From an optimization exercise on the open Yosys and OpenROAD flow, aimed at small area; shortcuts taken in it are not production practice.
At most, simulation tests tie the RTL to the original design; equivalence was not proved.
Not every run is shown, and edits may drop behaviour that the tests do not exercise.
Function not checked in run 5: the RTL went through the layout flow alone.
Power figures rest on the tool's default switching activity, not on a simulated workload.

==> flow/design.v <==
module rst_synch(RST_n, clk, rst_n);
input RST_n, clk;
output rst_n;
wire set, out1;
assign set = 1'b1;
d_flipflop 	flop1(.q(out1), .d(set), .rst_n(RST_n), .clk(clk)),
	flop2(.q(rst_n), .d(out1), .rst_n(RST_n), .clk(clk));
endmodule
module d_flipflop(q, d, rst_n, clk);
input d, clk, rst_n;
output reg q;
always @(posedge clk, negedge rst_n)
  if(!rst_n)
    q <= 0;
  else
    q <= d;
endmodule
module SPI_mstr16(clk, rst_n, wrt, cmd, MISO, SS_n, SCLK, MOSI, done, rd_data);
input clk, rst_n, wrt, MISO;
input [15:0] cmd;
output reg SS_n, SCLK, MOSI, done;
output reg [15:0] rd_data;
enum {IDLE, FRONT, BACK, GO} state, nxt_state;
wire MISO_smpl, shft_nxt, smpl;
wire [3:0] bit_cnt;
reg SS_n_d, shft, en_SCLK, set_done, clr_done;
spi_counter_5bit sclk_count(.clk(clk), .rst_n(rst_n), .rst_cnt(SS_n), .en(en_SCLK), .SCLK(SCLK), .rise_next(smpl), .fall_next(shft_nxt));
spi_counter_4bit bit_count(.clk(clk), .rst_n(rst_n), .rst_bit_cnt(SS_n), .inc(shft & (state==GO)), .cnt(bit_cnt));
spi_shft_reg16 shiftreg(.clk(clk), .rst_n(rst_n), .wrt(wrt), .shft(shft), .cmd(cmd), .MISO_smpl(MISO_smpl), .MOSI(MOSI));
sample_MISO sample(.clk(clk), .rst_n(rst_n), .smpl(smpl), .MISO(MISO), .MISO_smpl(MISO_smpl));
sr_ff done_flop(.q(done), .s(set_done), .r(clr_done), .rst_n(rst_n), .clk(clk));
always @(posedge clk, negedge rst_n)
	if(!rst_n) begin
		state <= IDLE;
		SS_n <= 1;	 
	end else begin
		state <= nxt_state;
		SS_n <= SS_n_d;	 
	end
always @(posedge clk, negedge rst_n)
	if(!rst_n)
		rd_data <= 16'h0;
	else if(shft)
		rd_data <= {rd_data[14:0], MISO_smpl};
always_comb begin
	nxt_state = IDLE;
	SS_n_d = 1;
	shft = 0;
	en_SCLK = 0;
	set_done = 0;
	clr_done = 0;
	case(state)
	  IDLE :	 
	    begin
		if(wrt) begin
			nxt_state = FRONT;
			SS_n_d = 0;
			en_SCLK = 1;
			clr_done = 1;
		end
	    end
	  FRONT :	 
	    begin
		if(shft_nxt) begin
			nxt_state = GO;
			SS_n_d = 0;
			en_SCLK = 1;
		end else begin
			nxt_state = FRONT;
			SS_n_d = 0;
			en_SCLK = 1;
		end
	    end
	  GO :		 
	    begin
		if(bit_cnt == 4'hF) begin
			nxt_state = BACK;
			SS_n_d = 0;
		end else begin
			nxt_state = GO;
			SS_n_d = 0;
			en_SCLK = 1;
			if(shft_nxt)
				shft = 1;
			else
				shft = 0;
		end
	    end
	  BACK :	 
	    begin
		if(shft_nxt) begin
			nxt_state = IDLE;
			shft = 1;
			SS_n_d = 1;
			set_done = 1;
		end else begin
			nxt_state = BACK;
			SS_n_d = 0;
			en_SCLK = 1;
		end
	    end
	  default : begin nxt_state = IDLE; end
	endcase
end
endmodule
module spi_counter_5bit(clk, rst_n, rst_cnt, en, SCLK, rise_next, fall_next);
input clk, rst_n, rst_cnt, en;
output SCLK, rise_next, fall_next;
reg [4:0] sclk_div;
assign SCLK = sclk_div[4];
assign rise_next = ~sclk_div[4] & (&sclk_div[3:0]);	 
assign fall_next = &sclk_div;	 
always @(posedge clk, negedge rst_n)
	if(!rst_n)
		sclk_div <= 5'h00;
	else if(rst_cnt)
		sclk_div <= 5'b10111;	 
	else if(en)
		sclk_div <= sclk_div + 1;
endmodule
module spi_counter_4bit(clk, rst_n, rst_bit_cnt, inc, cnt);
input clk, rst_n, inc, rst_bit_cnt;
output reg [3:0] cnt;	 
always @(posedge clk, negedge rst_n)
	if(!rst_n)
		cnt <= 0;
	else if(rst_bit_cnt)
		cnt <= 0;
	else if(inc)
		cnt <= cnt + 1;
endmodule
module spi_shft_reg16(clk, rst_n, wrt, shft, cmd, MISO_smpl, MOSI);
input clk, rst_n, wrt, shft, MISO_smpl;
input [15:0] cmd;
output MOSI;
reg [15:0] shft_reg;
assign MOSI = shft_reg[15];
always @(posedge clk, negedge rst_n)
	if(!rst_n)
		shft_reg <= 16'h0;
	else if(wrt)
		shft_reg <= cmd;
	else if(shft)
		shft_reg <= {shft_reg[14:0], MISO_smpl};
endmodule
module sample_MISO(clk, rst_n, smpl, MISO, MISO_smpl);
input clk, rst_n, smpl, MISO;
output reg MISO_smpl;
always @(posedge clk, negedge rst_n)	 
	if(!rst_n)
		MISO_smpl <= 0;
	else if(smpl)
		MISO_smpl <= MISO;
endmodule
module sr_ff(q, s, r, rst_n, clk);
input clk, s, r, rst_n;
output reg q;
always_ff @(posedge clk, negedge rst_n)
  if(!rst_n)
    q <= 0;
  else if(r)
    q <= 0;
  else if(s)
    q <= 1;
endmodule
module A2D_intf(clk, rst_n, nxt, MISO, lft_ld, rght_ld, batt, a2d_SS_n, SCLK, MOSI);
input clk, rst_n, nxt;
input MISO;
output [11:0] lft_ld, rght_ld, batt;
output a2d_SS_n, SCLK, MOSI;
wire done, lft_en, rght_en, batt_en;
wire [15:0] rd_data;
wire [2:0] chnl;
wire [1:0] rnd_cnt;
reg wrt, update;
reg [15:0] cmd;
SPI_mstr16 SPI(.clk(clk), .rst_n(rst_n), .wrt(wrt), .cmd(cmd), .MISO(MISO), .SS_n(a2d_SS_n), .SCLK(SCLK), .MOSI(MOSI), .done(done), .rd_data(rd_data));
round_counter rnd_counter(.clk(clk), .rst_n(rst_n), .update(update), .rnd_cnt(rnd_cnt));
assign lft_en = update && (rnd_cnt == 2'b00);
assign rght_en = update && rnd_cnt[0];
assign batt_en = update && rnd_cnt[1];
lft_ld_reg LFT(.clk(clk), .rst_n(rst_n), .en(lft_en), .lft_data_in(rd_data[11:0]), .lft_data_out(lft_ld));
rght_ld_reg RGHT(.clk(clk), .rst_n(rst_n), .en(rght_en), .rght_data_in(rd_data[11:0]), .rght_data_out(rght_ld));
batt_reg BATT(.clk(clk), .rst_n(rst_n), .en(batt_en), .batt_data_in(rd_data[11:0]), .batt_data_out(batt));
enum bit [1:0] {IDLE, SEND_1ST, WAIT_1, SEND_2ND} state, nxt_state;
always @(posedge clk, negedge rst_n)
	if(!rst_n)
		state <= IDLE;
	else
		state <= nxt_state;
assign chnl = (rnd_cnt == 2'b01) ? 3'h4 : (rnd_cnt == 2'b10) ? 3'h5 : 3'h0;
assign cmd = {2'b00, chnl, 11'h000};
always_comb begin
	nxt_state = IDLE;
	wrt = 0;
	update = 0;
	case(state)
	  IDLE : begin
		if(nxt) begin
			nxt_state = SEND_1ST;
			wrt = 1;
		end
	  end
	  SEND_1ST : begin
		if(done)
			nxt_state = WAIT_1;
		else
			nxt_state = SEND_1ST;
	  end
	  WAIT_1 : begin
		nxt_state = SEND_2ND;
		wrt = 1;
	  end
	  SEND_2ND : begin
		if(done) begin
			nxt_state = IDLE;
			update = 1;
		end
		else
			nxt_state = SEND_2ND;
	  end
	endcase
end
endmodule
module round_counter(clk, rst_n, update, rnd_cnt);
input clk, rst_n, update;
output reg [1:0] rnd_cnt;
always @(posedge clk, negedge rst_n)
	if(!rst_n)
		rnd_cnt <= 2'b00;
	else if(update)
		if(rnd_cnt == 2'b10)
			rnd_cnt <= 2'b00;
		else
			rnd_cnt <= rnd_cnt + 1;
endmodule
module lft_ld_reg(clk, rst_n, en, lft_data_in, lft_data_out);
input clk, rst_n, en;
input [11:0] lft_data_in;
output reg [11:0] lft_data_out;
always @(posedge clk, negedge rst_n)
	if(!rst_n)
		lft_data_out <= 0;
	else if(en)
		lft_data_out <= lft_data_in;
endmodule
module rght_ld_reg(clk, rst_n, en, rght_data_in, rght_data_out);
input clk, rst_n, en;
input [11:0] rght_data_in;
output reg [11:0] rght_data_out;
always @(posedge clk, negedge rst_n)
	if(!rst_n)
		rght_data_out <= 0;
	else if(en)
		rght_data_out <= rght_data_in;
endmodule
module batt_reg(clk, rst_n, en, batt_data_in, batt_data_out);
input clk, rst_n, en;
input [11:0] batt_data_in;
output reg [11:0] batt_data_out;
always @(posedge clk, negedge rst_n)
	if(!rst_n)
		batt_data_out <= 0;
	else if(en)
		batt_data_out <= batt_data_in;
endmodule
module UART_rcv(clk,rst_n,RX,rdy,rx_data,clr_rdy);
input clk,rst_n;			 
input RX;					 
input clr_rdy;			 
output rdy;				 
output [7:0] rx_data;		 
enum reg {IDLE, RX_STATE} state, nxt_state;
reg [8:0] shift_reg;		 
reg [3:0] bit_cnt;			 
reg [11:0] baud_cnt;			 
reg rdy;					 
reg rx_ff1, rx_ff2;			 
logic start, set_rdy, receiving;		 
wire shift;
always_ff @(posedge clk or negedge rst_n)
  if (!rst_n)
    state <= IDLE;
  else
    state <= nxt_state;
always_ff @(posedge clk or negedge rst_n)
  if (!rst_n)
    bit_cnt <= 4'b0000;
  else if (start)
    bit_cnt <= 4'b0000;
  else if (shift)
    bit_cnt <= bit_cnt+1;
always_ff @(posedge clk or negedge rst_n)
  if (!rst_n)
    baud_cnt <= 1302;			 
  else if (start)
    baud_cnt <= 1302;			 
  else if (shift)
    baud_cnt <= 2604;			 
  else if (receiving)
    baud_cnt <= baud_cnt-1;		 
always_ff @(posedge clk)
  if (shift)
    shift_reg <= {rx_ff2,shift_reg[8:1]};    
always @(posedge clk or negedge rst_n)
  if (!rst_n)
    rdy <= 1'b0;
  else if (start || clr_rdy)
    rdy <= 1'b0;			 
  else if (set_rdy)
    rdy <= 1'b1;
always_ff @(posedge clk or negedge rst_n)
  if (!rst_n)
    begin
      rx_ff1 <= 1'b1;			 
      rx_ff2 <= 1'b1;
    end
  else
    begin
      rx_ff1 <= RX;
      rx_ff2 <= rx_ff1;
    end
always_comb
  begin
    start         = 0;
    set_rdy    = 0;
    receiving     = 0;
    nxt_state     = IDLE;	 
    case (state)
      IDLE : begin
        if (!rx_ff2)		 
          begin
            nxt_state = RX_STATE;
            start = 1;
          end
        else nxt_state = IDLE;
      end
      default : begin		 
        if (bit_cnt==4'b1010)
          begin
            set_rdy = 1;
            nxt_state = IDLE;
          end
        else
          nxt_state = RX_STATE;
        receiving = 1;
      end
    endcase
  end
assign shift = ~|baud_cnt; 						 
assign rx_data = shift_reg[7:0];				 
endmodule
module Auth_blk(clk, rst_n, RX, rider_off, pwr_up);
input clk, rst_n, RX, rider_off;
output reg pwr_up;
wire [7:0] rx_data;
wire rx_rdy, g, s;
reg clr_rx_rdy;
UART_rcv RCV(.clk(clk), .rst_n(rst_n), .RX(RX), .clr_rdy(clr_rx_rdy), .rx_data(rx_data), .rdy(rx_rdy));
enum bit [1:0] {OFF, PWR1, PWR2} state, nxt_state;
assign g = rx_rdy & (rx_data == 8'h67);
assign s = rx_rdy & (rx_data == 8'h73);
always @(posedge clk, negedge rst_n)
	if(!rst_n)
		state <= OFF;
	else
		state <= nxt_state;
always_comb begin
	nxt_state = OFF;
	pwr_up = 0;
	clr_rx_rdy = 0;
	case(state)
	  OFF : begin
		if(g) begin
			nxt_state = PWR1;
			pwr_up = 1;
			clr_rx_rdy = 1;
		end
	  end
	  PWR1 : begin
		if(!s) begin
			nxt_state = PWR1;
			pwr_up = 1;
			clr_rx_rdy = 0;
		end
		else if(s) begin
			nxt_state = PWR2;
			pwr_up = 1;
			clr_rx_rdy = 1;
		end
	  end
	  PWR2 : begin
		if(g) begin
			nxt_state = PWR1;
			pwr_up = 1;
			clr_rx_rdy = 1;
		end
		else if(!rider_off) begin
			nxt_state = PWR2;
			pwr_up = 1;
			clr_rx_rdy = 0;
		end 
		else if(rider_off) begin
			nxt_state = OFF;
			pwr_up = 0;
			clr_rx_rdy = 0;
		end
	  end
	endcase
end
endmodule
module PWM11(clk, rst_n, duty, PWM_sig);
input clk, rst_n;
input unsigned [10:0] duty;
output PWM_sig;
wire set, reset;
reg unsigned [10:0] cnt;
sr_flipflop pwm_flop(.q(PWM_sig), .s(set), .r(reset), .rst_n(rst_n), .clk(clk));
assign reset = (cnt >= duty) ? 1 : 0;
assign set = ~|cnt;
always @(posedge clk, negedge rst_n)
  if(!rst_n)
    cnt <= 0;
  else
    cnt <= cnt + 1;
endmodule
module sr_flipflop(q, s, r, rst_n, clk);
input clk, s, r, rst_n;
output reg q;
always_ff @(posedge clk, negedge rst_n)
  if(!rst_n)
    q <= 0;
  else if(r)
    q <= 0;
  else if(s)
    q <= 1;
  else
    q <= q;
endmodule
module mtr_drv(clk, rst_n, lft_spd, rght_spd, lft_rev, rght_rev, PWM_rev_lft, PWM_rev_rght, PWM_frwrd_lft, PWM_frwrd_rght);
input clk, rst_n;
input [10:0] lft_spd, rght_spd;
input lft_rev, rght_rev;
output PWM_rev_lft, PWM_rev_rght;
output PWM_frwrd_lft, PWM_frwrd_rght;
wire lft_pwm_sig, rght_pwm_sig;
assign PWM_rev_lft = lft_rev & lft_pwm_sig;
assign PWM_frwrd_lft = ~lft_rev & lft_pwm_sig;
assign PWM_rev_rght = rght_rev & rght_pwm_sig;
assign PWM_frwrd_rght = ~rght_rev & rght_pwm_sig;
PWM11	l_pwm(.clk(clk), .rst_n(rst_n), .duty(lft_spd), .PWM_sig(lft_pwm_sig)),		 
	r_pwm(.clk(clk), .rst_n(rst_n), .duty(rght_spd), .PWM_sig(rght_pwm_sig));	 
endmodule
module Piezo_Timer(clk, rst_n, reset, steer_en_tmr_full, cnt);
parameter fast_sim = 1'b0;
input clk, rst_n, reset;
output steer_en_tmr_full;
output reg [26:0] cnt;
assign steer_en_tmr_full = fast_sim ? &cnt[14:0] : &cnt[25:0];
always @(posedge clk, negedge rst_n)
	if(!rst_n) begin
		cnt <= 27'h0000000;
	end
	else if(reset) begin
		cnt <= 27'h0000000;
	end
	else
		cnt <= cnt + 1;
endmodule
module piezo(clk, rst_n, en_steer, ovr_spd, batt_low, steer_en_clr_tmr, piezo, piezo_n, steer_en_tmr_full);
parameter fast_sim = 1'b0;	 
input clk, rst_n, en_steer, ovr_spd, batt_low, steer_en_clr_tmr;
output piezo, piezo_n, steer_en_tmr_full;
wire wave;
wire [26:0] cnt;
Piezo_Timer #(fast_sim) piezo_timer(.clk(clk), .rst_n(rst_n), .reset(~(en_steer | ovr_spd | batt_low) & steer_en_clr_tmr), .cnt(cnt), .steer_en_tmr_full(steer_en_tmr_full));
assign wave = 	(ovr_spd) ? (~cnt[12] & ~cnt[24]) :
		(en_steer) ? (~cnt[14] & ~cnt[25] & ~cnt[26]) : 1'b0;
assign piezo = (wave | (batt_low & ~cnt[15] & cnt[26] & ~cnt[25]));
assign piezo_n = (en_steer | ovr_spd | batt_low) & ~piezo; 
endmodule
module inertial_integrator(clk, rst_n, vld, ptch_rt, AZ, ptch);
input clk, rst_n, vld;
input signed [15:0] ptch_rt, AZ;
output reg [15:0] ptch;
localparam AZ_OFFSET = 16'hFE80;
localparam PTCH_RT_OFFSET = 16'h03C2;
reg [26:0] ptch_int;
wire signed [25:0] ptch_acc_product;
wire signed [15:0] ptch_acc, ptch_rt_comp, AZ_comp;
wire [26:0] fusion_ptch_offset;
assign ptch = ptch_int[26:11];
always @(posedge clk, negedge rst_n)
	if(!rst_n)
		ptch_int <= 0;
	else if(vld)
		ptch_int <= ptch_int - {{11{ptch_rt_comp[15]}}, ptch_rt_comp} + fusion_ptch_offset;
assign AZ_comp = AZ - AZ_OFFSET;
assign ptch_rt_comp = ptch_rt - PTCH_RT_OFFSET;
assign ptch_acc_product = AZ_comp * $signed(327);
assign ptch_acc = {{3{ptch_acc_product[25]}}, ptch_acc_product[25:13]};
assign fusion_ptch_offset = ($signed(ptch_acc) > $signed(ptch)) ? 27'h0000400 : 27'h7FFFC00;
endmodule
module inert_intf(clk, rst_n, vld, ptch, SS_n, SCLK, MOSI, MISO, INT);
  input clk, rst_n;
  input INT;   
  output vld;
  output [15:0] ptch;
  reg INT1, INT_stable;
  reg [7:0] ptchL, ptchH, AZL, AZH;
  input MISO;
  output SS_n, SCLK, MOSI;
  reg [15:0] timer16;   
  reg [15:0] ptch_rt, AZ;   
  typedef enum reg [3:0] {INIT1, INIT2, INIT3, INIT4, WAIT, RD1, RD2, RD3, RD4} state_t;   
  state_t state, nxt_state;
  logic [15:0] cmd, full_rd_data;
  logic [7:0] rd_data;
  logic wrt, done, vldSM, ptchL_en, ptchH_en, AZL_en, AZH_en;
  assign rd_data = full_rd_data[7:0];
  SPI_mstr16 iSPI(.clk(clk), .rst_n(rst_n), .SS_n(SS_n), .SCLK(SCLK), .MOSI(MOSI), 
                  .MISO(MISO), .wrt(wrt), .cmd(cmd), .done(done), .rd_data(full_rd_data));
  inertial_integrator iINT(.clk(clk), .rst_n(rst_n), .vld(vld), .ptch_rt(ptch_rt), .AZ(AZ), .ptch(ptch));
  always_ff@(posedge clk, negedge rst_n)
    if(!rst_n)
      timer16 <= 16'h0000;
    else
      timer16 <= timer16 + 1;  
  always_ff@(posedge clk, negedge rst_n)
    if(!rst_n)
      INT1 <= 1'b0;
    else
      INT1 <= INT;
  always_ff@(posedge clk, negedge rst_n)
    if(!rst_n)
      INT_stable <= 1'b0;
    else
      INT_stable <= INT1;
  always_ff@(posedge clk, negedge rst_n)
    if(!rst_n) begin
      ptch_rt <= 16'h0000;
      AZ <= 16'h0000;
    end
    else if(vld) begin
      ptch_rt <= {ptchH, ptchL};
      AZ <= {AZH, AZL};
    end    
  always_ff@(posedge clk, negedge rst_n)
    if(!rst_n)
      state <= INIT1;
    else
      state <= nxt_state;
  always_comb begin
    wrt = 0;
    vldSM = 0;
    cmd = 16'h0D02;
    ptchL_en = 0;
    ptchH_en = 0;
    AZL_en = 0;
    AZH_en = 0;
    nxt_state = INIT1;
    case(state)
      INIT1: begin
	cmd = 16'h0D02;
	if(&timer16) begin
	  wrt = 1;
	  nxt_state = INIT2;
	end
      end
      INIT2: begin
	cmd = 16'h1053;
	if(done) begin
	  wrt = 1;
	  nxt_state = INIT3;
	end
	else
	  nxt_state = INIT2;
      end
      INIT3: begin
	cmd = 16'h1150;
	if(done) begin
	  wrt = 1;
	  nxt_state = INIT4;
	end
	else
	  nxt_state = INIT3;
      end
      INIT4: begin
	cmd = 16'h1460;
	if(done) begin
	  wrt = 1;
	  nxt_state = WAIT;
	end
	else
	  nxt_state = INIT4;
      end
      WAIT: begin
	cmd = 16'hA200;
	if(done && INT_stable) begin
	  wrt = 1;
	  ptchL_en = 1;
	  nxt_state = RD1;
	end
	else
	  nxt_state = WAIT;
      end
      RD1: begin
	cmd = 16'hA300;
	if(done) begin
	  wrt = 1;
	  ptchH_en = 1;
	  nxt_state = RD2;
	end
	else
	  nxt_state = RD1;
      end
      RD2: begin
	cmd = 16'hAC00;
	if(done) begin
	  wrt = 1;
	  AZL_en = 1;
	  nxt_state = RD3;
	end
	else
	  nxt_state = RD2;
      end
      RD3: begin
	cmd = 16'hAD00;
	if(done) begin
	  wrt = 1;
	  AZH_en = 1;
	  nxt_state = RD4;
	end
	else
	  nxt_state = RD3;
      end
      RD4: begin
	if(done) begin
	  vldSM = 1;
	  nxt_state = WAIT;
	end
	else
	  nxt_state = RD4;
      end
    endcase
  end
  assign vld = vldSM;
  always_ff@(posedge clk, negedge rst_n)
    if(!rst_n)
      ptchL <= 8'h00;
    else if(ptchL_en)
      ptchL <= rd_data;
  always_ff@(posedge clk, negedge rst_n)
    if(!rst_n)
      ptchH <= 8'h00;
    else if(ptchH_en)
      ptchH <= rd_data;
  always_ff@(posedge clk, negedge rst_n)
    if(!rst_n)
      AZL <= 8'h00;
    else if(AZL_en)
      AZL <= rd_data;
  always_ff@(posedge clk, negedge rst_n)
    if(!rst_n)
      AZH <= 8'h00;
    else if(AZH_en)
      AZH <= rd_data;
endmodule
module balance_cntrl(clk, rst_n, vld, pwr_up, ptch, ld_cell_diff, rider_off, en_steer,
		     lft_spd, lft_rev, rght_spd, rght_rev, too_fast);
  parameter fast_sim = 1'b0;
  input clk, rst_n;
  input vld;						 
  input pwr_up;
  input signed [15:0] ptch;			 
  input signed [11:0] ld_cell_diff;	 
  input rider_off;					 
  input en_steer;
  output [10:0] lft_spd;			 
  output lft_rev;					 
  output [10:0] rght_spd;			 
  output rght_rev;					 
  output too_fast;
  	reg [17:0] full_integrator;
	reg [9:0] prev_ptch_err, intermediate;
	wire signed [9:0] ptch_err_sat, ptch_D_diff;
	reg signed [14:0] ptch_P_term;
	wire signed [17:0] next_integrator;
	wire ov, lft_torque_sel, rght_torque_sel;
	wire signed [11:0] integrator;
	wire signed [6:0] ptch_D_diff_sat;
	reg signed [12:0] ptch_D_term;
	wire signed [15:0] 	PID_cntrl,
				lft_torque, rght_torque,
				lft_torque_abs, rght_torque_abs,
				lft_torque_mult, rght_torque_mult,
				lft_torque_adjusted, rght_torque_adjusted,
				lft_shaped, rght_shaped,
				lft_speed_presat, rght_speed_presat;
  localparam P_COEFF = 5'h0E;
  localparam D_COEFF = 6'h14;				 
  localparam LOW_TORQUE_BAND = 8'h46;	 
  localparam GAIN_MULTIPLIER = 6'h0F;	 
  localparam MIN_DUTY = 15'h03D4;		 
	assign ptch_err_sat = ptch[15] ? &ptch[14:9] ? ptch[9:0] : 10'h200 :
					|ptch[14:9] ? 10'h1FF : ptch[9:0];
	assign ptch_P_term = ptch_err_sat * ($signed(P_COEFF));
	assign next_integrator = {{8{ptch_err_sat[9]}}, ptch_err_sat} + full_integrator;
	assign ov = (ptch_err_sat[9] & full_integrator[17] & ~next_integrator[17]) | (~ptch_err_sat[9] & ~full_integrator[17] & next_integrator[17]);
	assign integrator = (fast_sim != 0) ? full_integrator[17:2] : full_integrator[17:6];
	always @(posedge clk, negedge rst_n)
		if(!rst_n)
			full_integrator <= 18'h0;
		else if(rider_off | ~pwr_up)
			full_integrator <= 18'h0;
		else if(vld & ~ov & pwr_up)
			full_integrator <= next_integrator;
	always @(posedge clk, negedge rst_n)
		if(!rst_n) begin
			prev_ptch_err <= 10'h0;
			intermediate <= 10'h0;
		end
		else if(vld) begin
			prev_ptch_err <= intermediate;
			intermediate <= ptch_err_sat;
		end
 	assign ptch_D_diff = ptch_err_sat - prev_ptch_err;
	assign ptch_D_diff_sat = ptch_D_diff[9] ? &ptch_D_diff[8:6] ? ptch_D_diff[6:0] : 7'h40 :
					|ptch_D_diff[8:6] ? 10'h3F : ptch_D_diff[6:0];
	assign ptch_D_term = ptch_D_diff_sat * ($signed(D_COEFF));
	assign PID_cntrl = {ptch_P_term[14], ptch_P_term} + {{4{integrator[11]}}, integrator} + {{3{ptch_D_term[12]}}, ptch_D_term};
	assign lft_torque = en_steer ? PID_cntrl - {{7{ld_cell_diff[11]}}, ld_cell_diff[11:3]} : PID_cntrl;
	assign rght_torque = en_steer ? PID_cntrl + {{7{ld_cell_diff[11]}}, ld_cell_diff[11:3]} : PID_cntrl;
	assign lft_torque_mult = lft_torque * ($signed(GAIN_MULTIPLIER));
	assign rght_torque_mult = rght_torque * ($signed(GAIN_MULTIPLIER));
	assign lft_torque_adjusted = lft_torque[15] ? lft_torque - MIN_DUTY : lft_torque + MIN_DUTY;
	assign rght_torque_adjusted = rght_torque[15] ? rght_torque - MIN_DUTY : rght_torque + MIN_DUTY;
	assign lft_torque_abs = lft_torque[15] ? (~lft_torque + 1) : lft_torque;
	assign rght_torque_abs = rght_torque[15] ? (~rght_torque + 1) : rght_torque;
	assign lft_torque_sel = lft_torque_abs >= LOW_TORQUE_BAND;
	assign rght_torque_sel = rght_torque_abs >= LOW_TORQUE_BAND;
	assign lft_shaped = lft_torque_sel ? lft_torque_adjusted : lft_torque_mult;
	assign rght_shaped = rght_torque_sel ? rght_torque_adjusted : rght_torque_mult;
	reg signed [15:0] lft_shaped_f, rght_shaped_f;
	reg lft_rev_f, rght_rev_f;
	always_ff@(posedge clk,negedge rst_n)
		if (!rst_n) begin
			lft_rev_f <= 0;
			lft_shaped_f <= 0; end
		else 
		begin 
		lft_rev_f <= lft_shaped[15];
		lft_shaped_f <= lft_shaped; end 
	always_ff@(posedge clk,negedge rst_n)
		if (!rst_n) begin
			rght_rev_f <= 0;
			rght_shaped_f <= 0; end
		else 
		begin 
		rght_rev_f <= rght_shaped[15];
		rght_shaped_f <= rght_shaped; end
	assign lft_rev = lft_rev_f;
	assign rght_rev = rght_rev_f;
	assign lft_speed_presat = lft_rev ? (~lft_shaped_f + 1) : lft_shaped_f;
	assign rght_speed_presat = rght_rev ? (~rght_shaped_f + 1) : rght_shaped_f;
	assign lft_spd = pwr_up ? 
				|lft_speed_presat[15:11] ? 11'h7FF : lft_speed_presat[10:0]
			 : 11'h0;
	assign rght_spd = pwr_up ? 
				|rght_speed_presat[15:11] ? 11'h7FF : rght_speed_presat[10:0]
			  : 11'h0;
	assign too_fast = (lft_spd > 11'h600) || (rght_spd > 11'h600);
endmodule 
module steer_en_SM(clk, rst_n, lft_load, rght_load, tmr_full, en_steer, rider_off, clr_tmr, load_cell_diff);
  input clk;				 
  input rst_n;				 
  input [11:0] lft_load, rght_load;      
  input tmr_full;			 
  output reg en_steer;	 
  output reg rider_off;	 
  output reg clr_tmr;		 
  typedef enum reg [1:0] {IDLE, WAIT, STEER} state_t;
  state_t state, nxt_state;
  localparam MIN_RIDER_WEIGHT = 12'h200;
  localparam HYSTERESIS = 12'h020;
  logic sum_gt_min;			 
  logic sum_lt_min;			 
  logic diff_gt_1_4;			 
  logic diff_gt_15_16;			 
  logic [12:0] load_cell_sum;		 
  logic signed [11:0] signed_load_cell_diff;
  output [11:0] load_cell_diff;    
  assign load_cell_sum = lft_load + rght_load;
  assign sum_gt_min = load_cell_sum > (MIN_RIDER_WEIGHT + HYSTERESIS);
  assign sum_lt_min = load_cell_sum < (MIN_RIDER_WEIGHT - HYSTERESIS);
  assign signed_load_cell_diff = lft_load - rght_load;
  assign load_cell_diff = signed_load_cell_diff[11] ? (~signed_load_cell_diff + 1) : signed_load_cell_diff;
  assign diff_gt_1_4 = load_cell_diff > (load_cell_sum>>2);
  assign diff_gt_15_16 = load_cell_diff > ((load_cell_sum>>4) * 15);
  always_ff@(posedge clk, negedge rst_n)
    if(!rst_n)
      state <= IDLE;
    else
      state <= nxt_state;
  always_comb begin
    clr_tmr = 0;
    en_steer = 0;
    rider_off = 1; 
    nxt_state = IDLE;
    case(state)
    IDLE: if(sum_gt_min) begin
      clr_tmr = 1;
      rider_off = 0;
      nxt_state = WAIT;
    end
    WAIT: if(sum_lt_min) begin
      rider_off = 1;
      nxt_state = IDLE;
    end
    else if(diff_gt_1_4) begin
      clr_tmr = 1;
      nxt_state = WAIT;
      rider_off = 0;
    end
    else if(tmr_full) begin
      en_steer = 1;
      nxt_state = STEER;
      rider_off = 0;
    end
    else begin
      nxt_state = WAIT;
      rider_off = 0;
    end
    STEER: if(sum_lt_min) begin
      rider_off = 1;
      nxt_state = IDLE;
    end
    else if(diff_gt_15_16) begin
      clr_tmr = 1;
      nxt_state = WAIT;
      rider_off = 0;
    end
    else begin
      en_steer = 1;
      nxt_state = STEER;
      rider_off = 0;
    end
    default: nxt_state = IDLE;
    endcase
  end
endmodule
module Segway(clk,RST_n,LED,INERT_SS_n,INERT_MOSI,
              INERT_SCLK,INERT_MISO,A2D_SS_n,A2D_MOSI,A2D_SCLK,
			  A2D_MISO,PWM_rev_rght,PWM_frwrd_rght,PWM_rev_lft,
			  PWM_frwrd_lft,piezo_n,piezo,INT,RX);
  input clk,RST_n;
  input INERT_MISO;						 
  input A2D_MISO;						 
  input INT;							 
  input RX;								 
  output [7:0] LED;						 
  output A2D_SS_n, INERT_SS_n;			 
  output A2D_MOSI, INERT_MOSI;			 
  output A2D_SCLK, INERT_SCLK;			 
  output PWM_rev_rght, PWM_frwrd_rght;   
  output PWM_rev_lft, PWM_frwrd_lft;	 
  output piezo_n,piezo;					 
  localparam fast_sim = 1'b1;	 
  wire rst_n;                            
  localparam BATT_THRESHOLD = 12'h800;
  wire [11:0] lft_ld, rght_ld, batt;
  wire pwr_up;
  wire [15:0] ptch;
  wire vld;
  assign LED = ptch[15:8];
  wire [10:0] lft_spd, rght_spd;
  wire lft_rev, rght_rev, too_fast;
  wire rider_off, en_steer, clr_tmr;
  wire batt_low;
  assign batt_low = $unsigned(batt) < $unsigned(BATT_THRESHOLD);
  wire [11:0] load_cell_diff;
  wire steer_en_tmr_full, steer_en_clr_tmr;
  A2D_intf a2d_intf_DUT( 
			.clk(clk),
			.rst_n(rst_n),
			.nxt(vld),
			.MISO(A2D_MISO),
			.lft_ld(lft_ld),
			.rght_ld(rght_ld),
			.batt(batt),
			.a2d_SS_n(A2D_SS_n),
			.SCLK(A2D_SCLK),
			.MOSI(A2D_MOSI)
			);
  Auth_blk auth_blk_DUT( 
			.clk(clk),
			.rst_n(rst_n),
			.RX(RX),
			.rider_off(rider_off),
			.pwr_up(pwr_up));
  mtr_drv mtr_drv_DUT(	 
			.clk(clk),
			.rst_n(rst_n),
			.lft_spd(lft_spd),
			.rght_spd(rght_spd),
			.lft_rev(lft_rev),
			.rght_rev(rght_rev),
			.PWM_rev_lft(PWM_rev_lft),
			.PWM_rev_rght(PWM_rev_rght),
			.PWM_frwrd_lft(PWM_frwrd_lft),
			.PWM_frwrd_rght(PWM_frwrd_rght)
		      );
  piezo #(fast_sim)
	piezo_DUT(	 
			.clk(clk),
			.rst_n(rst_n),
			.en_steer(en_steer),
			.ovr_spd(too_fast),
			.batt_low(batt_low),
			.steer_en_clr_tmr(steer_en_clr_tmr),
			.piezo(piezo),
			.piezo_n(piezo_n),
			.steer_en_tmr_full(steer_en_tmr_full)
		  );
  inert_intf inert_intf_DUT(	 
				.clk(clk),
				.rst_n(rst_n),
				.INT(INT),
				.MISO(INERT_MISO),
				.vld(vld),
				.ptch(ptch),
				.SS_n(INERT_SS_n),
				.SCLK(INERT_SCLK),
				.MOSI(INERT_MOSI)
			    );
  balance_cntrl #(fast_sim)
		balance_ctrl_DUT( 
				.clk(clk),
				.rst_n(rst_n),
				.pwr_up(pwr_up),
				.vld(vld),
				.ptch(ptch),
				.ld_cell_diff(load_cell_diff),	 
				.rider_off(rider_off),
				.en_steer(en_steer),
				.lft_spd(lft_spd),
				.lft_rev(lft_rev),
				.rght_spd(rght_spd),
				.rght_rev(rght_rev),
				.too_fast(too_fast)
				);
  steer_en_SM steer_en_DUT(	 
				.clk(clk),
				.rst_n(rst_n),
				.lft_load(lft_ld),
				.rght_load(rght_ld),
				.tmr_full(steer_en_tmr_full),
				.en_steer(en_steer),
				.rider_off(rider_off),
				.load_cell_diff(load_cell_diff),
				.clr_tmr(steer_en_clr_tmr)
			   );
  rst_synch iRST(.clk(clk), .RST_n(RST_n), .rst_n(rst_n));
endmodule
==> flow/run.sh <==
#!/bin/bash
# synth_recipe.tcl (not shown) runs the flow's synth.tcl, then flattens the netlist and writes it again
# the make line also repeats each setting of config.mk as NAME=value (left out here)
make -C /OpenROAD-flow-scripts/flow DESIGN_CONFIG=/design/flow/config.mk WORK_HOME=/design/flow/orfs CLKGATE_MAP_FILE= SYNTH_SCRIPT=/design/flow/synth_recipe.tcl finish
==> flow/config.mk <==
export PLATFORM = sky130hd
export DESIGN_NAME = Segway
export DESIGN_NICKNAME = Segway
export VERILOG_FILES = /design/flow/design.v
export SDC_FILE = /design/flow/constraint.sdc
export NUM_CORES = 4
export LEC_CHECK = 0
export CAP_MARGIN = 20
export CORE_MARGIN = 2
export CORE_UTILIZATION = 40
export PLACE_DENSITY = 0.6
export SLEW_MARGIN = 20
==> flow/constraint.sdc <==
create_clock -name core_clock -period 20.0 [get_ports {clk}]
set_input_delay 4.0000 -clock core_clock [delete_from_list [all_inputs] [get_ports {clk}]]
set_output_delay 4.0000 -clock core_clock [all_outputs]
set_load 0.01 [all_outputs]
Figure 1. Signal wires by layer (run 1).
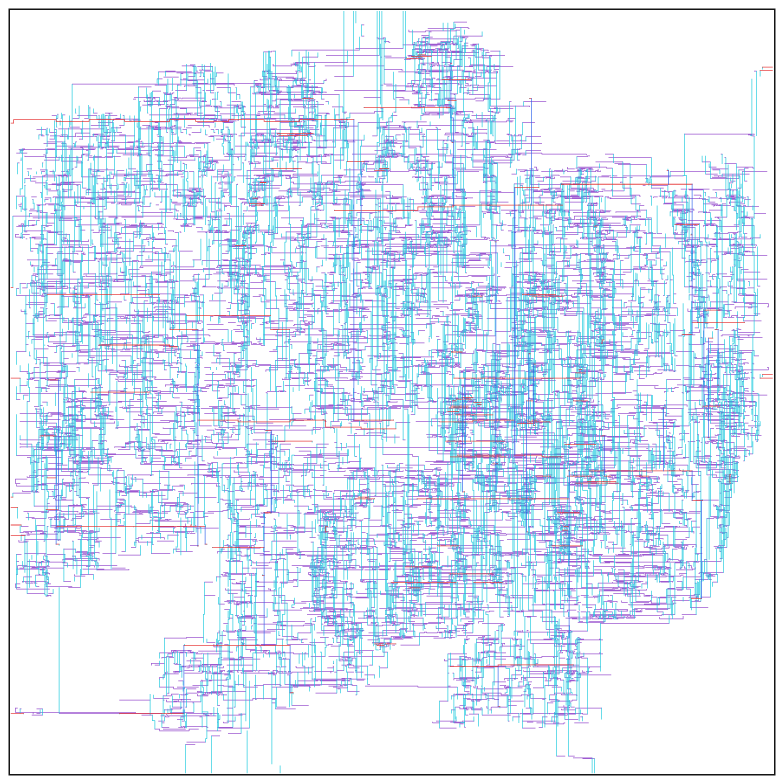
layer	color	wire length
met4	blue	1270 um
met3	red	1580 um
met1	purple	33.3 mm
met2	cyan	34.6 mm

Figure 2. Signal wires on met3 (run 1).
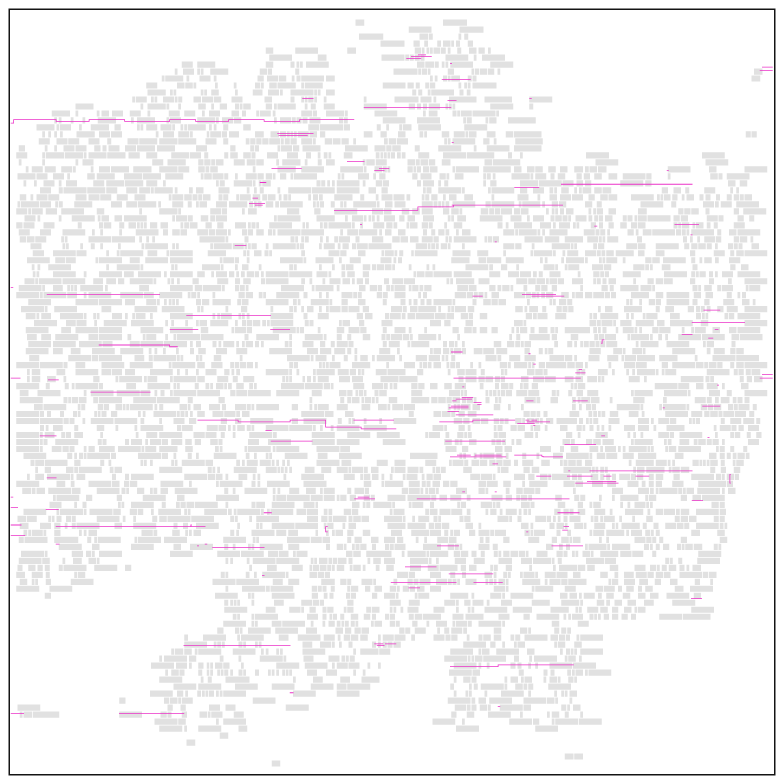
nets with wire on the layer	88
main direction	horizontal

Figure 3. Routing congestion map (run 1).
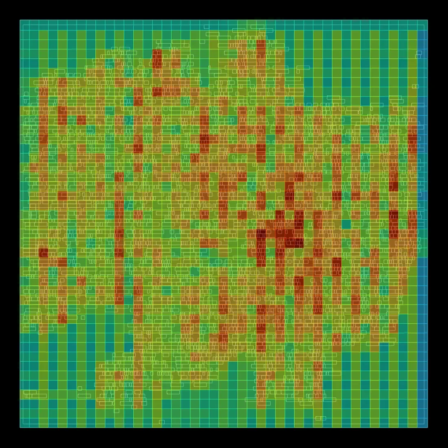
met1 Use GR: 21.03%
wire per inst: 14.27 um
Final Core Density: 43.95%
met2 global-route usage: 29.08%

Figure 4. The metal 2 layer (run 1).
Bar = 100 um.
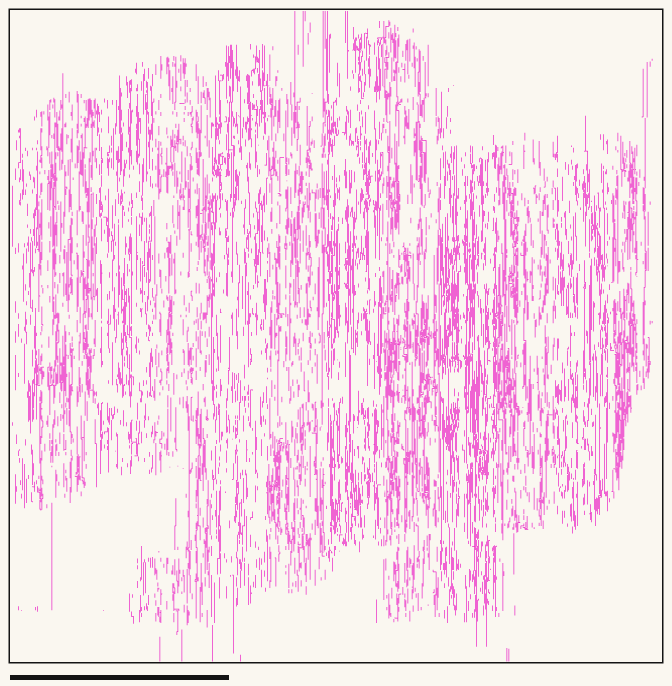
wire length on this layer	34.6 mm
share of all routed wire	49%
main direction	vertical
longest straight run	76.2 um
nets with wire on the layer	3484

==> impl_metrics.yaml, run 1 <==
run_status:
  outcome: "complete, no violations"
power_and_ir_drop:
  p_total_mw: 1.683
  irDropWorstVdd_v: 0.00007088
  power.density_mw_per_mm2: 44.97
  leakagePower_nw: 19.29
routing:
  via_per_inst: 5.064
  wl_mm: 70.71
  postRouteAntennaNets: 0
  drt_iter0_drc: 937
  drc_errors: 0
  vias: 25090
  drtPass1Iterations: 5
finish:
  finish.instance_area_mm2: 0.03742
  reg_top3: "inert_intf_DUT.iINT.ptch_int x27, piezo_DUT.piezo_timer.cnt x27, balance_ctrl_DUT.full_integrator x18"
  area_delta_synth_final_pct: 8.745
  drive_above_1_share_pct: 6.245
  antennaDiodeCount: 0
  fin_cells: 4955
  nets: 4390
cts:
  cts_hold_buf: 0
  cts-htree-levels: 2
  cts_sinks: 377
  cts_max_path_buffers: 3
  clk_pin_slew_ps: 60
  clkLatencyLatePin_ps: 610
  cts_resized: 0
  cts_tree: "yes"
  postCtsSetupRepairBufs: 0
  cts-root-buf: "clkbuf_16"
  numCtsBuffers: 47
die:
  fp.dieW_um: 297.3
  die_height_um: 297.3
  io-pin-count: 26
  die_area_mm2: 0.08839
  design.core.area_mm2: 0.08515
  placementRows: 107
  start_util_pct: 40.41
setup_path:
  slowest_delay_ps: 830
  r2r_slack_ps: 6850
  crit_top_cell: "a21oi_1"
  crit_fanout: 21
  crit_arrival_ps: 13600
  crit_required_ps: 20450
  reg2reg_depth: 53
  cp-end-kind: "flop"
  path_class: "flop to flop"
  startpoint_type: "flop"
  r2r_end: "balance_ctrl_DUT.rght_shaped_f[14]"
  r2r_start: "inert_intf_DUT.iINT.ptch_int[26]"
  slowest_stage: "dfrtp_1"
global_routing:
  grt_pass1_vias: 25370
  grt_max_degree: 97
  grt_usage_pct: 16.24
  gr-total-overflow: 0
  antenna_found_initial: 0
  grt_pass1_wl_mm: 122.8
timing:
  fin_crit_ps: 13150
  rsz0062_at_grt: "no"
  clock_skew_ps: 28.52
  hold_viol: 0
  hold_ws_ps: 309.2
  slew_headroom_pct: 30.32
  setup_viol: 0
  fin_ws_ps: 6851
  fin_crit_sh_pct: 65.75
  timing.fmax_mhz: 76.05
  tns_ps: 0
  slew_violations: 0
  worstMarginPinSlew_ps: 1045
logic_synthesis:
  syn_area_mm2: 0.03441
  ys_warn_count: 25
  synth_top_area_cell: "dfrtp_1"
  synth-async-reset-ratio_pct: 97.61
  syn_area_per_cell_um2: 9.125
  seq_area_frac_synth_pct: 27.58
  synth_seq_cells: 377
  yosysUniqueCellTypes: 102
  synth_top_area_share_pct: 26.11
  syn-instance-count: 3771
  synth-edff-count: 9
  syn_nets: 4385
  synth_flop_cell: "dfrtp_1"
  synth_area_leaders: "dfrtp_1 26%, ha_1 17%, fa_1 8.7%"
place:
  hpwlAfterDp_mm: 54.99
  numPortBuffers: 25
  placed_cell_area_mm2: 0.03589
  dp.cells: 4871
  preCtsSetupSlack_ps: 6907
  gp_congestion: 0.8630
hold_path:
  worstHoldPathType: "flop to async pin"
flow_run:
  max_cap_viol_count: 0
run 1: power breakdown:
| part | internal [mW] | switching (mW) | leakage (nW) |
|---|---|---|---|
| combinational | 0.0188 | 0.0298 | 13.5 |
| sequential | 0.781 | 0.0154 | 5.07 |
| clock | 0.492 | 0.345 | 0.732 |
run 1: cells in the final DEF (no fill, tap or decap), drive strengths merged, types with 78 or more instances in the layout:
| cell type | n |
|---|---|
| fa | 149 |
| nand3 | 78 |
| nor2 | 235 |
| xnor2 | 209 |
| inv | 462 |
| o21ai | 186 |
| xor2 | 113 |
| a21oi | 202 |
| ha | 459 |
| mux2 | 82 |
| dfrtp | 359 |
| nand2 | 376 |
run 1: synthesized netlist by cell type, types with 11 or more instances:
cell / n
or3_1: 35
o21bai_1: 43
a211oi_1: 21
a21o_1: 53
o21ai_0: 180
xor2_1: 113
xnor2_1: 207
a21oi_1: 201
nor2b_1: 42
nand2_1: 375
inv_1: 456
nand4_1: 35
nor4_1: 17
clkbuf_1: 61
and3_1: 34
fa_1: 149
o21a_1: 40
buf_2: 14
ha_1: 459
nor3_1: 58
nand3_1: 78
and2_1: 16
a31oi_1: 19
dfrtp_1: 359
mux2i_1: 70
mux2_2: 75
a31o_2: 11
o31ai_1: 23
nor2_1: 234
o211ai_1: 17
nand2b_1: 47
run 1: final cells by class:
class	instances	area, um^2
inverters	464	1749
well taps	1144	1431
flip-flops and latches	377	9494
repair buffers	50	439.2
multi-input cells	2836	22800
clock buffers	64	1291
clock inverters	20	220.2
fillers	8446	47730
run 1: routing by layer:
metal  wire [um]  vias up  GRT usage, %
li1            -    12850             -
met4        1266        0         3.535
met2       34580      233         29.08
met1       33280    11940         21.03
met3        1579       72         1.767
met5           0        -             0
run 1: critical path: cells and delay by family (launching register included):
family / cells / cell delay [ps]
xor+xnor: 6 / 1350
simple gates: 9 / 1440
compound gates: 24 / 5590
flops: 1 / 830
buf+inv: 5 / 770
fa+ha+maj: 8 / 2920
mux: 1 / 80
run 1: kinds of logic (layout without fill, tap and decap cells):
family                   count (synthesis)  count (layout)  share of synthesized area [%]
AO/OA/AOI/OAI                          723             723                          13.42
XOR/XNOR                               324             324                          8.403
adder cells (fa/ha/maj)                611             611                          25.44
buffers and inverters                  558             598                          6.334
flip-flops                             377             377                          27.58
multiplexers                           154             154                          4.836
other                                    1               1                        0.01090
AND/OR/NAND/NOR                       1023            1023                          13.97
run 1: worst max path at each step:
stage,startpoint,endpoint,slack [ps],cells past startpoint
3_5_place_dp,inert_intf_DUT.iINT.ptch_int[26],balance_ctrl_DUT.rght_shaped_f[14],6910,53
5_1_grt,inert_intf_DUT.iINT.ptch_int[26],balance_ctrl_DUT.rght_shaped_f[14],5420,53
3_3_place_gp,inert_intf_DUT.iINT.ptch_int[26],balance_ctrl_DUT.rght_shaped_f[14],7120,53
6_report,inert_intf_DUT.iINT.ptch_int[26],balance_ctrl_DUT.rght_shaped_f[14],6850,53
4_1_cts,inert_intf_DUT.iINT.ptch_int[26],balance_ctrl_DUT.rght_shaped_f[14],6850,53
2_1_floorplan,inert_intf_DUT.AZ[7],inert_intf_DUT.iINT.ptch_int[26],8570,39
Figure 5. Nets reached from selected ports (run 1).
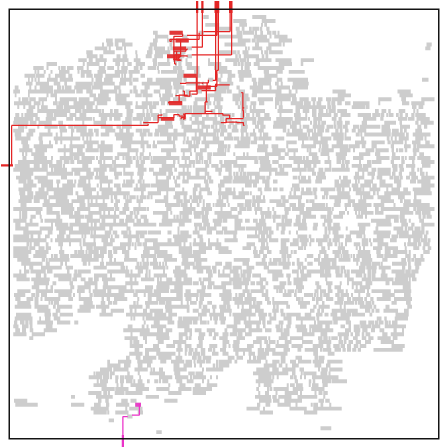

==> inputs of run 2 (changes only) <==
--- a/flow/config.mk
+++ b/flow/config.mk
@@ -5,6 +5,7 @@
 export SDC_FILE = /design/flow/constraint.sdc
 export NUM_CORES = 4
 export LEC_CHECK = 0
+export ABC_AREA = 1
 export CAP_MARGIN = 20
 export CORE_MARGIN = 2
 export CORE_UTILIZATION = 40
Figure 6. Nets reached from selected ports (run 2).
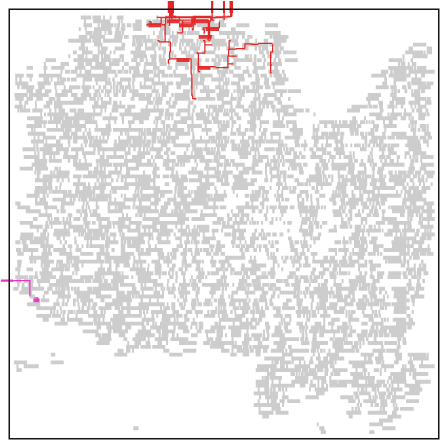
port	color	bits	direction	end cells	buffers	wire
`A2D_MISO`	magenta	1	input	1	1	29.3 um
`LED`	red	8	output	8	8	540 um

Figure 7. Routing congestion map (run 2).
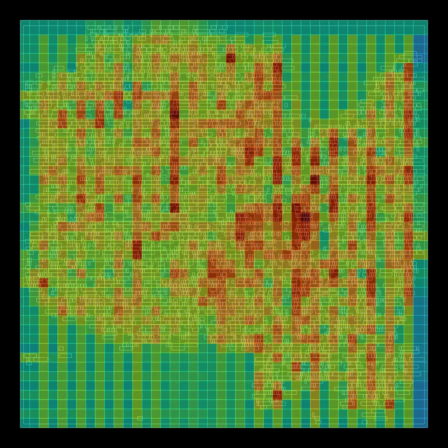
met2 global-route usage: 30.07%
GR peak layer: met2
Final Core Density: 43.99%
Total GRT Usage: 17.58%

==> run 2 against run 1 <==
- setup slack improved by 700 ps
- synthesized cell count rose by 19%
- global-route usage rose by 1.3 points
- critical path depth fell by 14
- routed wire length rose by 10%
- synthesized area rose by 2.1%
- largest power group unchanged
==> impl_metrics.yaml, run 2 <==
timing:
  tns_ps: 0
  fin_crit_ps: 12450
  hold_viol: 0
  setup_viol: 0
  worstMarginPinSlew_ps: 890.6
  slew_headroom_pct: 40.12
  clock_skew_ps: 29.15
  fin_crit_sh_pct: 62.27
  hold_ws_ps: 346.1
  timing.fmax_mhz: 80.30
power_and_ir_drop:
  power.density_mw_per_mm2: 46.17
  irDropWorstVdd_v: 0.00005420
  p_total_mw: 1.765
die:
  placementRows: 108
  fp.dieW_um: 300.4
  design.core.area_mm2: 0.08689
  die_area_mm2: 0.09023
  die_height_um: 300.4
  start_util_pct: 40.44
  io-pin-count: 26
logic_synthesis:
  yosysUniqueCellTypes: 65
  synth_compound_area_share_pct: 11.90
  synthXorXnorAreaFrac_pct: 6.980
  synth_top_area_share_pct: 25.57
  synth_seq_cells: 377
  synth_fa_ha_area_share_pct: 24.83
  synth_flop_cell: "dfrtp_1"
  synth_top_family_by_area: "adder cells"
  synth_commonest_cells: "867 x nand2_1, 794 x inv_1, 459 x ha_1"
  ys_warn_count: 25
  seq_area_frac_synth_pct: 27.01
  synth_top_area_cell: "dfrtp_1"
  synth_area_leaders: "dfrtp_1 26%, ha_1 16%, nand2_1 9.3%"
  syn-instance-count: 4481
  synth-edff-count: 9
  synth.most_common_cell: "nand2_1"
  syn_area_mm2: 0.03514
  synth-async-reset-ratio_pct: 97.61
  synth_simple_gate_area_share_pct: 19.27
  syn_area_per_cell_um2: 7.841
  syn_nets: 5095
setup_path:
  crit_top_cell: "nand2_1"
  startpoint_type: "flop"
  critPathBufInv: 7
  cp-end-kind: "output port"
  crit_required_ps: 16000
  path_class: "flop to output port"
  crit_arrival_ps: 8450
  r2r_slack_ps: 7810
  path_delay_family: "simple AND/OR/NAND/NOR gates"
  slowest_stage: "clkdlybuf4s50_1"
  slowest_delay_ps: 550
finish:
  reg_top3: "inert_intf_DUT.iINT.ptch_int x27, piezo_DUT.piezo_timer.cnt x27, balance_ctrl_DUT.full_integrator x18"
  antennaDiodeCount: 0
  multi_input_area_mm2: 0.02218
  finish.instance_area_mm2: 0.03822
  nFillCells: 8787
  area_delta_synth_final_pct: 8.789
  nets: 5100
  final_cell_mix: "867 x nand2_1, 793 x inv_1, 459 x ha_1"
  drive_above_1_share_pct: 4.023
  layout_commonest_cell: "nand2_1"
  regArea_mm2: 0.009494
routing:
  drt_iter0_drc: 1305
  drtPass1Iterations: 5
  via_per_inst: 4.908
  postRouteAntennaNets: 0
  vias: 27870
  drc_errors: 0
  wire_per_inst_um: 13.74
  wl_mm: 78.00
global_routing:
  grt_pass1_wl_mm: 133.2
  grt_max_degree: 79
  grt_pass1_vias: 27120
  antenna_found_initial: 0
  gr-total-overflow: 0
cts:
  cts_sinks: 377
  cts_tree: "yes"
  cts-root-buf: "clkbuf_16"
  cts-htree-levels: 2
  cts_max_path_buffers: 3
  cts_hold_buf: 0
  clkLatencyLatePin_ps: 600
  cts_resized: 0
  postCtsSetupRepairBufs: 0
  clk_pin_slew_ps: 60
  numCtsBuffers: 46
hold_path:
  worstHoldPathType: "flop to flop"
place:
  numPortBuffers: 25
  placed_cell_area_mm2: 0.03653
  hpwlAfterDp_mm: 61.82
  gp_congestion: 0.9139
flow_run:
  max_cap_viol_count: 0
run_status:
  outcome: "complete, no violations"
## run 2: cell count changes in the layout (fill, tap and decap cells not counted), moves of 95 or more
cell,change
nand2_1,+492
inv_1,+337
o21ai_0,+154
nand3_1,+153
xnor2_1,-134
xor2_1,+95
## run 2: kinds of logic after synthesis
logic type      count (synthesis)
mux                             1
xor+xnor                      280
simple gates                 1568
other cells                     1
buf+inv                       896
flops                         377
compound gates                750
fa+ha+maj                     608
## run 2: final cells by class
class	count	share of cell area (%)
tap	1155	3.781
sequential	377	24.84
clock inverter	20	0.8543
inverter	808	7.948
multi-input combinational	3208	58.01
timing repair buffer	45	1.067
clock buffer	66	3.499
## run 2: through the flow
step	std cells	setup WS (ps)
3_3_place_gp	5592	8158
3_5_place_dp	5592	7919
5_1_grt	5679	6427
6_report	5679	7546
4_1_cts	5678	7485
2_1_floorplan	4481	8986
## run 2: routing by layer
| layer | vias to the layer above | global-route usage, % | part of all wire, % |
|---|---|---|---|
| met5 | - | 0 | 0 |
| met4 | 0 | 4.000 | 2.1 |
| met3 | 77 | 1.833 | 2.8 |
| met2 | 341 | 30.07 | 47 |
| met1 | 12990 | 23.93 | 48 |
| li1 | 14470 | - | - |
## run 2: path summary, 6_finish.rpt
| path | start | endpoint | depth (start not counted) |
|---|---|---|---|
| setup / recovery | a2d_intf_DUT.RGHT.rght_data_out[2] | piezo | 39 |
| hold / removal | iRST.flop1.q | iRST.flop2.q | 0 |
| setup reg to reg | inert_intf_DUT.iINT.ptch_int[26] | balance_ctrl_DUT.rght_shaped_f[14] | 64 |
| hold reg to reg | iRST.flop1.q | iRST.flop2.q | 0 |
| max in group asynchronous | RST_n | iRST.flop2.q | 1 |
| min in group asynchronous | iRST.flop2.q | a2d_intf_DUT.SPI.bit_count.cnt[3] | 0 |
## run 2: report_power, final
part / switching [mW] / leakage (nW) / internal, mW
clock: 0.347 / 0.821 / 0.560
combinational: 0.0410 / 14.8 / 0.0195
sequential: 0.0138 / 5.06 / 0.784
Figure 8. Signal wires by layer (run 2).
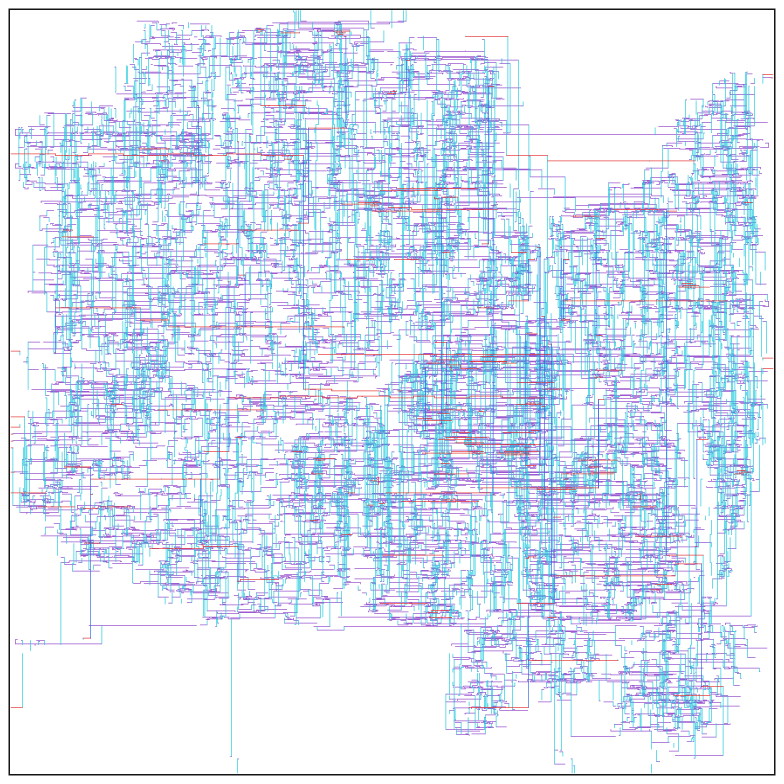

--- run 3 (changed files replaced; the others as in run 2) ---
==> flow/design.v <==
module rst_synch(RST_n, clk, rst_n);
input RST_n, clk;
output reg rst_n;
reg out1;
always @(posedge clk, negedge RST_n)
  if (!RST_n) begin
    out1 <= 1'b0;
    rst_n <= 1'b0;
  end else begin
    out1 <= 1'b1;
    rst_n <= out1;
  end
endmodule
module SPI_mstr16(clk, rst_n, wrt, MISO, SS_n, SCLK, done, busy, shft, bit_cnt, MISO_smpl, first_smpl);
input clk, rst_n, wrt, MISO;
output reg SS_n, done;
output SCLK;
output busy;			 
output reg shft;		 
output reg [3:0] bit_cnt;
output reg MISO_smpl;
output reg first_smpl;		 
localparam IDLE = 2'd0, FRONT = 2'd1, GO = 2'd2, BACK = 2'd3;
reg [1:0] state, nxt_state;
reg [4:0] sclk_div;
reg SS_n_d, en_SCLK, set_done;
wire [4:0] sclk_inc;
wire sclk_all1;
rc_inc #(5) u_sinc(.a(sclk_div), .ci(1'b1), .s(sclk_inc), .co(sclk_all1));
wire [3:0] bit_inc;
wire bit_all1;
rc_inc #(4) u_binc(.a(bit_cnt), .ci(1'b1), .s(bit_inc), .co(bit_all1));
assign SCLK = sclk_div[4];
wire smpl = ~sclk_div[4] & (&sclk_div[3:0]);
wire shft_nxt = sclk_all1;
assign busy = (state != IDLE);
always @(posedge clk, negedge rst_n)
	if(!rst_n) begin
		state <= IDLE;
		SS_n <= 1'b1;
	end else begin
		state <= nxt_state;
		SS_n <= SS_n_d;
	end
always @(posedge clk, negedge rst_n)
	if(!rst_n)
		sclk_div <= 5'h00;
	else if(SS_n)
		sclk_div <= 5'b10111;
	else if(en_SCLK)
		sclk_div <= sclk_inc;
always @(posedge clk, negedge rst_n)
	if(!rst_n)
		bit_cnt <= 4'h0;
	else if(SS_n)
		bit_cnt <= 4'h0;
	else if(shft & (state == GO))
		bit_cnt <= bit_inc;
always @(posedge clk, negedge rst_n)
	if(!rst_n)
		MISO_smpl <= 1'b0;
	else if(smpl)
		MISO_smpl <= MISO;
always @(posedge clk, negedge rst_n)
	if(!rst_n)
		first_smpl <= 1'b0;
	else if(shft & (state == GO) & (bit_cnt == 4'h0))
		first_smpl <= MISO_smpl;
always @(posedge clk, negedge rst_n)
	if(!rst_n)
		done <= 1'b0;
	else if(wrt & (state == IDLE))
		done <= 1'b0;
	else if(set_done)
		done <= 1'b1;
always @* begin
	nxt_state = state;
	SS_n_d = 1'b0;
	shft = 1'b0;
	en_SCLK = 1'b0;
	set_done = 1'b0;
	case(state)
	  IDLE : begin
		SS_n_d = ~wrt;
		en_SCLK = wrt;
		if(wrt) nxt_state = FRONT;
	  end
	  FRONT : begin
		en_SCLK = 1'b1;
		if(shft_nxt) nxt_state = GO;
	  end
	  GO : begin
		if(bit_all1) nxt_state = BACK;
		else begin
			en_SCLK = 1'b1;
			shft = shft_nxt;
		end
	  end
	  default : begin	 
		if(shft_nxt) begin
			nxt_state = IDLE;
			shft = 1'b1;
			SS_n_d = 1'b1;
			set_done = 1'b1;
		end else
			en_SCLK = 1'b1;
	  end
	endcase
end
endmodule
module A2D_intf(clk, rst_n, nxt, MISO, lft_ld, rght_ld, batt_low, a2d_SS_n, SCLK, MOSI);
input clk, rst_n, nxt;
input MISO;
output reg [11:0] lft_ld, rght_ld;
output batt_low;
output a2d_SS_n, SCLK, MOSI;
wire done, busy, shft, MISO_smpl, first_smpl;
wire [3:0] bit_cnt;
reg wrt, update;
reg [1:0] rnd_cnt;
reg [11:0] rd;		 
reg batt11;		 
SPI_mstr16 SPI(.clk(clk), .rst_n(rst_n), .wrt(wrt), .MISO(MISO), .SS_n(a2d_SS_n), .SCLK(SCLK),
		.done(done), .busy(busy), .shft(shft), .bit_cnt(bit_cnt), .MISO_smpl(MISO_smpl), .first_smpl(first_smpl));
wire [2:0] chnl = {rnd_cnt[0] | rnd_cnt[1], 1'b0, rnd_cnt[1]};
reg cmd_bit;
always @* begin
	case(bit_cnt)
	  4'd2: cmd_bit = chnl[2];
	  4'd3: cmd_bit = chnl[1];
	  4'd4: cmd_bit = chnl[0];
	  default: cmd_bit = 1'b0;
	endcase
end
assign MOSI = busy ? cmd_bit : first_smpl;
always @(posedge clk)
	if(shft)
		rd <= {rd[10:0], MISO_smpl};
always @(posedge clk, negedge rst_n)
	if(!rst_n)
		rnd_cnt <= 2'b00;
	else if(update)
		rnd_cnt <= {rnd_cnt[0], ~rnd_cnt[0] & ~rnd_cnt[1]};
always @(posedge clk, negedge rst_n)
	if(!rst_n)
		lft_ld <= 12'h000;
	else if(update & ~rnd_cnt[0] & ~rnd_cnt[1])
		lft_ld <= rd;
always @(posedge clk, negedge rst_n)
	if(!rst_n)
		rght_ld <= 12'h000;
	else if(update & rnd_cnt[0])
		rght_ld <= rd;
always @(posedge clk, negedge rst_n)
	if(!rst_n)
		batt11 <= 1'b0;
	else if(update & rnd_cnt[1])
		batt11 <= rd[11];
assign batt_low = ~batt11;
localparam IDLE = 2'd0, SEND_1ST = 2'd1, WAIT_1 = 2'd2, SEND_2ND = 2'd3;
reg [1:0] state, nxt_state;
always @(posedge clk, negedge rst_n)
	if(!rst_n)
		state <= IDLE;
	else
		state <= nxt_state;
always @* begin
	nxt_state = state;
	wrt = 1'b0;
	update = 1'b0;
	case(state)
	  IDLE : if(nxt) begin nxt_state = SEND_1ST; wrt = 1'b1; end
	  SEND_1ST : if(done) nxt_state = WAIT_1;
	  WAIT_1 : begin nxt_state = SEND_2ND; wrt = 1'b1; end
	  default : if(done) begin nxt_state = IDLE; update = 1'b1; end
	endcase
end
endmodule
module UART_rcv(clk, rst_n, RX, clr_rdy, rdy_g, rdy_s);
input clk, rst_n;
input RX;
input clr_rdy;
output rdy_g, rdy_s;		 
reg state;			 
reg [3:0] bit_cnt;
reg [11:0] baud_cnt;
reg rx_ff1, rx_ff2;
reg gm, sm;			 
wire [11:0] baud_dec;
wire baud_nz;
wire [12:0] br;
assign br[0] = 1'b1;
genvar i;
generate for (i = 0; i < 12; i = i + 1) begin : g
	assign baud_dec[i] = baud_cnt[i] ^ br[i];
	assign br[i+1] = ~baud_cnt[i] & br[i];
end endgenerate
wire shift = br[12];		 
wire [3:0] bit_inc;
wire bit_co;
rc_inc #(4) u_binc(.a(bit_cnt), .ci(1'b1), .s(bit_inc), .co(bit_co));
wire start = ~state & ~rx_ff2;
wire last = state & (bit_cnt == 4'b1010);
always @(posedge clk or negedge rst_n)
  if (!rst_n)
    state <= 1'b0;
  else if (start)
    state <= 1'b1;
  else if (last)
    state <= 1'b0;
always @(posedge clk or negedge rst_n)
  if (!rst_n)
    bit_cnt <= 4'b0000;
  else if (start)
    bit_cnt <= 4'b0000;
  else if (shift)
    bit_cnt <= bit_inc;
always @(posedge clk or negedge rst_n)
  if (!rst_n)
    baud_cnt <= 12'd1302;
  else if (start)
    baud_cnt <= 12'd1302;
  else if (shift)
    baud_cnt <= 12'd2604;
  else if (state)
    baud_cnt <= baud_dec;
reg exp_g, exp_s, dbit;
always @* begin
  dbit = 1'b1;
  exp_g = 1'b0;
  exp_s = 1'b0;
  case (bit_cnt)
    4'd1: begin exp_g = 1'b1; exp_s = 1'b1; end
    4'd2: begin exp_g = 1'b1; exp_s = 1'b1; end
    4'd3: begin exp_g = 1'b1; exp_s = 1'b0; end
    4'd4: begin exp_g = 1'b0; exp_s = 1'b0; end
    4'd5: begin exp_g = 1'b0; exp_s = 1'b1; end
    4'd6: begin exp_g = 1'b1; exp_s = 1'b1; end
    4'd7: begin exp_g = 1'b1; exp_s = 1'b1; end
    4'd8: begin exp_g = 1'b0; exp_s = 1'b0; end
    default: dbit = 1'b0;
  endcase
end
always @(posedge clk or negedge rst_n)
  if (!rst_n) begin
    gm <= 1'b0;
    sm <= 1'b0;
  end else if (start) begin
    gm <= 1'b1;
    sm <= 1'b1;
  end else if (clr_rdy) begin
    gm <= 1'b0;
    sm <= 1'b0;
  end else if (shift & dbit) begin
    gm <= gm & (rx_ff2 == exp_g);
    sm <= sm & (rx_ff2 == exp_s);
  end
always_ff @(posedge clk or negedge rst_n)
  if (!rst_n)
    begin
      rx_ff1 <= 1'b1;
      rx_ff2 <= 1'b1;
    end
  else
    begin
      rx_ff1 <= RX;
      rx_ff2 <= rx_ff1;
    end
assign rdy_g = ~state & gm;
assign rdy_s = ~state & sm;
endmodule
module Auth_blk(clk, rst_n, RX, rider_off, pwr_up);
input clk, rst_n, RX, rider_off;
output reg pwr_up;
wire g, s;
reg clr_rx_rdy;
UART_rcv RCV(.clk(clk), .rst_n(rst_n), .RX(RX), .clr_rdy(clr_rx_rdy), .rdy_g(g), .rdy_s(s));
localparam OFF = 2'd0, PWR1 = 2'd1, PWR2 = 2'd2;
reg [1:0] state, nxt_state;
always @(posedge clk, negedge rst_n)
	if(!rst_n)
		state <= OFF;
	else
		state <= nxt_state;
always @* begin
	nxt_state = OFF;
	pwr_up = 1'b0;
	clr_rx_rdy = 1'b0;
	case(state)
	  OFF : if(g) begin nxt_state = PWR1; pwr_up = 1'b1; clr_rx_rdy = 1'b1; end
	  PWR1 : begin
		pwr_up = 1'b1;
		if(s) begin nxt_state = PWR2; clr_rx_rdy = 1'b1; end
		else nxt_state = PWR1;
	  end
	  PWR2 : begin
		if(g) begin nxt_state = PWR1; pwr_up = 1'b1; clr_rx_rdy = 1'b1; end
		else if(!rider_off) begin nxt_state = PWR2; pwr_up = 1'b1; end
	  end
	  default : ;
	endcase
end
endmodule
module PWM11(clk, rst_n, cnt, duty, PWM_sig);
input clk, rst_n;
input [10:0] cnt;
input [10:0] duty;
output reg PWM_sig;
wire ge;
rc_carry #(11) u_cmp(.a(cnt), .b(~duty), .ci(1'b1), .co(ge));
always @(posedge clk, negedge rst_n)
  if(!rst_n)
    PWM_sig <= 1'b0;
  else if(ge)
    PWM_sig <= 1'b0;
  else if(~|cnt)
    PWM_sig <= 1'b1;
endmodule
module mtr_drv(clk, rst_n, cnt, lft_spd, rght_spd, lft_rev, rght_rev, PWM_rev_lft, PWM_rev_rght, PWM_frwrd_lft, PWM_frwrd_rght);
input clk, rst_n;
input [10:0] cnt;
input [10:0] lft_spd, rght_spd;
input lft_rev, rght_rev;
output PWM_rev_lft, PWM_rev_rght;
output PWM_frwrd_lft, PWM_frwrd_rght;
wire lft_pwm_sig, rght_pwm_sig;
assign PWM_rev_lft = lft_rev & lft_pwm_sig;
assign PWM_frwrd_lft = ~lft_rev & lft_pwm_sig;
assign PWM_rev_rght = rght_rev & rght_pwm_sig;
assign PWM_frwrd_rght = ~rght_rev & rght_pwm_sig;
PWM11 l_pwm(.clk(clk), .rst_n(rst_n), .cnt(cnt), .duty(lft_spd), .PWM_sig(lft_pwm_sig)),
      r_pwm(.clk(clk), .rst_n(rst_n), .cnt(cnt), .duty(rght_spd), .PWM_sig(rght_pwm_sig));
endmodule
module Piezo_Timer(clk, rst_n, reset, steer_en_tmr_full, cnt);
input clk, rst_n, reset;
output steer_en_tmr_full;
output reg [26:0] cnt;
wire [26:0] nxt;
wire [27:0] c;
assign c[0] = 1'b1;
genvar i;
generate for (i = 0; i < 27; i = i + 1) begin : g
	assign nxt[i] = cnt[i] ^ c[i];
	assign c[i+1] = cnt[i] & c[i];
end endgenerate
assign steer_en_tmr_full = c[15];	 
always @(posedge clk, negedge rst_n)
	if(!rst_n)
		cnt <= 27'h0;
	else if(reset)
		cnt <= 27'h0;
	else
		cnt <= nxt;
endmodule
module piezo(clk, rst_n, en_steer, ovr_spd, batt_low, steer_en_clr_tmr, piezo, piezo_n, steer_en_tmr_full);
input clk, rst_n, en_steer, ovr_spd, batt_low, steer_en_clr_tmr;
output piezo, piezo_n, steer_en_tmr_full;
wire wave;
wire [26:0] cnt;
wire any = en_steer | ovr_spd | batt_low;
Piezo_Timer piezo_timer(.clk(clk), .rst_n(rst_n), .reset(~any & steer_en_clr_tmr), .cnt(cnt), .steer_en_tmr_full(steer_en_tmr_full));
assign wave = 	(ovr_spd) ? (~cnt[12] & ~cnt[24]) :
		(en_steer) ? (~cnt[14] & ~cnt[25] & ~cnt[26]) : 1'b0;
assign piezo = (wave | (batt_low & ~cnt[15] & cnt[26] & ~cnt[25]));
assign piezo_n = any & ~piezo;
endmodule
module inertial_integrator(clk, rst_n, vld, ld_cmp, ptch_rt, AZ, ptch);
input clk, rst_n, vld, ld_cmp;
input [15:0] ptch_rt, AZ;
output [15:0] ptch;
reg [26:0] ptch_int;
reg [16:0] inc;
reg cmp;
assign ptch = ptch_int[26:11];
wire [26:0] ptch_int_nxt;
wire pn_co;
rc_add #(27) u_pn(.a(ptch_int), .b({{10{inc[16]}}, inc}), .ci(1'b0), .s(ptch_int_nxt), .co(pn_co));
wire [15:0] ptch_nxt = ptch_int_nxt[26:11];
wire [15:0] A;
wire a_co;
rc_add #(16) u_a(.a(AZ), .b(16'h0180), .ci(1'b0), .s(A), .co(a_co));
wire [25:0] As = {{10{A[15]}}, A};
wire [25:0] t1, t2, P;
wire t1_co, t2_co, p_co;
rc_add #(26) u_t1(.a({As[22:0], 3'b000}), .b(~As), .ci(1'b1), .s(t1), .co(t1_co));	 
rc_add #(26) u_t2(.a(t1), .b({As[19:0], 6'b000000}), .ci(1'b0), .s(t2), .co(t2_co));	 
rc_add #(26) u_p(.a(t2), .b({As[17:0], 8'h00}), .ci(1'b0), .s(P), .co(p_co));		 
wire [15:0] acc = {{3{P[25]}}, P[25:13]};
wire ge;
rc_carry #(16) u_ge(.a({~ptch_nxt[15], ptch_nxt[14:0]}), .b(~{~acc[15], acc[14:0]}), .ci(1'b1), .co(ge));
always @(posedge clk)
	if(ld_cmp)
		cmp <= ~ge;
wire [15:0] rtc;
wire rtc_co;
rc_add #(16) u_rtc(.a(ptch_rt), .b(16'hFC3E), .ci(1'b0), .s(rtc), .co(rtc_co));
wire [16:0] inc_nxt;
wire in_co;
rc_add #(17) u_in(.a(~{rtc[15], rtc}), .b({{6{~cmp}}, 1'b1, 10'h000}), .ci(1'b1), .s(inc_nxt), .co(in_co));
always @(posedge clk, negedge rst_n)
	if(!rst_n) begin
		ptch_int <= 27'h0;
		inc <= 17'h007C2;
	end else if(vld) begin
		ptch_int <= ptch_int_nxt;
		inc <= inc_nxt;
	end
endmodule
module inert_intf(clk, rst_n, vld, ptch, SS_n, SCLK, MOSI, MISO, INT, init_go);
  input clk, rst_n;
  input INT;
  input init_go;		 
  output vld;
  output [15:0] ptch;
  input MISO;
  output SS_n, SCLK, MOSI;
  reg INT1, INT_stable;
  reg [7:0] ptchL, ptchH, AZL;
  reg [7:0] rd;			 
  localparam INIT1 = 4'd0, INIT2 = 4'd1, INIT3 = 4'd2, INIT4 = 4'd3, WAIT = 4'd4,
	     RD1 = 4'd5, RD2 = 4'd6, RD3 = 4'd7, RD4 = 4'd8;
  reg [3:0] state, nxt_state;
  reg wrt;
  wire done, busy, shft, MISO_smpl, first_smpl;
  wire [3:0] bit_cnt;
  SPI_mstr16 iSPI(.clk(clk), .rst_n(rst_n), .wrt(wrt), .MISO(MISO), .SS_n(SS_n), .SCLK(SCLK),
		  .done(done), .busy(busy), .shft(shft), .bit_cnt(bit_cnt), .MISO_smpl(MISO_smpl), .first_smpl(first_smpl));
  inertial_integrator iINT(.clk(clk), .rst_n(rst_n), .vld(vld), .ld_cmp((state == RD3) & done),
			   .ptch_rt({ptchH, ptchL}), .AZ({rd, AZL}), .ptch(ptch));
  reg [15:0] cip;
  always @* begin
    case(state)
      INIT2: cip = 16'h0D02;
      INIT3: cip = 16'h1053;
      INIT4: cip = 16'h1150;
      WAIT:  cip = 16'h1460;
      RD1:   cip = 16'hA200;
      RD2:   cip = 16'hA300;
      RD3:   cip = 16'hAC00;
      RD4:   cip = 16'hAD00;
      default: cip = 16'h0D02;
    endcase
  end
  assign MOSI = busy ? cip[~bit_cnt] : first_smpl;
  always @(posedge clk)
    if(shft)
      rd <= {rd[6:0], MISO_smpl};
  always_ff@(posedge clk, negedge rst_n)
    if(!rst_n) begin
      INT1 <= 1'b0;
      INT_stable <= 1'b0;
    end else begin
      INT1 <= INT;
      INT_stable <= INT1;
    end
  always_ff@(posedge clk, negedge rst_n)
    if(!rst_n)
      state <= INIT1;
    else
      state <= nxt_state;
  always_comb begin
    wrt = 1'b0;
    nxt_state = state;
    case(state)
      INIT1: if(init_go) begin wrt = 1'b1; nxt_state = INIT2; end
      INIT2: if(done) begin wrt = 1'b1; nxt_state = INIT3; end
      INIT3: if(done) begin wrt = 1'b1; nxt_state = INIT4; end
      INIT4: if(done) begin wrt = 1'b1; nxt_state = WAIT; end
      WAIT:  if(done & INT_stable) begin wrt = 1'b1; nxt_state = RD1; end
      RD1:   if(done) begin wrt = 1'b1; nxt_state = RD2; end
      RD2:   if(done) begin wrt = 1'b1; nxt_state = RD3; end
      RD3:   if(done) begin wrt = 1'b1; nxt_state = RD4; end
      RD4:   if(done) nxt_state = WAIT;
      default: nxt_state = INIT1;
    endcase
  end
  assign vld = (state == RD4) & done;
  always_ff@(posedge clk)
    if((state == WAIT) & done & INT_stable)
      ptchL <= rd;
  always_ff@(posedge clk)
    if((state == RD1) & done)
      ptchH <= rd;
  always_ff@(posedge clk)
    if((state == RD2) & done)
      AZL <= rd;
endmodule
module balance_cntrl(clk, rst_n, vld, pwr_up, ptch, ld_cell_diff, rider_off, en_steer,
		     lft_spd, lft_rev, rght_spd, rght_rev, too_fast);
  input clk, rst_n;
  input vld;
  input pwr_up;
  input [15:0] ptch;
  input [11:0] ld_cell_diff;
  input rider_off;
  input en_steer;
  output [10:0] lft_spd;
  output lft_rev;
  output [10:0] rght_spd;
  output rght_rev;
  output too_fast;
  reg [17:0] full_integrator;
  reg [9:0] prev_ptch_err, intermediate;
  wire [9:0] e = ptch[15] ? (&ptch[14:9] ? ptch[9:0] : 10'h200) :
			     (|ptch[14:9] ? 10'h1FF : ptch[9:0]);
  wire [17:0] next_integrator;
  wire ni_co;
  rc_add #(18) u_int(.a(full_integrator), .b({{8{e[9]}}, e}), .ci(1'b0), .s(next_integrator), .co(ni_co));
  wire ov = (e[9] & full_integrator[17] & ~next_integrator[17]) |
	    (~e[9] & ~full_integrator[17] & next_integrator[17]);
  always @(posedge clk, negedge rst_n)
	if(!rst_n)
		full_integrator <= 18'h0;
	else if(rider_off | ~pwr_up)
		full_integrator <= 18'h0;
	else if(vld & ~ov)
		full_integrator <= next_integrator;
  always @(posedge clk, negedge rst_n)
	if(!rst_n) begin
		prev_ptch_err <= 10'h0;
		intermediate <= 10'h0;
	end
	else if(vld) begin
		prev_ptch_err <= intermediate;
		intermediate <= e;
	end
  wire [9:0] dd;
  wire dd_co;
  rc_add #(10) u_dd(.a(e), .b(~prev_ptch_err), .ci(1'b1), .s(dd), .co(dd_co));
  wire [6:0] d = dd[9] ? (&dd[8:6] ? dd[6:0] : 7'h40) :
			 (|dd[8:6] ? 7'h3F : dd[6:0]);
  wire [10:0] w;		 
  wire w_co;
  rc_add #(11) u_w(.a({e[9], e}), .b({{4{d[6]}}, d}), .ci(1'b0), .s(w), .co(w_co));
  wire [13:0] v1;
  wire v1_co;
  rc_add #(13) u_v1(.a({w, 2'b00}), .b({{6{d[6]}}, d}), .ci(1'b0), .s(v1[13:1]), .co(v1_co));
  assign v1[0] = 1'b0;
  wire [13:0] v;
  wire v_co;
  rc_add #(14) u_v(.a(v1), .b(~{{4{e[9]}}, e}), .ci(1'b1), .s(v), .co(v_co));
  wire [11:0] I = full_integrator[13:2];
  wire [14:0] pid;
  wire pid_co;
  rc_add #(14) u_pid(.a(v), .b({{3{I[11]}}, I[11:1]}), .ci(1'b0), .s(pid[14:1]), .co(pid_co));
  assign pid[0] = I[0];
  wire [8:0] st = ld_cell_diff[11:3];
  wire [14:0] st_l = en_steer ? ~{{6{st[8]}}, st} : 15'h0;	 
  wire [14:0] st_r = en_steer ?  {{6{st[8]}}, st} : 15'h0;
  wire [10:0] lspd_n, rspd_n;
  wire lrev_n, rrev_n;
  torque_shape u_l(.pid(pid), .x(st_l), .ci(en_steer), .spd(lspd_n), .rev(lrev_n));
  torque_shape u_r(.pid(pid), .x(st_r), .ci(1'b0), .spd(rspd_n), .rev(rrev_n));
  reg [10:0] lspd_f, rspd_f;
  reg lft_rev_f, rght_rev_f;
  always_ff@(posedge clk,negedge rst_n)
	if (!rst_n) begin
		lft_rev_f <= 0;
		lspd_f <= 0;
		rght_rev_f <= 0;
		rspd_f <= 0;
	end else begin
		lft_rev_f <= lrev_n;
		lspd_f <= lspd_n;
		rght_rev_f <= rrev_n;
		rspd_f <= rspd_n;
	end
  assign lft_rev = lft_rev_f;
  assign rght_rev = rght_rev_f;
  assign lft_spd = pwr_up ? lspd_f : 11'h0;
  assign rght_spd = pwr_up ? rspd_f : 11'h0;
  assign too_fast = pwr_up & ((lspd_f[10] & lspd_f[9] & (|lspd_f[8:0])) |
			      (rspd_f[10] & rspd_f[9] & (|rspd_f[8:0])));
endmodule
module torque_shape(input [14:0] pid, input [14:0] x, input ci, output [10:0] spd, output rev);
  wire [14:0] t;
  wire t_co;
  rc_add #(15) u_t(.a(pid), .b(x), .ci(ci), .s(t), .co(t_co));
  assign rev = t[14];
  wire [13:0] oc = t[13:0] ^ {14{t[14]}};	 
  wire big = (|oc[13:7]) | (oc[6] & (oc[5] | oc[4] | oc[3] | (oc[2] & (oc[1] | (rev & oc[0])))));
  wire [10:0] adj;
  wire adj_co;
  rc_add #(11) u_adj(.a(oc[10:0]), .b(11'd980), .ci(rev), .s(adj), .co(adj_co));
  wire sat = adj_co | (|oc[13:11]);
  wire [6:0] a;
  wire a_co;
  rc_inc #(7) u_a(.a(oc[6:0]), .ci(rev), .s(a), .co(a_co));
  wire [10:0] m;
  wire m_co;
  rc_add #(11) u_m(.a({a, 4'b0000}), .b(~{4'b0000, a}), .ci(1'b1), .s(m), .co(m_co));
  assign spd = big ? (sat ? 11'h7FF : adj) : m;
endmodule
module steer_en_SM(clk, rst_n, lft_load, rght_load, tmr_full, en_steer, rider_off, clr_tmr, load_cell_diff);
  input clk;
  input rst_n;
  input [11:0] lft_load, rght_load;
  input tmr_full;
  output reg en_steer;
  output reg rider_off;
  output reg clr_tmr;
  output [11:0] load_cell_diff;
  localparam IDLE = 2'd0, WAIT = 2'd1, STEER = 2'd2;
  reg [1:0] state, nxt_state;
  wire [11:0] sum_lo;
  wire sum_hi;
  rc_add #(12) u_sum(.a(lft_load), .b(rght_load), .ci(1'b0), .s(sum_lo), .co(sum_hi));
  wire [12:0] sum = {sum_hi, sum_lo};
  wire sum_gt_min = sum > 13'h220;
  wire sum_lt_min = sum < 13'h1E0;
  wire [11:0] dif;
  wire dif_co;
  rc_add #(12) u_dif(.a(lft_load), .b(~rght_load), .ci(1'b1), .s(dif), .co(dif_co));
  wire [11:0] dif_oc = dif ^ {12{dif[11]}};
  wire abs_co;
  rc_inc #(12) u_abs(.a(dif_oc), .ci(dif[11]), .s(load_cell_diff), .co(abs_co));
  wire diff_gt_1_4;
  rc_carry #(12) u_c14(.a(load_cell_diff), .b(~{1'b0, sum[12:2]}), .ci(1'b0), .co(diff_gt_1_4));
  wire [8:0] q = sum[12:4];
  wire [11:0] y_lo;
  wire y_co;
  rc_add #(12) u_y(.a(load_cell_diff), .b({3'b000, q}), .ci(1'b0), .s(y_lo), .co(y_co));
  wire [12:0] y = {y_co, y_lo};
  wire diff_gt_15_16;
  rc_carry #(9) u_c1516(.a(y[12:4]), .b(~q), .ci(|y[3:0]), .co(diff_gt_15_16));
  always_ff@(posedge clk, negedge rst_n)
    if(!rst_n)
      state <= IDLE;
    else
      state <= nxt_state;
  always_comb begin
    clr_tmr = 0;
    en_steer = 0;
    rider_off = 1;
    nxt_state = IDLE;
    case(state)
    IDLE: if(sum_gt_min) begin
      clr_tmr = 1;
      rider_off = 0;
      nxt_state = WAIT;
    end
    WAIT: if(sum_lt_min) begin
      rider_off = 1;
      nxt_state = IDLE;
    end
    else if(diff_gt_1_4) begin
      clr_tmr = 1;
      nxt_state = WAIT;
      rider_off = 0;
    end
    else if(tmr_full) begin
      en_steer = 1;
      nxt_state = STEER;
      rider_off = 0;
    end
    else begin
      nxt_state = WAIT;
      rider_off = 0;
    end
    STEER: if(sum_lt_min) begin
      rider_off = 1;
      nxt_state = IDLE;
    end
    else if(diff_gt_15_16) begin
      clr_tmr = 1;
      nxt_state = WAIT;
      rider_off = 0;
    end
    else begin
      en_steer = 1;
      nxt_state = STEER;
      rider_off = 0;
    end
    default: nxt_state = IDLE;
    endcase
  end
endmodule
module Segway(clk,RST_n,LED,INERT_SS_n,INERT_MOSI,
              INERT_SCLK,INERT_MISO,A2D_SS_n,A2D_MOSI,A2D_SCLK,
			  A2D_MISO,PWM_rev_rght,PWM_frwrd_rght,PWM_rev_lft,
			  PWM_frwrd_lft,piezo_n,piezo,INT,RX);
  input clk,RST_n;
  input INERT_MISO;
  input A2D_MISO;
  input INT;
  input RX;
  output [7:0] LED;
  output A2D_SS_n, INERT_SS_n;
  output A2D_MOSI, INERT_MOSI;
  output A2D_SCLK, INERT_SCLK;
  output PWM_rev_rght, PWM_frwrd_rght;
  output PWM_rev_lft, PWM_frwrd_lft;
  output piezo_n,piezo;
  wire rst_n;
  wire [11:0] lft_ld, rght_ld;
  wire batt_low;
  wire pwr_up;
  wire [15:0] ptch;
  wire vld;
  wire [10:0] lft_spd, rght_spd;
  wire lft_rev, rght_rev, too_fast;
  wire rider_off, en_steer;
  wire [11:0] load_cell_diff;
  wire steer_en_tmr_full, steer_en_clr_tmr;
  wire [15:0] tmr16;
  wire init_go;
  assign LED = ptch[15:8];
  free_tmr iTMR(.clk(clk), .rst_n(rst_n), .cnt(tmr16), .full(init_go));
  A2D_intf a2d_intf_DUT(.clk(clk), .rst_n(rst_n), .nxt(vld), .MISO(A2D_MISO),
			.lft_ld(lft_ld), .rght_ld(rght_ld), .batt_low(batt_low),
			.a2d_SS_n(A2D_SS_n), .SCLK(A2D_SCLK), .MOSI(A2D_MOSI));
  Auth_blk auth_blk_DUT(.clk(clk), .rst_n(rst_n), .RX(RX), .rider_off(rider_off), .pwr_up(pwr_up));
  mtr_drv mtr_drv_DUT(.clk(clk), .rst_n(rst_n), .cnt(tmr16[10:0]),
			.lft_spd(lft_spd), .rght_spd(rght_spd), .lft_rev(lft_rev), .rght_rev(rght_rev),
			.PWM_rev_lft(PWM_rev_lft), .PWM_rev_rght(PWM_rev_rght),
			.PWM_frwrd_lft(PWM_frwrd_lft), .PWM_frwrd_rght(PWM_frwrd_rght));
  piezo piezo_DUT(.clk(clk), .rst_n(rst_n), .en_steer(en_steer), .ovr_spd(too_fast),
			.batt_low(batt_low), .steer_en_clr_tmr(steer_en_clr_tmr),
			.piezo(piezo), .piezo_n(piezo_n), .steer_en_tmr_full(steer_en_tmr_full));
  inert_intf inert_intf_DUT(.clk(clk), .rst_n(rst_n), .INT(INT), .MISO(INERT_MISO), .init_go(init_go),
				.vld(vld), .ptch(ptch), .SS_n(INERT_SS_n), .SCLK(INERT_SCLK), .MOSI(INERT_MOSI));
  balance_cntrl balance_ctrl_DUT(.clk(clk), .rst_n(rst_n), .pwr_up(pwr_up), .vld(vld), .ptch(ptch),
				.ld_cell_diff(load_cell_diff), .rider_off(rider_off), .en_steer(en_steer),
				.lft_spd(lft_spd), .lft_rev(lft_rev), .rght_spd(rght_spd), .rght_rev(rght_rev),
				.too_fast(too_fast));
  steer_en_SM steer_en_DUT(.clk(clk), .rst_n(rst_n), .lft_load(lft_ld), .rght_load(rght_ld),
				.tmr_full(steer_en_tmr_full), .en_steer(en_steer), .rider_off(rider_off),
				.load_cell_diff(load_cell_diff), .clr_tmr(steer_en_clr_tmr));
  rst_synch iRST(.clk(clk), .RST_n(RST_n), .rst_n(rst_n));
endmodule
module rc_add #(parameter W = 8) (input [W-1:0] a, input [W-1:0] b, input ci, output [W-1:0] s, output co);
  wire [W:0] c;
  assign c[0] = ci;
  genvar i;
  generate for (i = 0; i < W; i = i + 1) begin : g
    wire p = a[i] ^ b[i];
    assign s[i] = p ^ c[i];
    assign c[i+1] = (a[i] & b[i]) | (p & c[i]);
  end endgenerate
  assign co = c[W];
endmodule
module rc_carry #(parameter W = 8) (input [W-1:0] a, input [W-1:0] b, input ci, output co);
  wire [W:0] c;
  assign c[0] = ci;
  genvar i;
  generate for (i = 0; i < W; i = i + 1) begin : g
    assign c[i+1] = (a[i] & b[i]) | ((a[i] | b[i]) & c[i]);
  end endgenerate
  assign co = c[W];
endmodule
module rc_inc #(parameter W = 8) (input [W-1:0] a, input ci, output [W-1:0] s, output co);
  wire [W:0] c;
  assign c[0] = ci;
  genvar i;
  generate for (i = 0; i < W; i = i + 1) begin : g
    assign s[i] = a[i] ^ c[i];
    assign c[i+1] = a[i] & c[i];
  end endgenerate
  assign co = c[W];
endmodule
module free_tmr(input clk, input rst_n, output reg [15:0] cnt, output full);
  wire [15:0] nxt;
  rc_inc #(16) u_inc(.a(cnt), .ci(1'b1), .s(nxt), .co(full));
  always @(posedge clk, negedge rst_n)
    if (!rst_n) cnt <= 16'h0;
    else cnt <= nxt;
endmodule
==> flow/config.mk <==
export PLATFORM = sky130hd
export DESIGN_NAME = Segway
export DESIGN_NICKNAME = Segway
export VERILOG_FILES = /design/flow/design.v
export SDC_FILE = /design/flow/constraint.sdc
export NUM_CORES = 4
export LEC_CHECK = 0
export CAP_MARGIN = 20
export CORE_MARGIN = 2
export CORE_UTILIZATION = 40
export CTS_BUF_LIST = sky130_fd_sc_hd__clkbuf_16
export CTS_CLUSTER_DIAMETER = 100
export CTS_CLUSTER_SIZE = 30
export PLACE_DENSITY = 0.6
export SLEW_MARGIN = 20
Figure 9. Signal wires by layer (run 3).
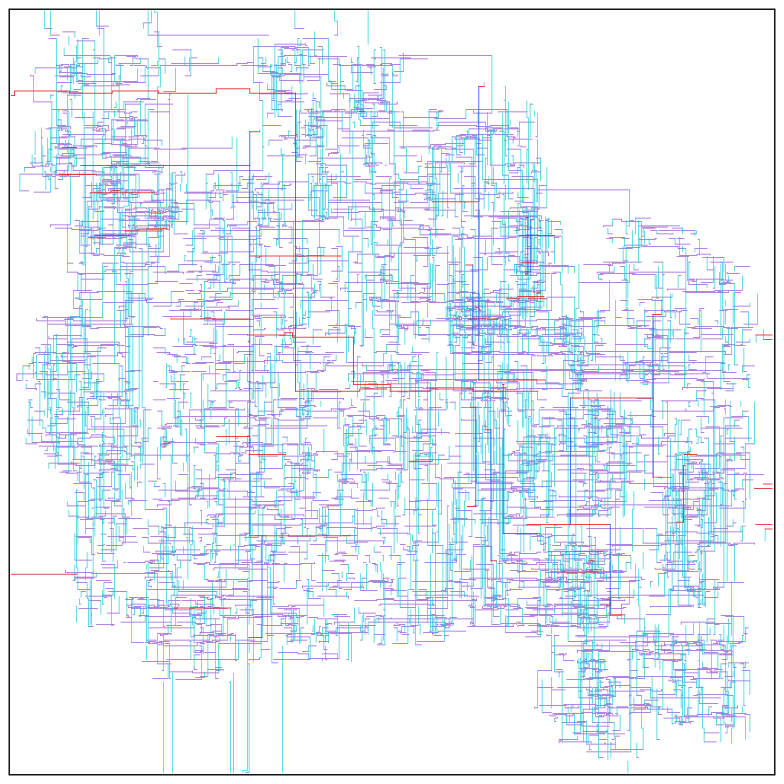
layer	color	wire length
met4	blue	647 um
met1	purple	16600 um
met3	red	723 um
met2	cyan	18100 um

Figure 10. Nets reached from selected ports (run 3).
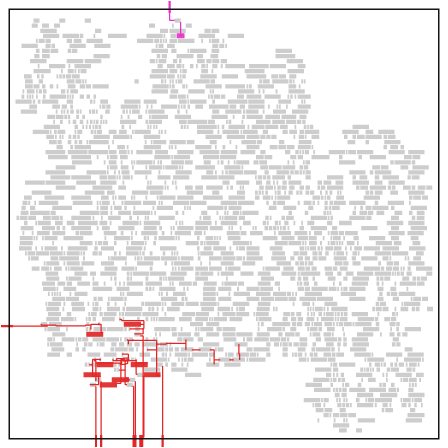
port	color	bits	direction	end cells	buffers	wire
`A2D_MISO`	magenta	1	input	1	1	15.7 um
`LED`	red	8	output	8	8	587 um

==> run 3 against run 2 <==
- non-clock buffer count increased by 7
- hold slack got worse by 130 ps
- flip-flop and latch count shrank 89
- final cell count decreased by 55%
- global-route usage is 3.4 points lower
- combinational power decreased by 21%
- routed wire length is 54% lower
- total power is 40% lower
- critical path type is now flop to flop
- largest power group is now sequential cells
==> impl_metrics.yaml, run 3 <==
run_status:
  outcome: "complete, no violations"
logic_synthesis:
  synth_area_leaders: "dfrtp_1 28%, fa_1 20%, ha_1 12%"
  synth.most_common_cell: "inv_1"
  ys_warn_count: 12
  seq_area_frac_synth_pct: 36.43
  syn_area_mm2: 0.02045
  synth_commonest_cells: "279 x inv_1, 228 x dfrtp_1, 204 x fa_1"
  synth_top_area_share_pct: 27.90
  syn_nets: 2270
  yosysUniqueCellTypes: 82
  syn-instance-count: 1858
  synth_seq_cells: 288
  synth-async-reset-ratio_pct: 84.38
  synth_flop_cell: "dfrtp_1"
  synth-edff-count: 45
  synth_top_area_cell: "dfrtp_1"
  syn_area_per_cell_um2: 11.01
setup_path:
  startpoint_type: "flop"
  crit_required_ps: 20460
  r2r_end: "balance_ctrl_DUT.rspd_f[10]"
  path_class: "flop to flop"
  crit_top_cell: "fa_1"
  crit_arrival_ps: 19710
  crit_fanout: 5
  r2r_start: "a2d_intf_DUT.lft_ld[0]"
  slowest_delay_ps: 460
  cp-end-kind: "flop"
  slowest_stage: "fa_1"
  reg2reg_depth: 71
  r2r_slack_ps: 760
place:
  gp_congestion: 0.8277
  preCtsSetupSlack_ps: -262.3
  placed_cell_area_mm2: 0.02145
  hpwlAfterDp_mm: 27.69
  numPortBuffers: 25
power_and_ir_drop:
  clkPwrFrac_pct: 36.8
  intPower_mw: 0.7978
  irDropWorstVdd_v: 0.00004124
  switching_share_pct: 24.23
  switchingPower_mw: 0.2551
  leakagePower_nw: 10.67
  p_total_mw: 1.053
  power.density_mw_per_mm2: 47.49
  combPwrFrac_pct: 4.5
  p_seq_share_pct: 58.7
die:
  design.core.area_mm2: 0.05027
  die_height_um: 230.1
  fp.dieW_um: 230.1
  placementRows: 82
  io-pin-count: 26
  die_area_mm2: 0.05296
  start_util_pct: 40.68
timing:
  tns_ps: 0
  fin_ws_ps: 757.1
  slew_violations: 0
  slew_headroom_pct: 34.84
  fin_crit_ps: 19240
  setup_viol: 0
  hold_viol: 0
  worstMarginPinSlew_ps: 977.4
  fin_crit_sh_pct: 96.21
  clock_skew_ps: 28.89
  rsz0062_at_grt: "no"
  timing.fmax_mhz: 51.97
finish:
  area_delta_synth_final_pct: 8.406
  final_cell_mix: "280 x inv_1, 227 x dfrtp_1, 202 x ha_1"
  nets: 2287
  antennaDiodeCount: 0
  nFillCells: 4736
  layout_commonest_cell: "inv_1"
  reg_top3: "inert_intf_DUT.iINT.ptch_int x27, piezo_DUT.piezo_timer.cnt x27, balance_ctrl_DUT.full_integrator x18"
  drive_above_1_share_pct: 6.950
  finish.instance_area_mm2: 0.02217
routing:
  drt_iter0_drc: 616
  via_per_inst: 4.893
  postRouteAntennaNets: 0
  drc_errors: 0
  vias: 12510
  wire_per_inst_um: 14.08
  wl_mm: 36.01
  drtPass1Iterations: 6
flow_run:
  max_cap_viol_count: 0
global_routing:
  antenna_found_initial: 0
  grt_pass1_wl_mm: 63.61
  grt_max_degree: 98
  grt_pass1_vias: 13050
  gr-total-overflow: 0
  grt_usage_pct: 14.23
cts:
  cts_tree: "yes"
  cts_hold_buf: 0
  cts_sinks: 288
  cts-htree-levels: 1
  numCtsBuffers: 16
  cts-root-buf: "clkbuf_16"
  clk_pin_slew_ps: 110
  cts_max_path_buffers: 3
  clkLatencyLatePin_ps: 530
hold_path:
  worstHoldPathType: "flop to async pin"
[run 3: changes by cell type in the layout (fill, tap and decap cells not counted), moves of 53 or more]
cell	before	now
nor2_1	276	107
o21ai_0	333	92
ha_1	459	202
nand2_1	867	180
nand4_1	61	5
nor3_1	61	8
dfrtp_1	358	227
xor2_1	207	16
a21oi_1	248	48
nand3_1	230	10
inv_1	793	280
[run 3: cell families (layout without fill, tap and decap cells)]
kind of cell,count (synthesis),in the layout,synth area share (%)
xor+xnor,63,63,3.034
flops,288,288,36.43
fa+ha+maj,426,426,33.30
compound gates,263,263,8.412
mux,50,50,2.582
other cells,1,1,0.01834
simple gates,433,433,9.770
buf+inv,334,361,6.448
[run 3: metal layers]
layer	wire length [um]	global-route usage, %	vias up	share of wire (%)
li1	-	-	6088	-
met2	18090	24.62	101	50
met5	0	0	-	0
met3	723	1.662	37	2.0
met4	646	2.681	0	1.8
met1	16550	19.38	6285	46
[run 3: stage by stage]
stage | utilization, % | hold slack [ps] | instances
2_1_floorplan | - | 331.2 | 1858
3_3_place_gp | 42.67 | 224.9 | 2520
3_5_place_dp | 42.67 | 230.0 | 2520
4_1_cts | 43.86 | 233.4 | 2551
5_1_grt | 44.10 | 259.8 | 2557
6_report | 44.10 | 217.1 | 2557
[run 3: layout make-up]
cell class | count | area (um^2) | share of cell area [%]
clock buffers | 17 | 425.4 | 1.919
repair buffers | 52 | 460.4 | 2.077
multi-input cells | 1236 | 11800 | 53.21
clock inverters | 11 | 133.9 | 0.6038
inverters | 281 | 1059 | 4.774
flip-flops and latches | 288 | 7455 | 33.62
well taps | 672 | 840.8 | 3.792
[run 3: worst max-delay path by stage]
stage | from | slack (ps) | to
6_report | a2d_intf_DUT.lft_ld[0] | 760 | balance_ctrl_DUT.rspd_f[10]
4_1_cts | a2d_intf_DUT.lft_ld[0] | 40 | balance_ctrl_DUT.rspd_f[10]
3_5_place_dp | a2d_intf_DUT.lft_ld[0] | -260 | balance_ctrl_DUT.rspd_f[10]
5_1_grt | a2d_intf_DUT.lft_ld[0] | 20 | balance_ctrl_DUT.rspd_f[10]
2_1_floorplan | a2d_intf_DUT.lft_ld[0] | 30 | balance_ctrl_DUT.rspd_f[10]
3_3_place_gp | a2d_intf_DUT.lft_ld[0] | 230 | balance_ctrl_DUT.rspd_f[10]
[run 3: timing repair]
action                     CTS  global route
resized for setup            4            24
setup endpoints to repair    3            22
pin swaps                    2             7
buffers inserted             3             6
[run 3: power groups by stage]
stage / Clock, mW / Sequential [mW] / Combinational [mW]
final: 0.388 / 0.618 / 0.0475
after floorplan: 0 / 0.634 / 0.0319
after CTS: 0.408 / 0.618 / 0.0493
after detailed placement: 0 / 0.630 / 0.0491
after global placement: 0 / 0.629 / 0.0465
after global routing: 0.427 / 0.620 / 0.0567
[run 3: critical path, delay by kind of cell (launching register included)]
family	cells	cell delay [ps]
xor gates and xnor gates	5	1010
buffers and inverters	11	820
adders and majority gates	46	15530
AOI/OAI and AO/OA	4	770
and+or+nand+nor	5	690
DFF	1	390
Figure 11. The metal 2 layer (run 3).
Bar = 50 um.
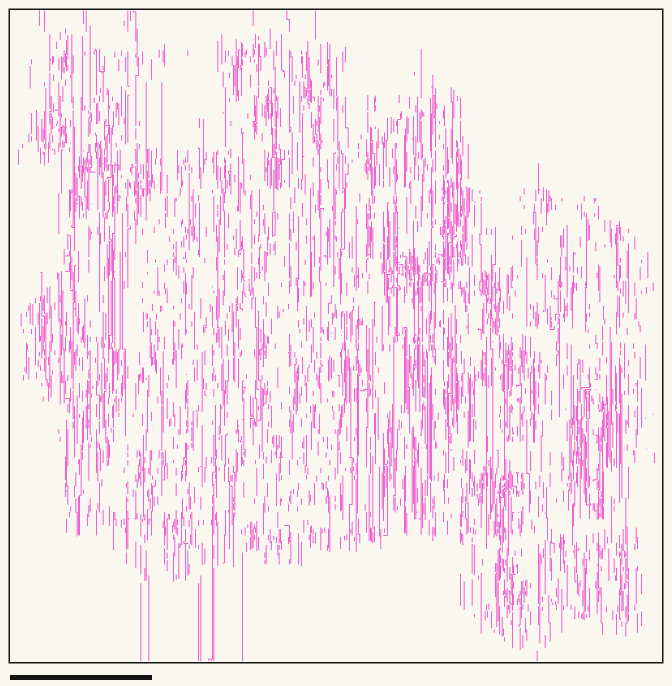

==> inputs of run 4 (changes only) <==
--- a/flow/config.mk
+++ b/flow/config.mk
@@ -8,8 +8,5 @@
 export CAP_MARGIN = 20
 export CORE_MARGIN = 2
 export CORE_UTILIZATION = 40
-export CTS_BUF_LIST = sky130_fd_sc_hd__clkbuf_16
-export CTS_CLUSTER_DIAMETER = 100
-export CTS_CLUSTER_SIZE = 30
 export PLACE_DENSITY = 0.6
 export SLEW_MARGIN = 20
Figure 12. The metal 2 layer (run 4).
Bar = 50 um.
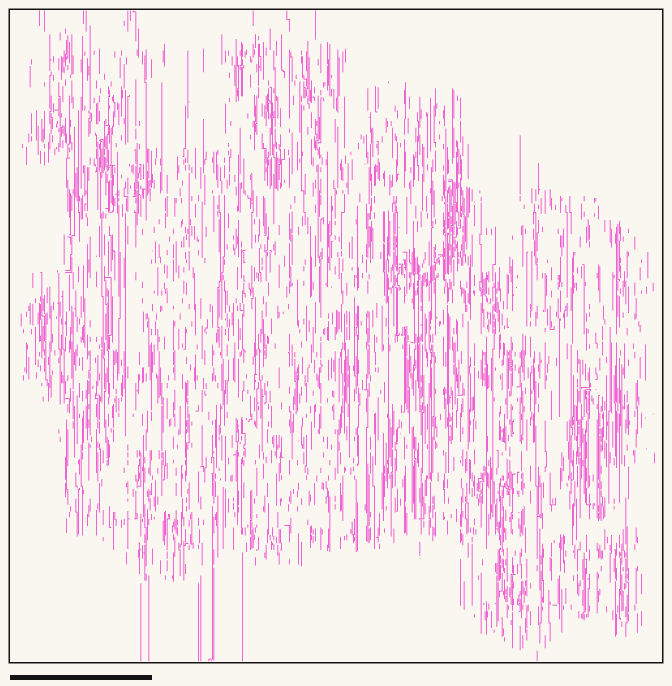
main direction	vertical
wire length on this layer	18100 um
nets with wire on the layer	1887

Figure 13. Signal wires on met3 (run 4).
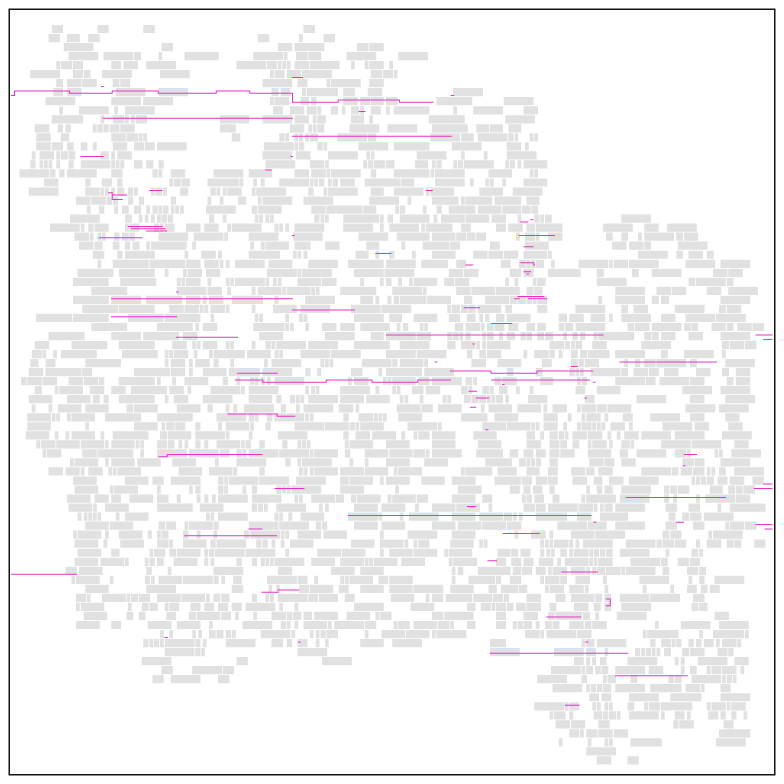
nets with wire on the layer	43
wire length on this layer	1100 um
longest straight run	73.1 um

==> run 4 against run 3 <==
- sequential power is essentially flat
- fmax shrank 0.20%
- final area increased by 2.7%
- critical path type unchanged
- largest cell class unchanged
==> impl_metrics.yaml, run 4 <==
logic_synthesis:
  synth_commonest_cells: "279 x inv_1, 228 x dfrtp_1, 204 x fa_1"
  synth_top_area_share_pct: 27.90
  ys_warn_count: 12
  synthXorXnorAreaFrac_pct: 3.034
  seq_area_frac_synth_pct: 36.43
  synth_simple_gate_area_share_pct: 9.770
  syn_area_per_cell_um2: 11.01
  synth.most_common_cell: "inv_1"
  synth-edff-count: 45
  synth_seq_cells: 288
  synth_fa_ha_area_share_pct: 33.30
  yosysUniqueCellTypes: 82
  synth_top_area_cell: "dfrtp_1"
  synth.mux.area_fraction_pct: 2.582
  synth-async-reset-ratio_pct: 84.38
  syn_nets: 2270
  synth_compound_area_share_pct: 8.412
  syn-instance-count: 1858
  synth_top_family_by_area: "adder cells"
  synth_area_leaders: "dfrtp_1 28%, fa_1 20%, ha_1 12%"
  syn_area_mm2: 0.02045
  synth_flop_cell: "dfrtp_1"
timing:
  setup_viol: 0
  tns_ps: 0
  slew_headroom_pct: 35.93
  timing.fmax_mhz: 51.87
  clock_skew_ps: 33.27
  fin_crit_sh_pct: 96.40
  hold_viol: 0
  fin_crit_ps: 19280
  slew_violations: 0
  worstMarginPinSlew_ps: 949.0
routing:
  drt_iter0_drc: 622
  postRouteAntennaNets: 0
  wl_mm: 36.68
  via_per_inst: 4.872
  drtPass1Iterations: 4
  wire_per_inst_um: 14.16
  drc_errors: 0
  vias: 12620
finish:
  reg_top3: "inert_intf_DUT.iINT.ptch_int x27, piezo_DUT.piezo_timer.cnt x27, balance_ctrl_DUT.full_integrator x18"
  drive_above_1_share_pct: 8.077
  nets: 2305
  area_delta_synth_final_pct: 11.34
  antennaDiodeCount: 0
  final_cell_mix: "276 x inv_1, 227 x dfrtp_1, 202 x ha_1"
  final_core_util_pct: 45.30
  layout_commonest_cell: "inv_1"
global_routing:
  grt_usage_pct: 14.59
  grt_pass1_wl_mm: 64.61
  antenna_found_initial: 0
  gr-total-overflow: 0
  grt_max_degree: 98
  grt_pass1_vias: 13360
power_and_ir_drop:
  leakagePower_nw: 10.96
  irDropWorstVdd_v: 0.00004706
  power.density_mw_per_mm2: 57.67
hold_path:
  worstHoldPathType: "flop to async pin"
setup_path:
  path_delay_family: "adder cells"
  slowest_stage: "fa_1"
  slowest_delay_ps: 460
  path_class: "flop to flop"
  startpoint: "a2d_intf_DUT.lft_ld[0]"
  r2r_start: "a2d_intf_DUT.lft_ld[0]"
  crit_arrival_ps: 19740
  critPathBufInv: 11
  cp-end-kind: "flop"
  crit_fanout: 5
  crit_required_ps: 20460
  startpoint_type: "flop"
  crit_top_cell: "fa_1"
die:
  io-pin-count: 26
  die_height_um: 230.1
  design.core.area_mm2: 0.05027
  start_util_pct: 40.68
  placementRows: 82
  die_area_mm2: 0.05296
  fp.dieW_um: 230.1
place:
  numPortBuffers: 25
  hpwlAfterDp_mm: 27.69
  gp_congestion: 0.8277
cts:
  cts_sinks: 288
  clk_pin_slew_ps: 60
  cts-root-buf: "clkbuf_16"
  cts-htree-levels: 2
  clkLatencyLatePin_ps: 550
  cts_tree: "yes"
  cts_max_path_buffers: 3
  numCtsBuffers: 35
run_status:
  outcome: "complete, no violations"
flow_run:
  max_cap_viol_count: 0
[run 4: cell counts after synthesis]
No cell type changed its count.
[run 4: final timing paths]
path                       cells after the start                          end  slack, ps
max                                           71  balance_ctrl_DUT.rspd_f[10]        720
min                                            0      inert_intf_DUT.state[3]        220
max reg2reg                                   71  balance_ctrl_DUT.rspd_f[10]        720
min reg2reg                                    0      inert_intf_DUT.state[3]        220
max in group asynchronous                      1                   iRST.rst_n      16250
min in group core_clock                        0                   iRST.rst_n        350
[run 4: layout make-up]
cell class	instances	area, um^2
Sequential cell	288	7455
Clock inverter	14	211.5
Fill cell	4688	27500
Tap cell	672	840.8
Inverter	281	1059
Clock buffer	49	958.4
Timing Repair Buffer	51	452.9
Multi-Input combinational cell	1236	11800
[run 4: stage by stage]
step                cell area, um^2  hold slack, ps  instances  power (mW)  setup slack, ps
floorplan                     20460           331.2       1858      0.6656            31.55
global placement              21450           224.9       2520      0.6756            229.4
detailed placement            21450           230.0       2520      0.6790           -262.3
CTS                           22660           235.4       2586       1.339            5.318
global route                  22770           255.8       2591       1.373           -11.46
finish                        22770           219.2       2591       1.313            719.2
[run 4: logic make-up after synthesis]
kind of cell	after synthesis
and+or+nand+nor	433
other	1
adders and majority gates	426
AOI/OAI and AO/OA	263
xor gates and xnor gates	63
buffers and inverters	334
muxes	50
DFF	288
[run 4: what timing repair did]
item / CTS / global route
resized for setup: 4 / 23
buffers inserted: 3 / 5
setup endpoints to repair: 3 / 22
hold buffers: 0 / 0
pin swaps: 2 / 7
gates cloned: 0 / 0
[run 4: power breakdown]
part	switching [mW]	internal, mW	total, mW
logic	0.0282	0.0194	0.0476
registers	0.00763	0.611	0.619
clock network	0.257	0.390	0.647
total	0.292	1.02	1.31
[run 4: worst reg2reg max path, delay by kind of cell, from the launching register on]
family	cells	cell delay [ps]
fa+ha+maj	46	15550
xor+xnor	5	1010
buf+inv	11	810
compound gates	4	770
simple gates	5	690
flops	1	380
[run 4: routing by layer]
layer | share of wire [%] | GRT usage (%)
met1 | 46 | 19.47
met2 | 49 | 24.65
met3 | 3.0 | 2.480
met4 | 1.9 | 3.770
met5 | 0 | 0
Figure 14. Routing congestion map (run 4).
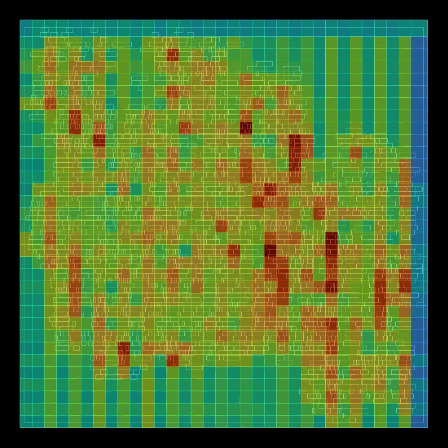

==> inputs of run 5 (changes only) <==
--- a/flow/design.v
+++ b/flow/design.v
@@ -44,22 +44,23 @@
 	end
 always @(posedge clk, negedge rst_n)
 	if(!rst_n)
-		sclk_div <= 5'h00;
+		sclk_div[4] <= 1'b0;
 	else if(SS_n)
-		sclk_div <= 5'b10111;
+		sclk_div[4] <= 1'b1;
 	else if(en_SCLK)
-		sclk_div <= sclk_inc;
-always @(posedge clk, negedge rst_n)
-	if(!rst_n)
-		bit_cnt <= 4'h0;
-	else if(SS_n)
+		sclk_div[4] <= sclk_inc[4];
+always @(posedge clk)
+	if(SS_n)
+		sclk_div[3:0] <= 4'b0111;
+	else if(en_SCLK)
+		sclk_div[3:0] <= sclk_inc[3:0];
+always @(posedge clk)
+	if(SS_n)
 		bit_cnt <= 4'h0;
 	else if(shft & (state == GO))
 		bit_cnt <= bit_inc;
-always @(posedge clk, negedge rst_n)
-	if(!rst_n)
-		MISO_smpl <= 1'b0;
-	else if(smpl)
+always @(posedge clk)
+	if(smpl)
 		MISO_smpl <= MISO;
 always @(posedge clk, negedge rst_n)
 	if(!rst_n)
@@ -208,17 +209,13 @@
     state <= 1'b1;
   else if (last)
     state <= 1'b0;
-always @(posedge clk or negedge rst_n)
-  if (!rst_n)
-    bit_cnt <= 4'b0000;
-  else if (start)
+always @(posedge clk)
+  if (start)
     bit_cnt <= 4'b0000;
   else if (shift)
     bit_cnt <= bit_inc;
-always @(posedge clk or negedge rst_n)
-  if (!rst_n)
-    baud_cnt <= 12'd1302;
-  else if (start)
+always @(posedge clk)
+  if (start)
     baud_cnt <= 12'd1302;
   else if (shift)
     baud_cnt <= 12'd2604;
@@ -445,14 +442,10 @@
   always @(posedge clk)
     if(shft)
       rd <= {rd[6:0], MISO_smpl};
-  always_ff@(posedge clk, negedge rst_n)
-    if(!rst_n) begin
-      INT1 <= 1'b0;
-      INT_stable <= 1'b0;
-    end else begin
-      INT1 <= INT;
-      INT_stable <= INT1;
-    end
+  always_ff@(posedge clk) begin
+    INT1 <= INT;
+    INT_stable <= INT1;
+  end
   always_ff@(posedge clk, negedge rst_n)
     if(!rst_n)
       state <= INIT1;
@@ -508,10 +501,8 @@
   rc_add #(18) u_int(.a(full_integrator), .b({{8{e[9]}}, e}), .ci(1'b0), .s(next_integrator), .co(ni_co));
   wire ov = (e[9] & full_integrator[17] & ~next_integrator[17]) |
 	    (~e[9] & ~full_integrator[17] & next_integrator[17]);
-  always @(posedge clk, negedge rst_n)
-	if(!rst_n)
-		full_integrator <= 18'h0;
-	else if(rider_off | ~pwr_up)
+  always @(posedge clk)
+	if(rider_off | ~pwr_up)
 		full_integrator <= 18'h0;
 	else if(vld & ~ov)
 		full_integrator <= next_integrator;
@@ -544,27 +535,26 @@
   wire pid_co;
   rc_add #(14) u_pid(.a(v), .b({{3{I[11]}}, I[11:1]}), .ci(1'b0), .s(pid[14:1]), .co(pid_co));
   assign pid[0] = I[0];
-  wire [8:0] st = ld_cell_diff[11:3];
-  wire [14:0] st_l = en_steer ? ~{{6{st[8]}}, st} : 15'h0;	 
-  wire [14:0] st_r = en_steer ?  {{6{st[8]}}, st} : 15'h0;
+  wire [11:0] dif = ld_cell_diff;
+  wire [14:0] D8 = {{6{dif[11]}}, dif[11:3]};
+  wire nz = |dif[2:0];
+  wire neg = dif[11] & (|dif[10:0]);
+  wire [14:0] st_l = en_steer ? (neg ? D8 : ~D8) : 15'h0;
+  wire [14:0] st_r = en_steer ? (neg ? ~D8 : D8) : 15'h0;
+  wire ci_l = en_steer & (neg ? nz : 1'b1);
+  wire ci_r = en_steer & neg & ~nz;
   wire [10:0] lspd_n, rspd_n;
   wire lrev_n, rrev_n;
-  torque_shape u_l(.pid(pid), .x(st_l), .ci(en_steer), .spd(lspd_n), .rev(lrev_n));
-  torque_shape u_r(.pid(pid), .x(st_r), .ci(1'b0), .spd(rspd_n), .rev(rrev_n));
+  torque_shape u_l(.pid(pid), .x(st_l), .ci(ci_l), .spd(lspd_n), .rev(lrev_n));
+  torque_shape u_r(.pid(pid), .x(st_r), .ci(ci_r), .spd(rspd_n), .rev(rrev_n));
   reg [10:0] lspd_f, rspd_f;
   reg lft_rev_f, rght_rev_f;
-  always_ff@(posedge clk,negedge rst_n)
-	if (!rst_n) begin
-		lft_rev_f <= 0;
-		lspd_f <= 0;
-		rght_rev_f <= 0;
-		rspd_f <= 0;
-	end else begin
+  always_ff@(posedge clk) begin
 		lft_rev_f <= lrev_n;
 		lspd_f <= lspd_n;
 		rght_rev_f <= rrev_n;
 		rspd_f <= rspd_n;
-	end
+  end
   assign lft_rev = lft_rev_f;
   assign rght_rev = rght_rev_f;
   assign lft_spd = pwr_up ? lspd_f : 11'h0;
@@ -611,15 +601,15 @@
   wire [11:0] dif;
   wire dif_co;
   rc_add #(12) u_dif(.a(lft_load), .b(~rght_load), .ci(1'b1), .s(dif), .co(dif_co));
-  wire [11:0] dif_oc = dif ^ {12{dif[11]}};
-  wire abs_co;
-  rc_inc #(12) u_abs(.a(dif_oc), .ci(dif[11]), .s(load_cell_diff), .co(abs_co));
+  wire sgn = dif[11];
+  wire [11:0] dif_oc = dif ^ {12{sgn}};
+  assign load_cell_diff = dif;	 
   wire diff_gt_1_4;
-  rc_carry #(12) u_c14(.a(load_cell_diff), .b(~{1'b0, sum[12:2]}), .ci(1'b0), .co(diff_gt_1_4));
+  rc_carry #(12) u_c14(.a(dif_oc), .b(~{1'b0, sum[12:2]}), .ci(sgn), .co(diff_gt_1_4));
   wire [8:0] q = sum[12:4];
   wire [11:0] y_lo;
   wire y_co;
-  rc_add #(12) u_y(.a(load_cell_diff), .b({3'b000, q}), .ci(1'b0), .s(y_lo), .co(y_co));
+  rc_add #(12) u_y(.a(dif_oc), .b({3'b000, q}), .ci(sgn), .s(y_lo), .co(y_co));
   wire [12:0] y = {y_co, y_lo};
   wire diff_gt_15_16;
   rc_carry #(9) u_c1516(.a(y[12:4]), .b(~q), .ci(|y[3:0]), .co(diff_gt_15_16));
--- a/flow/config.mk
+++ b/flow/config.mk
@@ -8,5 +8,8 @@
 export CAP_MARGIN = 20
 export CORE_MARGIN = 2
 export CORE_UTILIZATION = 40
+export CTS_BUF_LIST = sky130_fd_sc_hd__clkbuf_8
+export CTS_CLUSTER_DIAMETER = 80
+export CTS_CLUSTER_SIZE = 16
 export PLACE_DENSITY = 0.6
 export SLEW_MARGIN = 20
Figure 15. Routing congestion map (run 5).
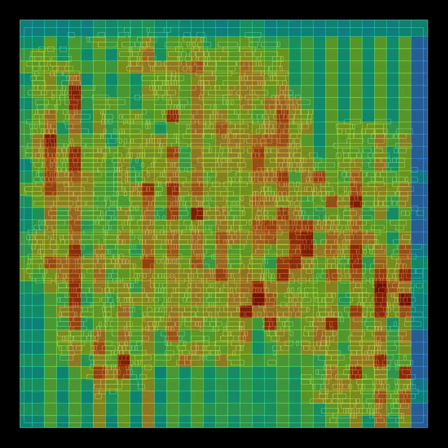
met1 Use GR: 19.61%
met3 Use GR: 1.823%
Final Core Density: 43.87%

Figure 16. Signal wires by layer (run 5).
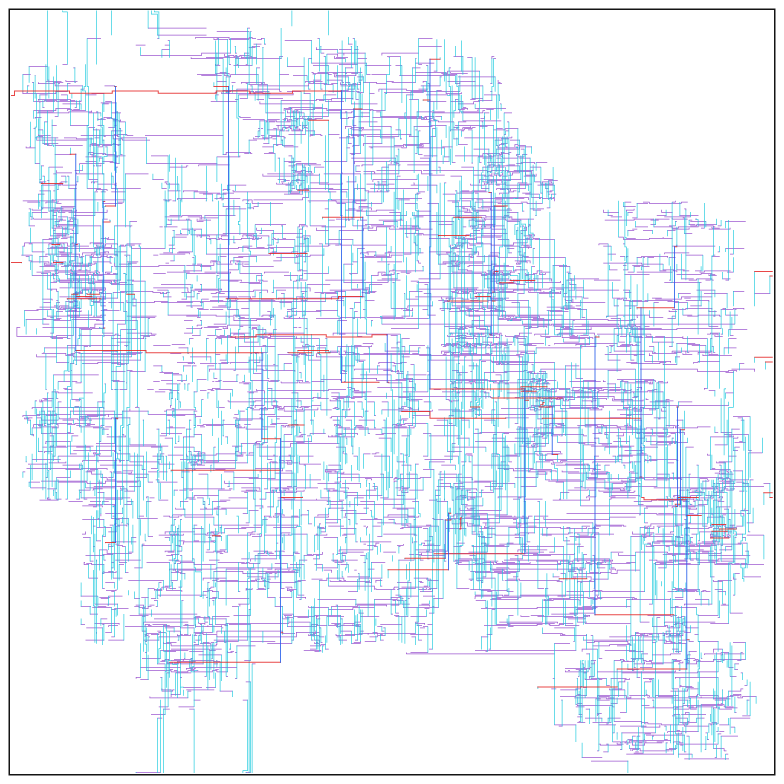
layer	color	wire length
met1	purple	17500 um
met4	blue	1000 um
met2	cyan	18200 um
met3	red	871 um

==> run 5 against run 4 <==
- final area fell by 3.1%
- total power fell by 20%
- flip-flop and latch count rose by 3
- synthesized area barely moved
- critical path depth fell by 1
- largest power group is now sequential cells
==> impl_metrics.yaml, run 5 <==
run_status:
  outcome: "complete, no violations"
cts:
  cts_tree: "yes"
  cts-htree-levels: 1
  cts-root-buf: "clkbuf_8"
  cts_max_path_buffers: 3
  cts_hold_buf: 0
  cts_sinks: 291
  clkLatencyLatePin_ps: 630
  numCtsBuffers: 26
  clk_pin_slew_ps: 110
timing:
  clock_skew_ps: 22.58
  tns_ps: 0
  slew_violations: 0
  fin_crit_sh_pct: 95.85
  hold_ws_ps: 290.0
  hold_viol: 0
  timing.fmax_mhz: 52.17
  fin_crit_ps: 19170
  setup_viol: 0
  slew_headroom_pct: 36.83
routing:
  drt_iter0_drc: 712
  drc_errors: 0
  highest_layer: "met4"
  wl_met2_mm: 18.24
  via_per_inst: 4.871
  drt-met1-wl_mm: 17.51
  vias: 12890
  wl_mm: 37.62
  drtPass1Iterations: 5
  wire_per_inst_um: 14.22
  postRouteAntennaNets: 0
  wl_met3_um: 870
place:
  hpwlAfterDp_mm: 29.08
  dp.cells: 2590
  placed_cell_area_mm2: 0.02140
  numPortBuffers: 25
power_and_ir_drop:
  switching_share_pct: 26.15
  p_total_mw: 1.056
  irDropWorstVdd_v: 0.00004773
  intPower_mw: 0.7798
  power.density_mw_per_mm2: 47.87
  switchingPower_mw: 0.2761
  leakagePower_nw: 10.04
  combPwrFrac_pct: 6.0
  p_seq_share_pct: 59.5
setup_path:
  startpoint_type: "flop"
  slowest_stage: "fa_2"
  slowest_delay_ps: 480
  crit_arrival_ps: 19670
  crit_required_ps: 20500
  crit_fanout: 9
  path_class: "flop to flop"
  crit_top_cell: "fa_1"
finish:
  final_cell_mix: "290 x inv_1, 203 x fa_1, 190 x nand2_1"
  finish.instance_area_mm2: 0.02205
  fin_cells: 2645
  nets: 2351
  drive_above_1_share_pct: 6.589
  layout_commonest_cell: "inv_1"
  antennaDiodeCount: 0
  area_delta_synth_final_pct: 7.890
  reg_top3: "inert_intf_DUT.iINT.ptch_int x27, piezo_DUT.piezo_timer.cnt x27, balance_ctrl_DUT.full_integrator x18"
logic_synthesis:
  synthXorXnorAreaFrac_pct: 3.109
  syn_nets: 2340
  syn_area_per_cell_um2: 10.53
  synth-edff-count: 47
  synth_area_leaders: "fa_1 20%, dfrtp_1 19%, ha_1 12%"
  synth_commonest_cells: "278 x inv_1, 204 x fa_1, 190 x nand2_1"
  seq_area_frac_synth_pct: 34.90
  ys_warn_count: 12
  synth_compound_area_share_pct: 9.665
  synth_top_area_share_pct: 19.98
  synth_top_area_cell: "fa_1"
  yosysUniqueCellTypes: 80
  synth.most_common_cell: "inv_1"
  syn-instance-count: 1942
  synth-async-reset-ratio_pct: 56.70
  syn_area_mm2: 0.02044
  synth_fa_ha_area_share_pct: 32.57
  synth_seq_cells: 291
  synth_top_family_by_area: "adder cells"
  synth_flop_cell: "dfrtp_1"
die:
  die_height_um: 230.1
  die_area_mm2: 0.05293
  start_util_pct: 40.66
  fp.dieW_um: 230.1
  io-pin-count: 26
  placementRows: 82
  design.core.area_mm2: 0.05027
global_routing:
  gr-total-overflow: 0
  grt_usage_pct: 14.82
  grt_pass1_vias: 13550
  antenna_found_initial: 0
  grt_pass1_wl_mm: 66.10
flow_run:
  max_cap_viol_count: 0
hold_path:
  worstHoldPathType: "flop to async pin"
[run 5: cell types whose count changed in the layout (fill, tap and decap cells not counted), moves of 18 or more]
cell	delta
dfrtp_1	-73
nor2_1	+18
clkbuf_16	-35
a211oi_1	+21
dfxtp_1	+79
clkbuf_8	+24
[run 5: routing by layer]
metal / global-route usage [%] / up-vias
li1: - / 6387
met1: 19.61 / 6303
met2: 25.67 / 137
met3: 1.823 / 58
met4: 3.972 / 0
met5: 0 / -
[run 5: worst max-delay path, delay by kind of cell (launching register included)]
family | cells | cell delay (ps)
compound gates | 5 | 1060
simple gates | 5 | 840
xor+xnor | 5 | 980
flops | 1 | 390
fa+ha+maj | 45 | 15100
buf+inv | 10 | 670
[run 5: timing repair]
item	CTS	global route
setup endpoints to repair	4	22
resized for setup	1	9
pin swaps	0	3
buffers inserted	0	7
[run 5: per-stage QoR]
step	worst slack, ps	util, %
6_report	830.5	43.87
2_1_floorplan	625.1	-
5_1_grt	-0.2913	43.87
3_5_place_dp	-50.72	42.56
4_1_cts	108.5	43.61
3_3_place_gp	311.4	42.55
[run 5: worst paths after layout]
check,startpoint,cells after the start,slack [ps],to
max in group asynchronous,RST_n,1,16360,iRST.rst_n
worst max-delay path,a2d_intf_DUT.lft_ld[0],70,830,balance_ctrl_DUT.lspd_f[10]
worst min register to register,iRST.rst_n,0,290,a2d_intf_DUT.SPI.state[1]
worst min-delay path,iRST.rst_n,0,290,a2d_intf_DUT.SPI.state[1]
worst max register to register,a2d_intf_DUT.lft_ld[0],70,830,balance_ctrl_DUT.lspd_f[10]
min in group core_clock,inert_intf_DUT.INT1,0,350,inert_intf_DUT.INT_stable
[run 5: layout make-up]
class	count	area, um^2
fillers	4799	28220
multi-input cells	1304	12060
flip-flops and latches	291	7138
inverters	278	1044
well taps	672	840.8
repair buffers	52	452.9
clock buffers	27	371.6
clock inverters	21	150.1
[run 5: kinds of logic after synthesis]
kind of cell               after synthesis
buffers and inverters                  347
other                                    1
DFF                                    291
muxes                                   39
and+or+nand+nor                        480
adders and majority gates              414
AOI/OAI and AO/OA                      302
xor gates and xnor gates                68
[run 5: power groups by stage]
| stage | registers [mW] | logic [mW] | clock network, mW |
|---|---|---|---|
| after floorplan | 0.641 | 0.0470 | 0 |
| after global placement | 0.640 | 0.0588 | 0 |
| after detailed placement | 0.641 | 0.0646 | 0 |
| after CTS | 0.629 | 0.0647 | 0.384 |
| after global routing | 0.632 | 0.0751 | 0.406 |
| final | 0.629 | 0.0630 | 0.364 |
Figure 17. The metal 2 layer (run 5).
Bar = 50 um.
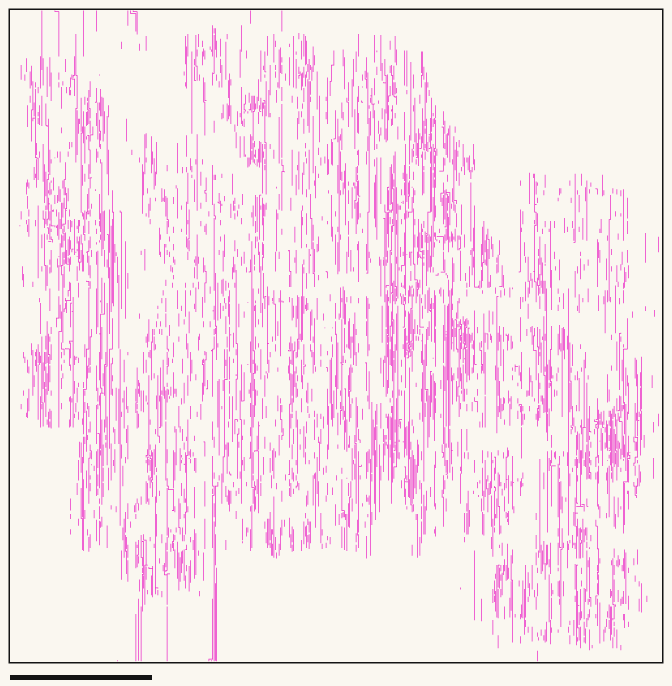

--- run 6: outline of the changes from run 5 ---
flow/design.v: 757 -> 796 lines; modules unchanged: 15
  SPI_mstr16: edited, 98 -> 81 lines
  A2D_intf: edited, 68 -> 69 lines
  inert_intf: edited, 75 -> 76 lines
  balance_cntrl: edited, 84 -> 72 lines
  pid_sum: new, 66 lines
==> module SPI_mstr16 as of run 6 <==
module SPI_mstr16(clk, rst_n, wrt, MISO, SS_n, SCLK, busy, shft, bit_cnt, MISO_smpl, first_smpl);
input clk, rst_n, wrt, MISO;
output SS_n;
output SCLK;
output busy;			 
output reg shft;		 
output reg [3:0] bit_cnt;
output reg MISO_smpl;
output reg first_smpl;		 
localparam IDLE = 2'd0, FRONT = 2'd1, GO = 2'd2, BACK = 2'd3;
reg [1:0] state, nxt_state;
reg [4:0] sclk_div;
reg en_SCLK;
wire [4:0] sclk_inc;
wire sclk_all1;
rc_inc #(5) u_sinc(.a(sclk_div), .ci(1'b1), .s(sclk_inc), .co(sclk_all1));
wire [3:0] bit_inc;
wire bit_all1;
rc_inc #(4) u_binc(.a(bit_cnt), .ci(1'b1), .s(bit_inc), .co(bit_all1));
assign SCLK = sclk_div[4];
wire smpl = ~sclk_div[4] & (&sclk_div[3:0]);
wire shft_nxt = sclk_all1;
assign busy = (state != IDLE);
assign SS_n = ~busy;
always @(posedge clk, negedge rst_n)
	if(!rst_n)
		state <= IDLE;
	else
		state <= nxt_state;
always @(posedge clk, negedge rst_n)
	if(!rst_n)
		sclk_div[4] <= 1'b0;
	else if(SS_n)
		sclk_div[4] <= 1'b1;
	else if(en_SCLK)
		sclk_div[4] <= sclk_inc[4];
always @(posedge clk)
	if(SS_n)
		sclk_div[3:0] <= 4'b0111;
	else if(en_SCLK)
		sclk_div[3:0] <= sclk_inc[3:0];
always @(posedge clk)
	if(SS_n)
		bit_cnt <= 4'h0;
	else if(shft & (state == GO))
		bit_cnt <= bit_inc;
always @(posedge clk)
	if(smpl)
		MISO_smpl <= MISO;
always @(posedge clk, negedge rst_n)
	if(!rst_n)
		first_smpl <= 1'b0;
	else if(shft & (state == GO) & (bit_cnt == 4'h0))
		first_smpl <= MISO_smpl;
always @* begin
	nxt_state = state;
	shft = 1'b0;
	en_SCLK = 1'b0;
	case(state)
	  IDLE : if(wrt) nxt_state = FRONT;
	  FRONT : begin
		en_SCLK = 1'b1;
		if(shft_nxt) nxt_state = GO;
	  end
	  GO : begin
		if(bit_all1) nxt_state = BACK;
		else begin
			en_SCLK = 1'b1;
			shft = shft_nxt;
		end
	  end
	  default : begin	 
		if(shft_nxt) begin
			nxt_state = IDLE;
			shft = 1'b1;
		end else
			en_SCLK = 1'b1;
	  end
	endcase
end
endmodule
Figure 18. The metal 2 layer (run 6).
Bar = 50 um.
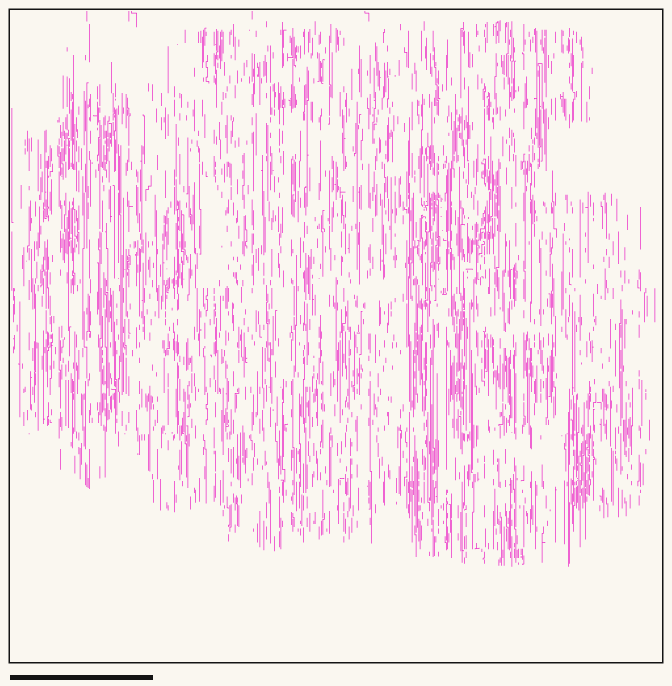
share of all routed wire	49%
main direction	vertical
nets with wire on the layer	1877
wire length on this layer	17900 um
longest straight run	58.8 um

==> run 6 against run 5 <==
- still clean
- flip-flop and latch count is 4 lower
- count of clock-buffer cells in the layout is 2 lower
- routed wire length is 2.4% lower
- via count is 2.3% lower
- clock power hardly changed
- clock skew is 12 ps higher
- first-iteration DRC count is 6.7% lower
- setup slack better by 120 ps
- non-clock buffer count is 1 lower
- fmax is 0.65% higher
- critical path type unchanged
==> impl_metrics.yaml, run 6 <==
logic_synthesis:
  synth.most_common_cell: "inv_1"
  ys_warn_count: 12
  syn_area_per_cell_um2: 10.68
  syn_nets: 2279
  synth_flop_cell: "dfrtp_1"
  synth-edff-count: 47
  synth-async-reset-ratio_pct: 56.10
  synth_commonest_cells: "317 x inv_1, 193 x fa_1, 192 x ha_1"
  syn-instance-count: 1888
  seq_area_frac_synth_pct: 34.87
  syn_area_mm2: 0.02017
  synth_top_area_share_pct: 19.16
  synth_area_leaders: "fa_1 19%, dfrtp_1 19%, ha_1 12%"
  synth_top_area_cell: "fa_1"
  yosysUniqueCellTypes: 78
  synth_seq_cells: 287
timing:
  worstMarginPinSlew_ps: 880.3
  rsz0062_at_grt: "no"
  slew_violations: 0
  fin_crit_ps: 19050
  hold_ws_ps: 278.7
  fin_crit_sh_pct: 95.23
  hold_viol: 0
  fin_ws_ps: 954.7
  slew_headroom_pct: 41.31
  tns_ps: 0
  clock_skew_ps: 34.22
  timing.fmax_mhz: 52.51
  setup_viol: 0
die:
  design.core.area_mm2: 0.04997
  io-pin-count: 26
  die_area_mm2: 0.05223
  placementRows: 82
  fp.dieW_um: 228.5
  die_height_um: 228.5
  start_util_pct: 40.36
power_and_ir_drop:
  combPwrFrac_pct: 5.7
  p_seq_share_pct: 59.2
  clkPwrFrac_pct: 35.0
  p_total_mw: 1.047
  switching_share_pct: 24.91
  leakagePower_nw: 9.989
  switchingPower_mw: 0.2607
  power.density_mw_per_mm2: 48.03
  irDropWorstVdd_v: 0.00004348
  intPower_mw: 0.7859
routing:
  wl_mm: 36.73
  vias: 12580
  drc_errors: 0
  via_per_inst: 4.861
  drt_iter0_drc: 664
  postRouteAntennaNets: 0
  drtPass1Iterations: 5
place:
  preCtsSetupSlack_ps: 213.1
  dp.cells: 2534
  gp_congestion: 0.8215
  hpwlAfterDp_mm: 28.35
  numPortBuffers: 25
setup_path:
  slowest_stage: "fa_1"
  crit_fanout: 4
  cp-end-kind: "flop"
  startpoint_type: "flop"
  crit_required_ps: 20500
  path_class: "flop to flop"
  crit_top_cell: "fa_1"
  slowest_delay_ps: 480
  crit_arrival_ps: 19540
finish:
  drive_above_1_share_pct: 8.503
  nets: 2290
  layout_commonest_cell: "inv_1"
  multi_input_area_mm2: 0.01175
  fin_cells: 2589
  regArea_mm2: 0.007036
  final_cell_mix: "329 x inv_1, 192 x ha_1, 191 x fa_1"
  area_delta_synth_final_pct: 8.040
  antennaDiodeCount: 0
  reg_top3: "inert_intf_DUT.iINT.ptch_int x27, piezo_DUT.piezo_timer.cnt x27, balance_ctrl_DUT.full_integrator x18"
  nFillCells: 4716
cts:
  cts_hold_buf: 0
  clkLatencyLatePin_ps: 610
  cts_tree: "yes"
  cts-root-buf: "clkbuf_8"
  numCtsBuffers: 25
  cts_sinks: 287
  cts_max_path_buffers: 3
  cts-htree-levels: 1
  clk_pin_slew_ps: 110
run_status:
  outcome: "complete, no violations"
flow_run:
  max_cap_viol_count: 0
global_routing:
  grt_pass1_wl_mm: 64.67
  antenna_found_initial: 0
  gr-total-overflow: 0
  grt_pass1_vias: 13250
  grt_max_degree: 80
hold_path:
  worstHoldPathType: "flop to async pin"
Figure 19. Routing congestion map (run 6).
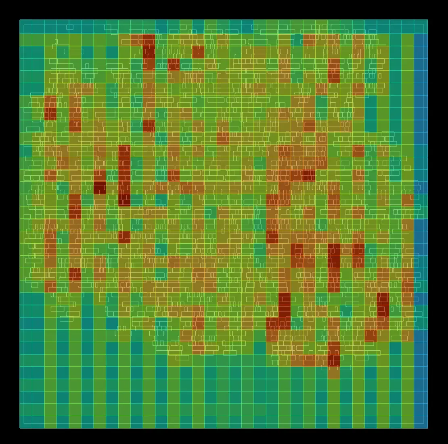
Total GRT Usage: 14.61%
met1 Use GR: 19.62%
met3 Use GR: 1.784%
Final Core Density: 43.61%
wire per inst: 14.19 um

[run 6: final timing paths]
path | startpoint | to | slack [ps] | cells after the start
setup / recovery | a2d_intf_DUT.lft_ld[0] | balance_ctrl_DUT.rspd_f[10] | 950 | 68
hold / removal | iRST.rst_n | a2d_intf_DUT.SPI.sclk_div[4] | 280 | 0
setup reg to reg | a2d_intf_DUT.lft_ld[0] | balance_ctrl_DUT.rspd_f[10] | 950 | 68
hold reg to reg | iRST.rst_n | a2d_intf_DUT.SPI.sclk_div[4] | 280 | 0
max in group asynchronous | RST_n | iRST.rst_n | 16310 | 1
min in group core_clock | inert_intf_DUT.INT1 | inert_intf_DUT.INT_stable | 340 | 0
[run 6: area by class of cell]
class / count / share of cell area (%)
multi-input cells: 1217 / 53.94
flip-flops and latches: 287 / 32.29
inverters: 317 / 5.461
well taps: 672 / 3.859
repair buffers: 51 / 2.061
clock buffers: 25 / 1.579
clock inverters: 20 / 0.8096
[run 6: critical path, delay by kind of cell, from the launching register on]
family	cells	cell delay, ps
adders and majority gates	45	15660
xor gates and xnor gates	7	1270
AOI/OAI and AO/OA	6	930
buffers and inverters	8	510
DFF	1	390
and+or+nand+nor	2	180
[run 6: cells by family (layout without fill, tap and decap cells)]
group,count (synthesis),in the layout,synth area share (%)
simple gates,375,375,9.138
flops,287,287,34.87
mux,77,77,4.212
fa+ha+maj,409,409,32.32
compound gates,285,285,8.847
xor+xnor,69,70,3.195
other cells,1,1,0.01859
buf+inv,385,413,7.401
[run 6: power groups by stage]
stage	Combinational (mW)	Sequential, mW	Clock (mW)
finish	0.0599	0.620	0.367
CTS	0.0623	0.620	0.385
floorplan	0.0461	0.632	0
detailed placement	0.0622	0.632	0
global placement	0.0574	0.632	0
global route	0.0713	0.624	0.406
[run 6: what timing repair did]
item,CTS,global route
gates resized for setup,0,11
buffers inserted,0,9
endpoints found under the setup margin,0,22
[run 6: layer usage]
metal / track usage (%) / wire length (um) / vias up
li1: - / - / 6216
met1: 19.62 / 17110 / 6185
met2: 25.43 / 17920 / 133
met3: 1.784 / 929 / 50
met4: 2.962 / 772 / 0
met5: 0 / 0 / -
[run 6: metrics by stage]
step	cell area (um^2)	util, %
after CTS	21640	43.31
final	21790	43.61
after floorplan	20170	-
after global routing	21790	43.61
after global placement	21120	42.27
after detailed placement	21120	42.27

[what the ideal ports hide]
Ports are ideal in the flow. The routed layouts listed here were re-timed in OpenROAD. Step 1, drivers: a clkbuf_16 drives clk and a buf_2 each remaining input, both assumed. Step 2, shift: input delay + t, output delay - t, t = (earliest + latest rising clock arrival at the registers) / 2. This alone moves slack from input paths to output paths. a / b / c = ideal / step 1 / step 2; a / b = the first two.
run | shift t [ns] | setup slack, ns
run 1 | 0.665 | 6.851 / 6.851 / 6.851
run 2 | 0.654 | 7.546 / 7.482 / 7.809
run 3 | 0.574 | 0.757 / 0.757 / 0.757
run 4 | 0.591 | 0.719 / 0.719 / 0.719
run 5 | 0.674 | 0.831 / 0.831 / 0.831
run 6 | 0.642 | 0.955 / 0.955 / 0.955
After both steps every run listed still meets setup and hold.
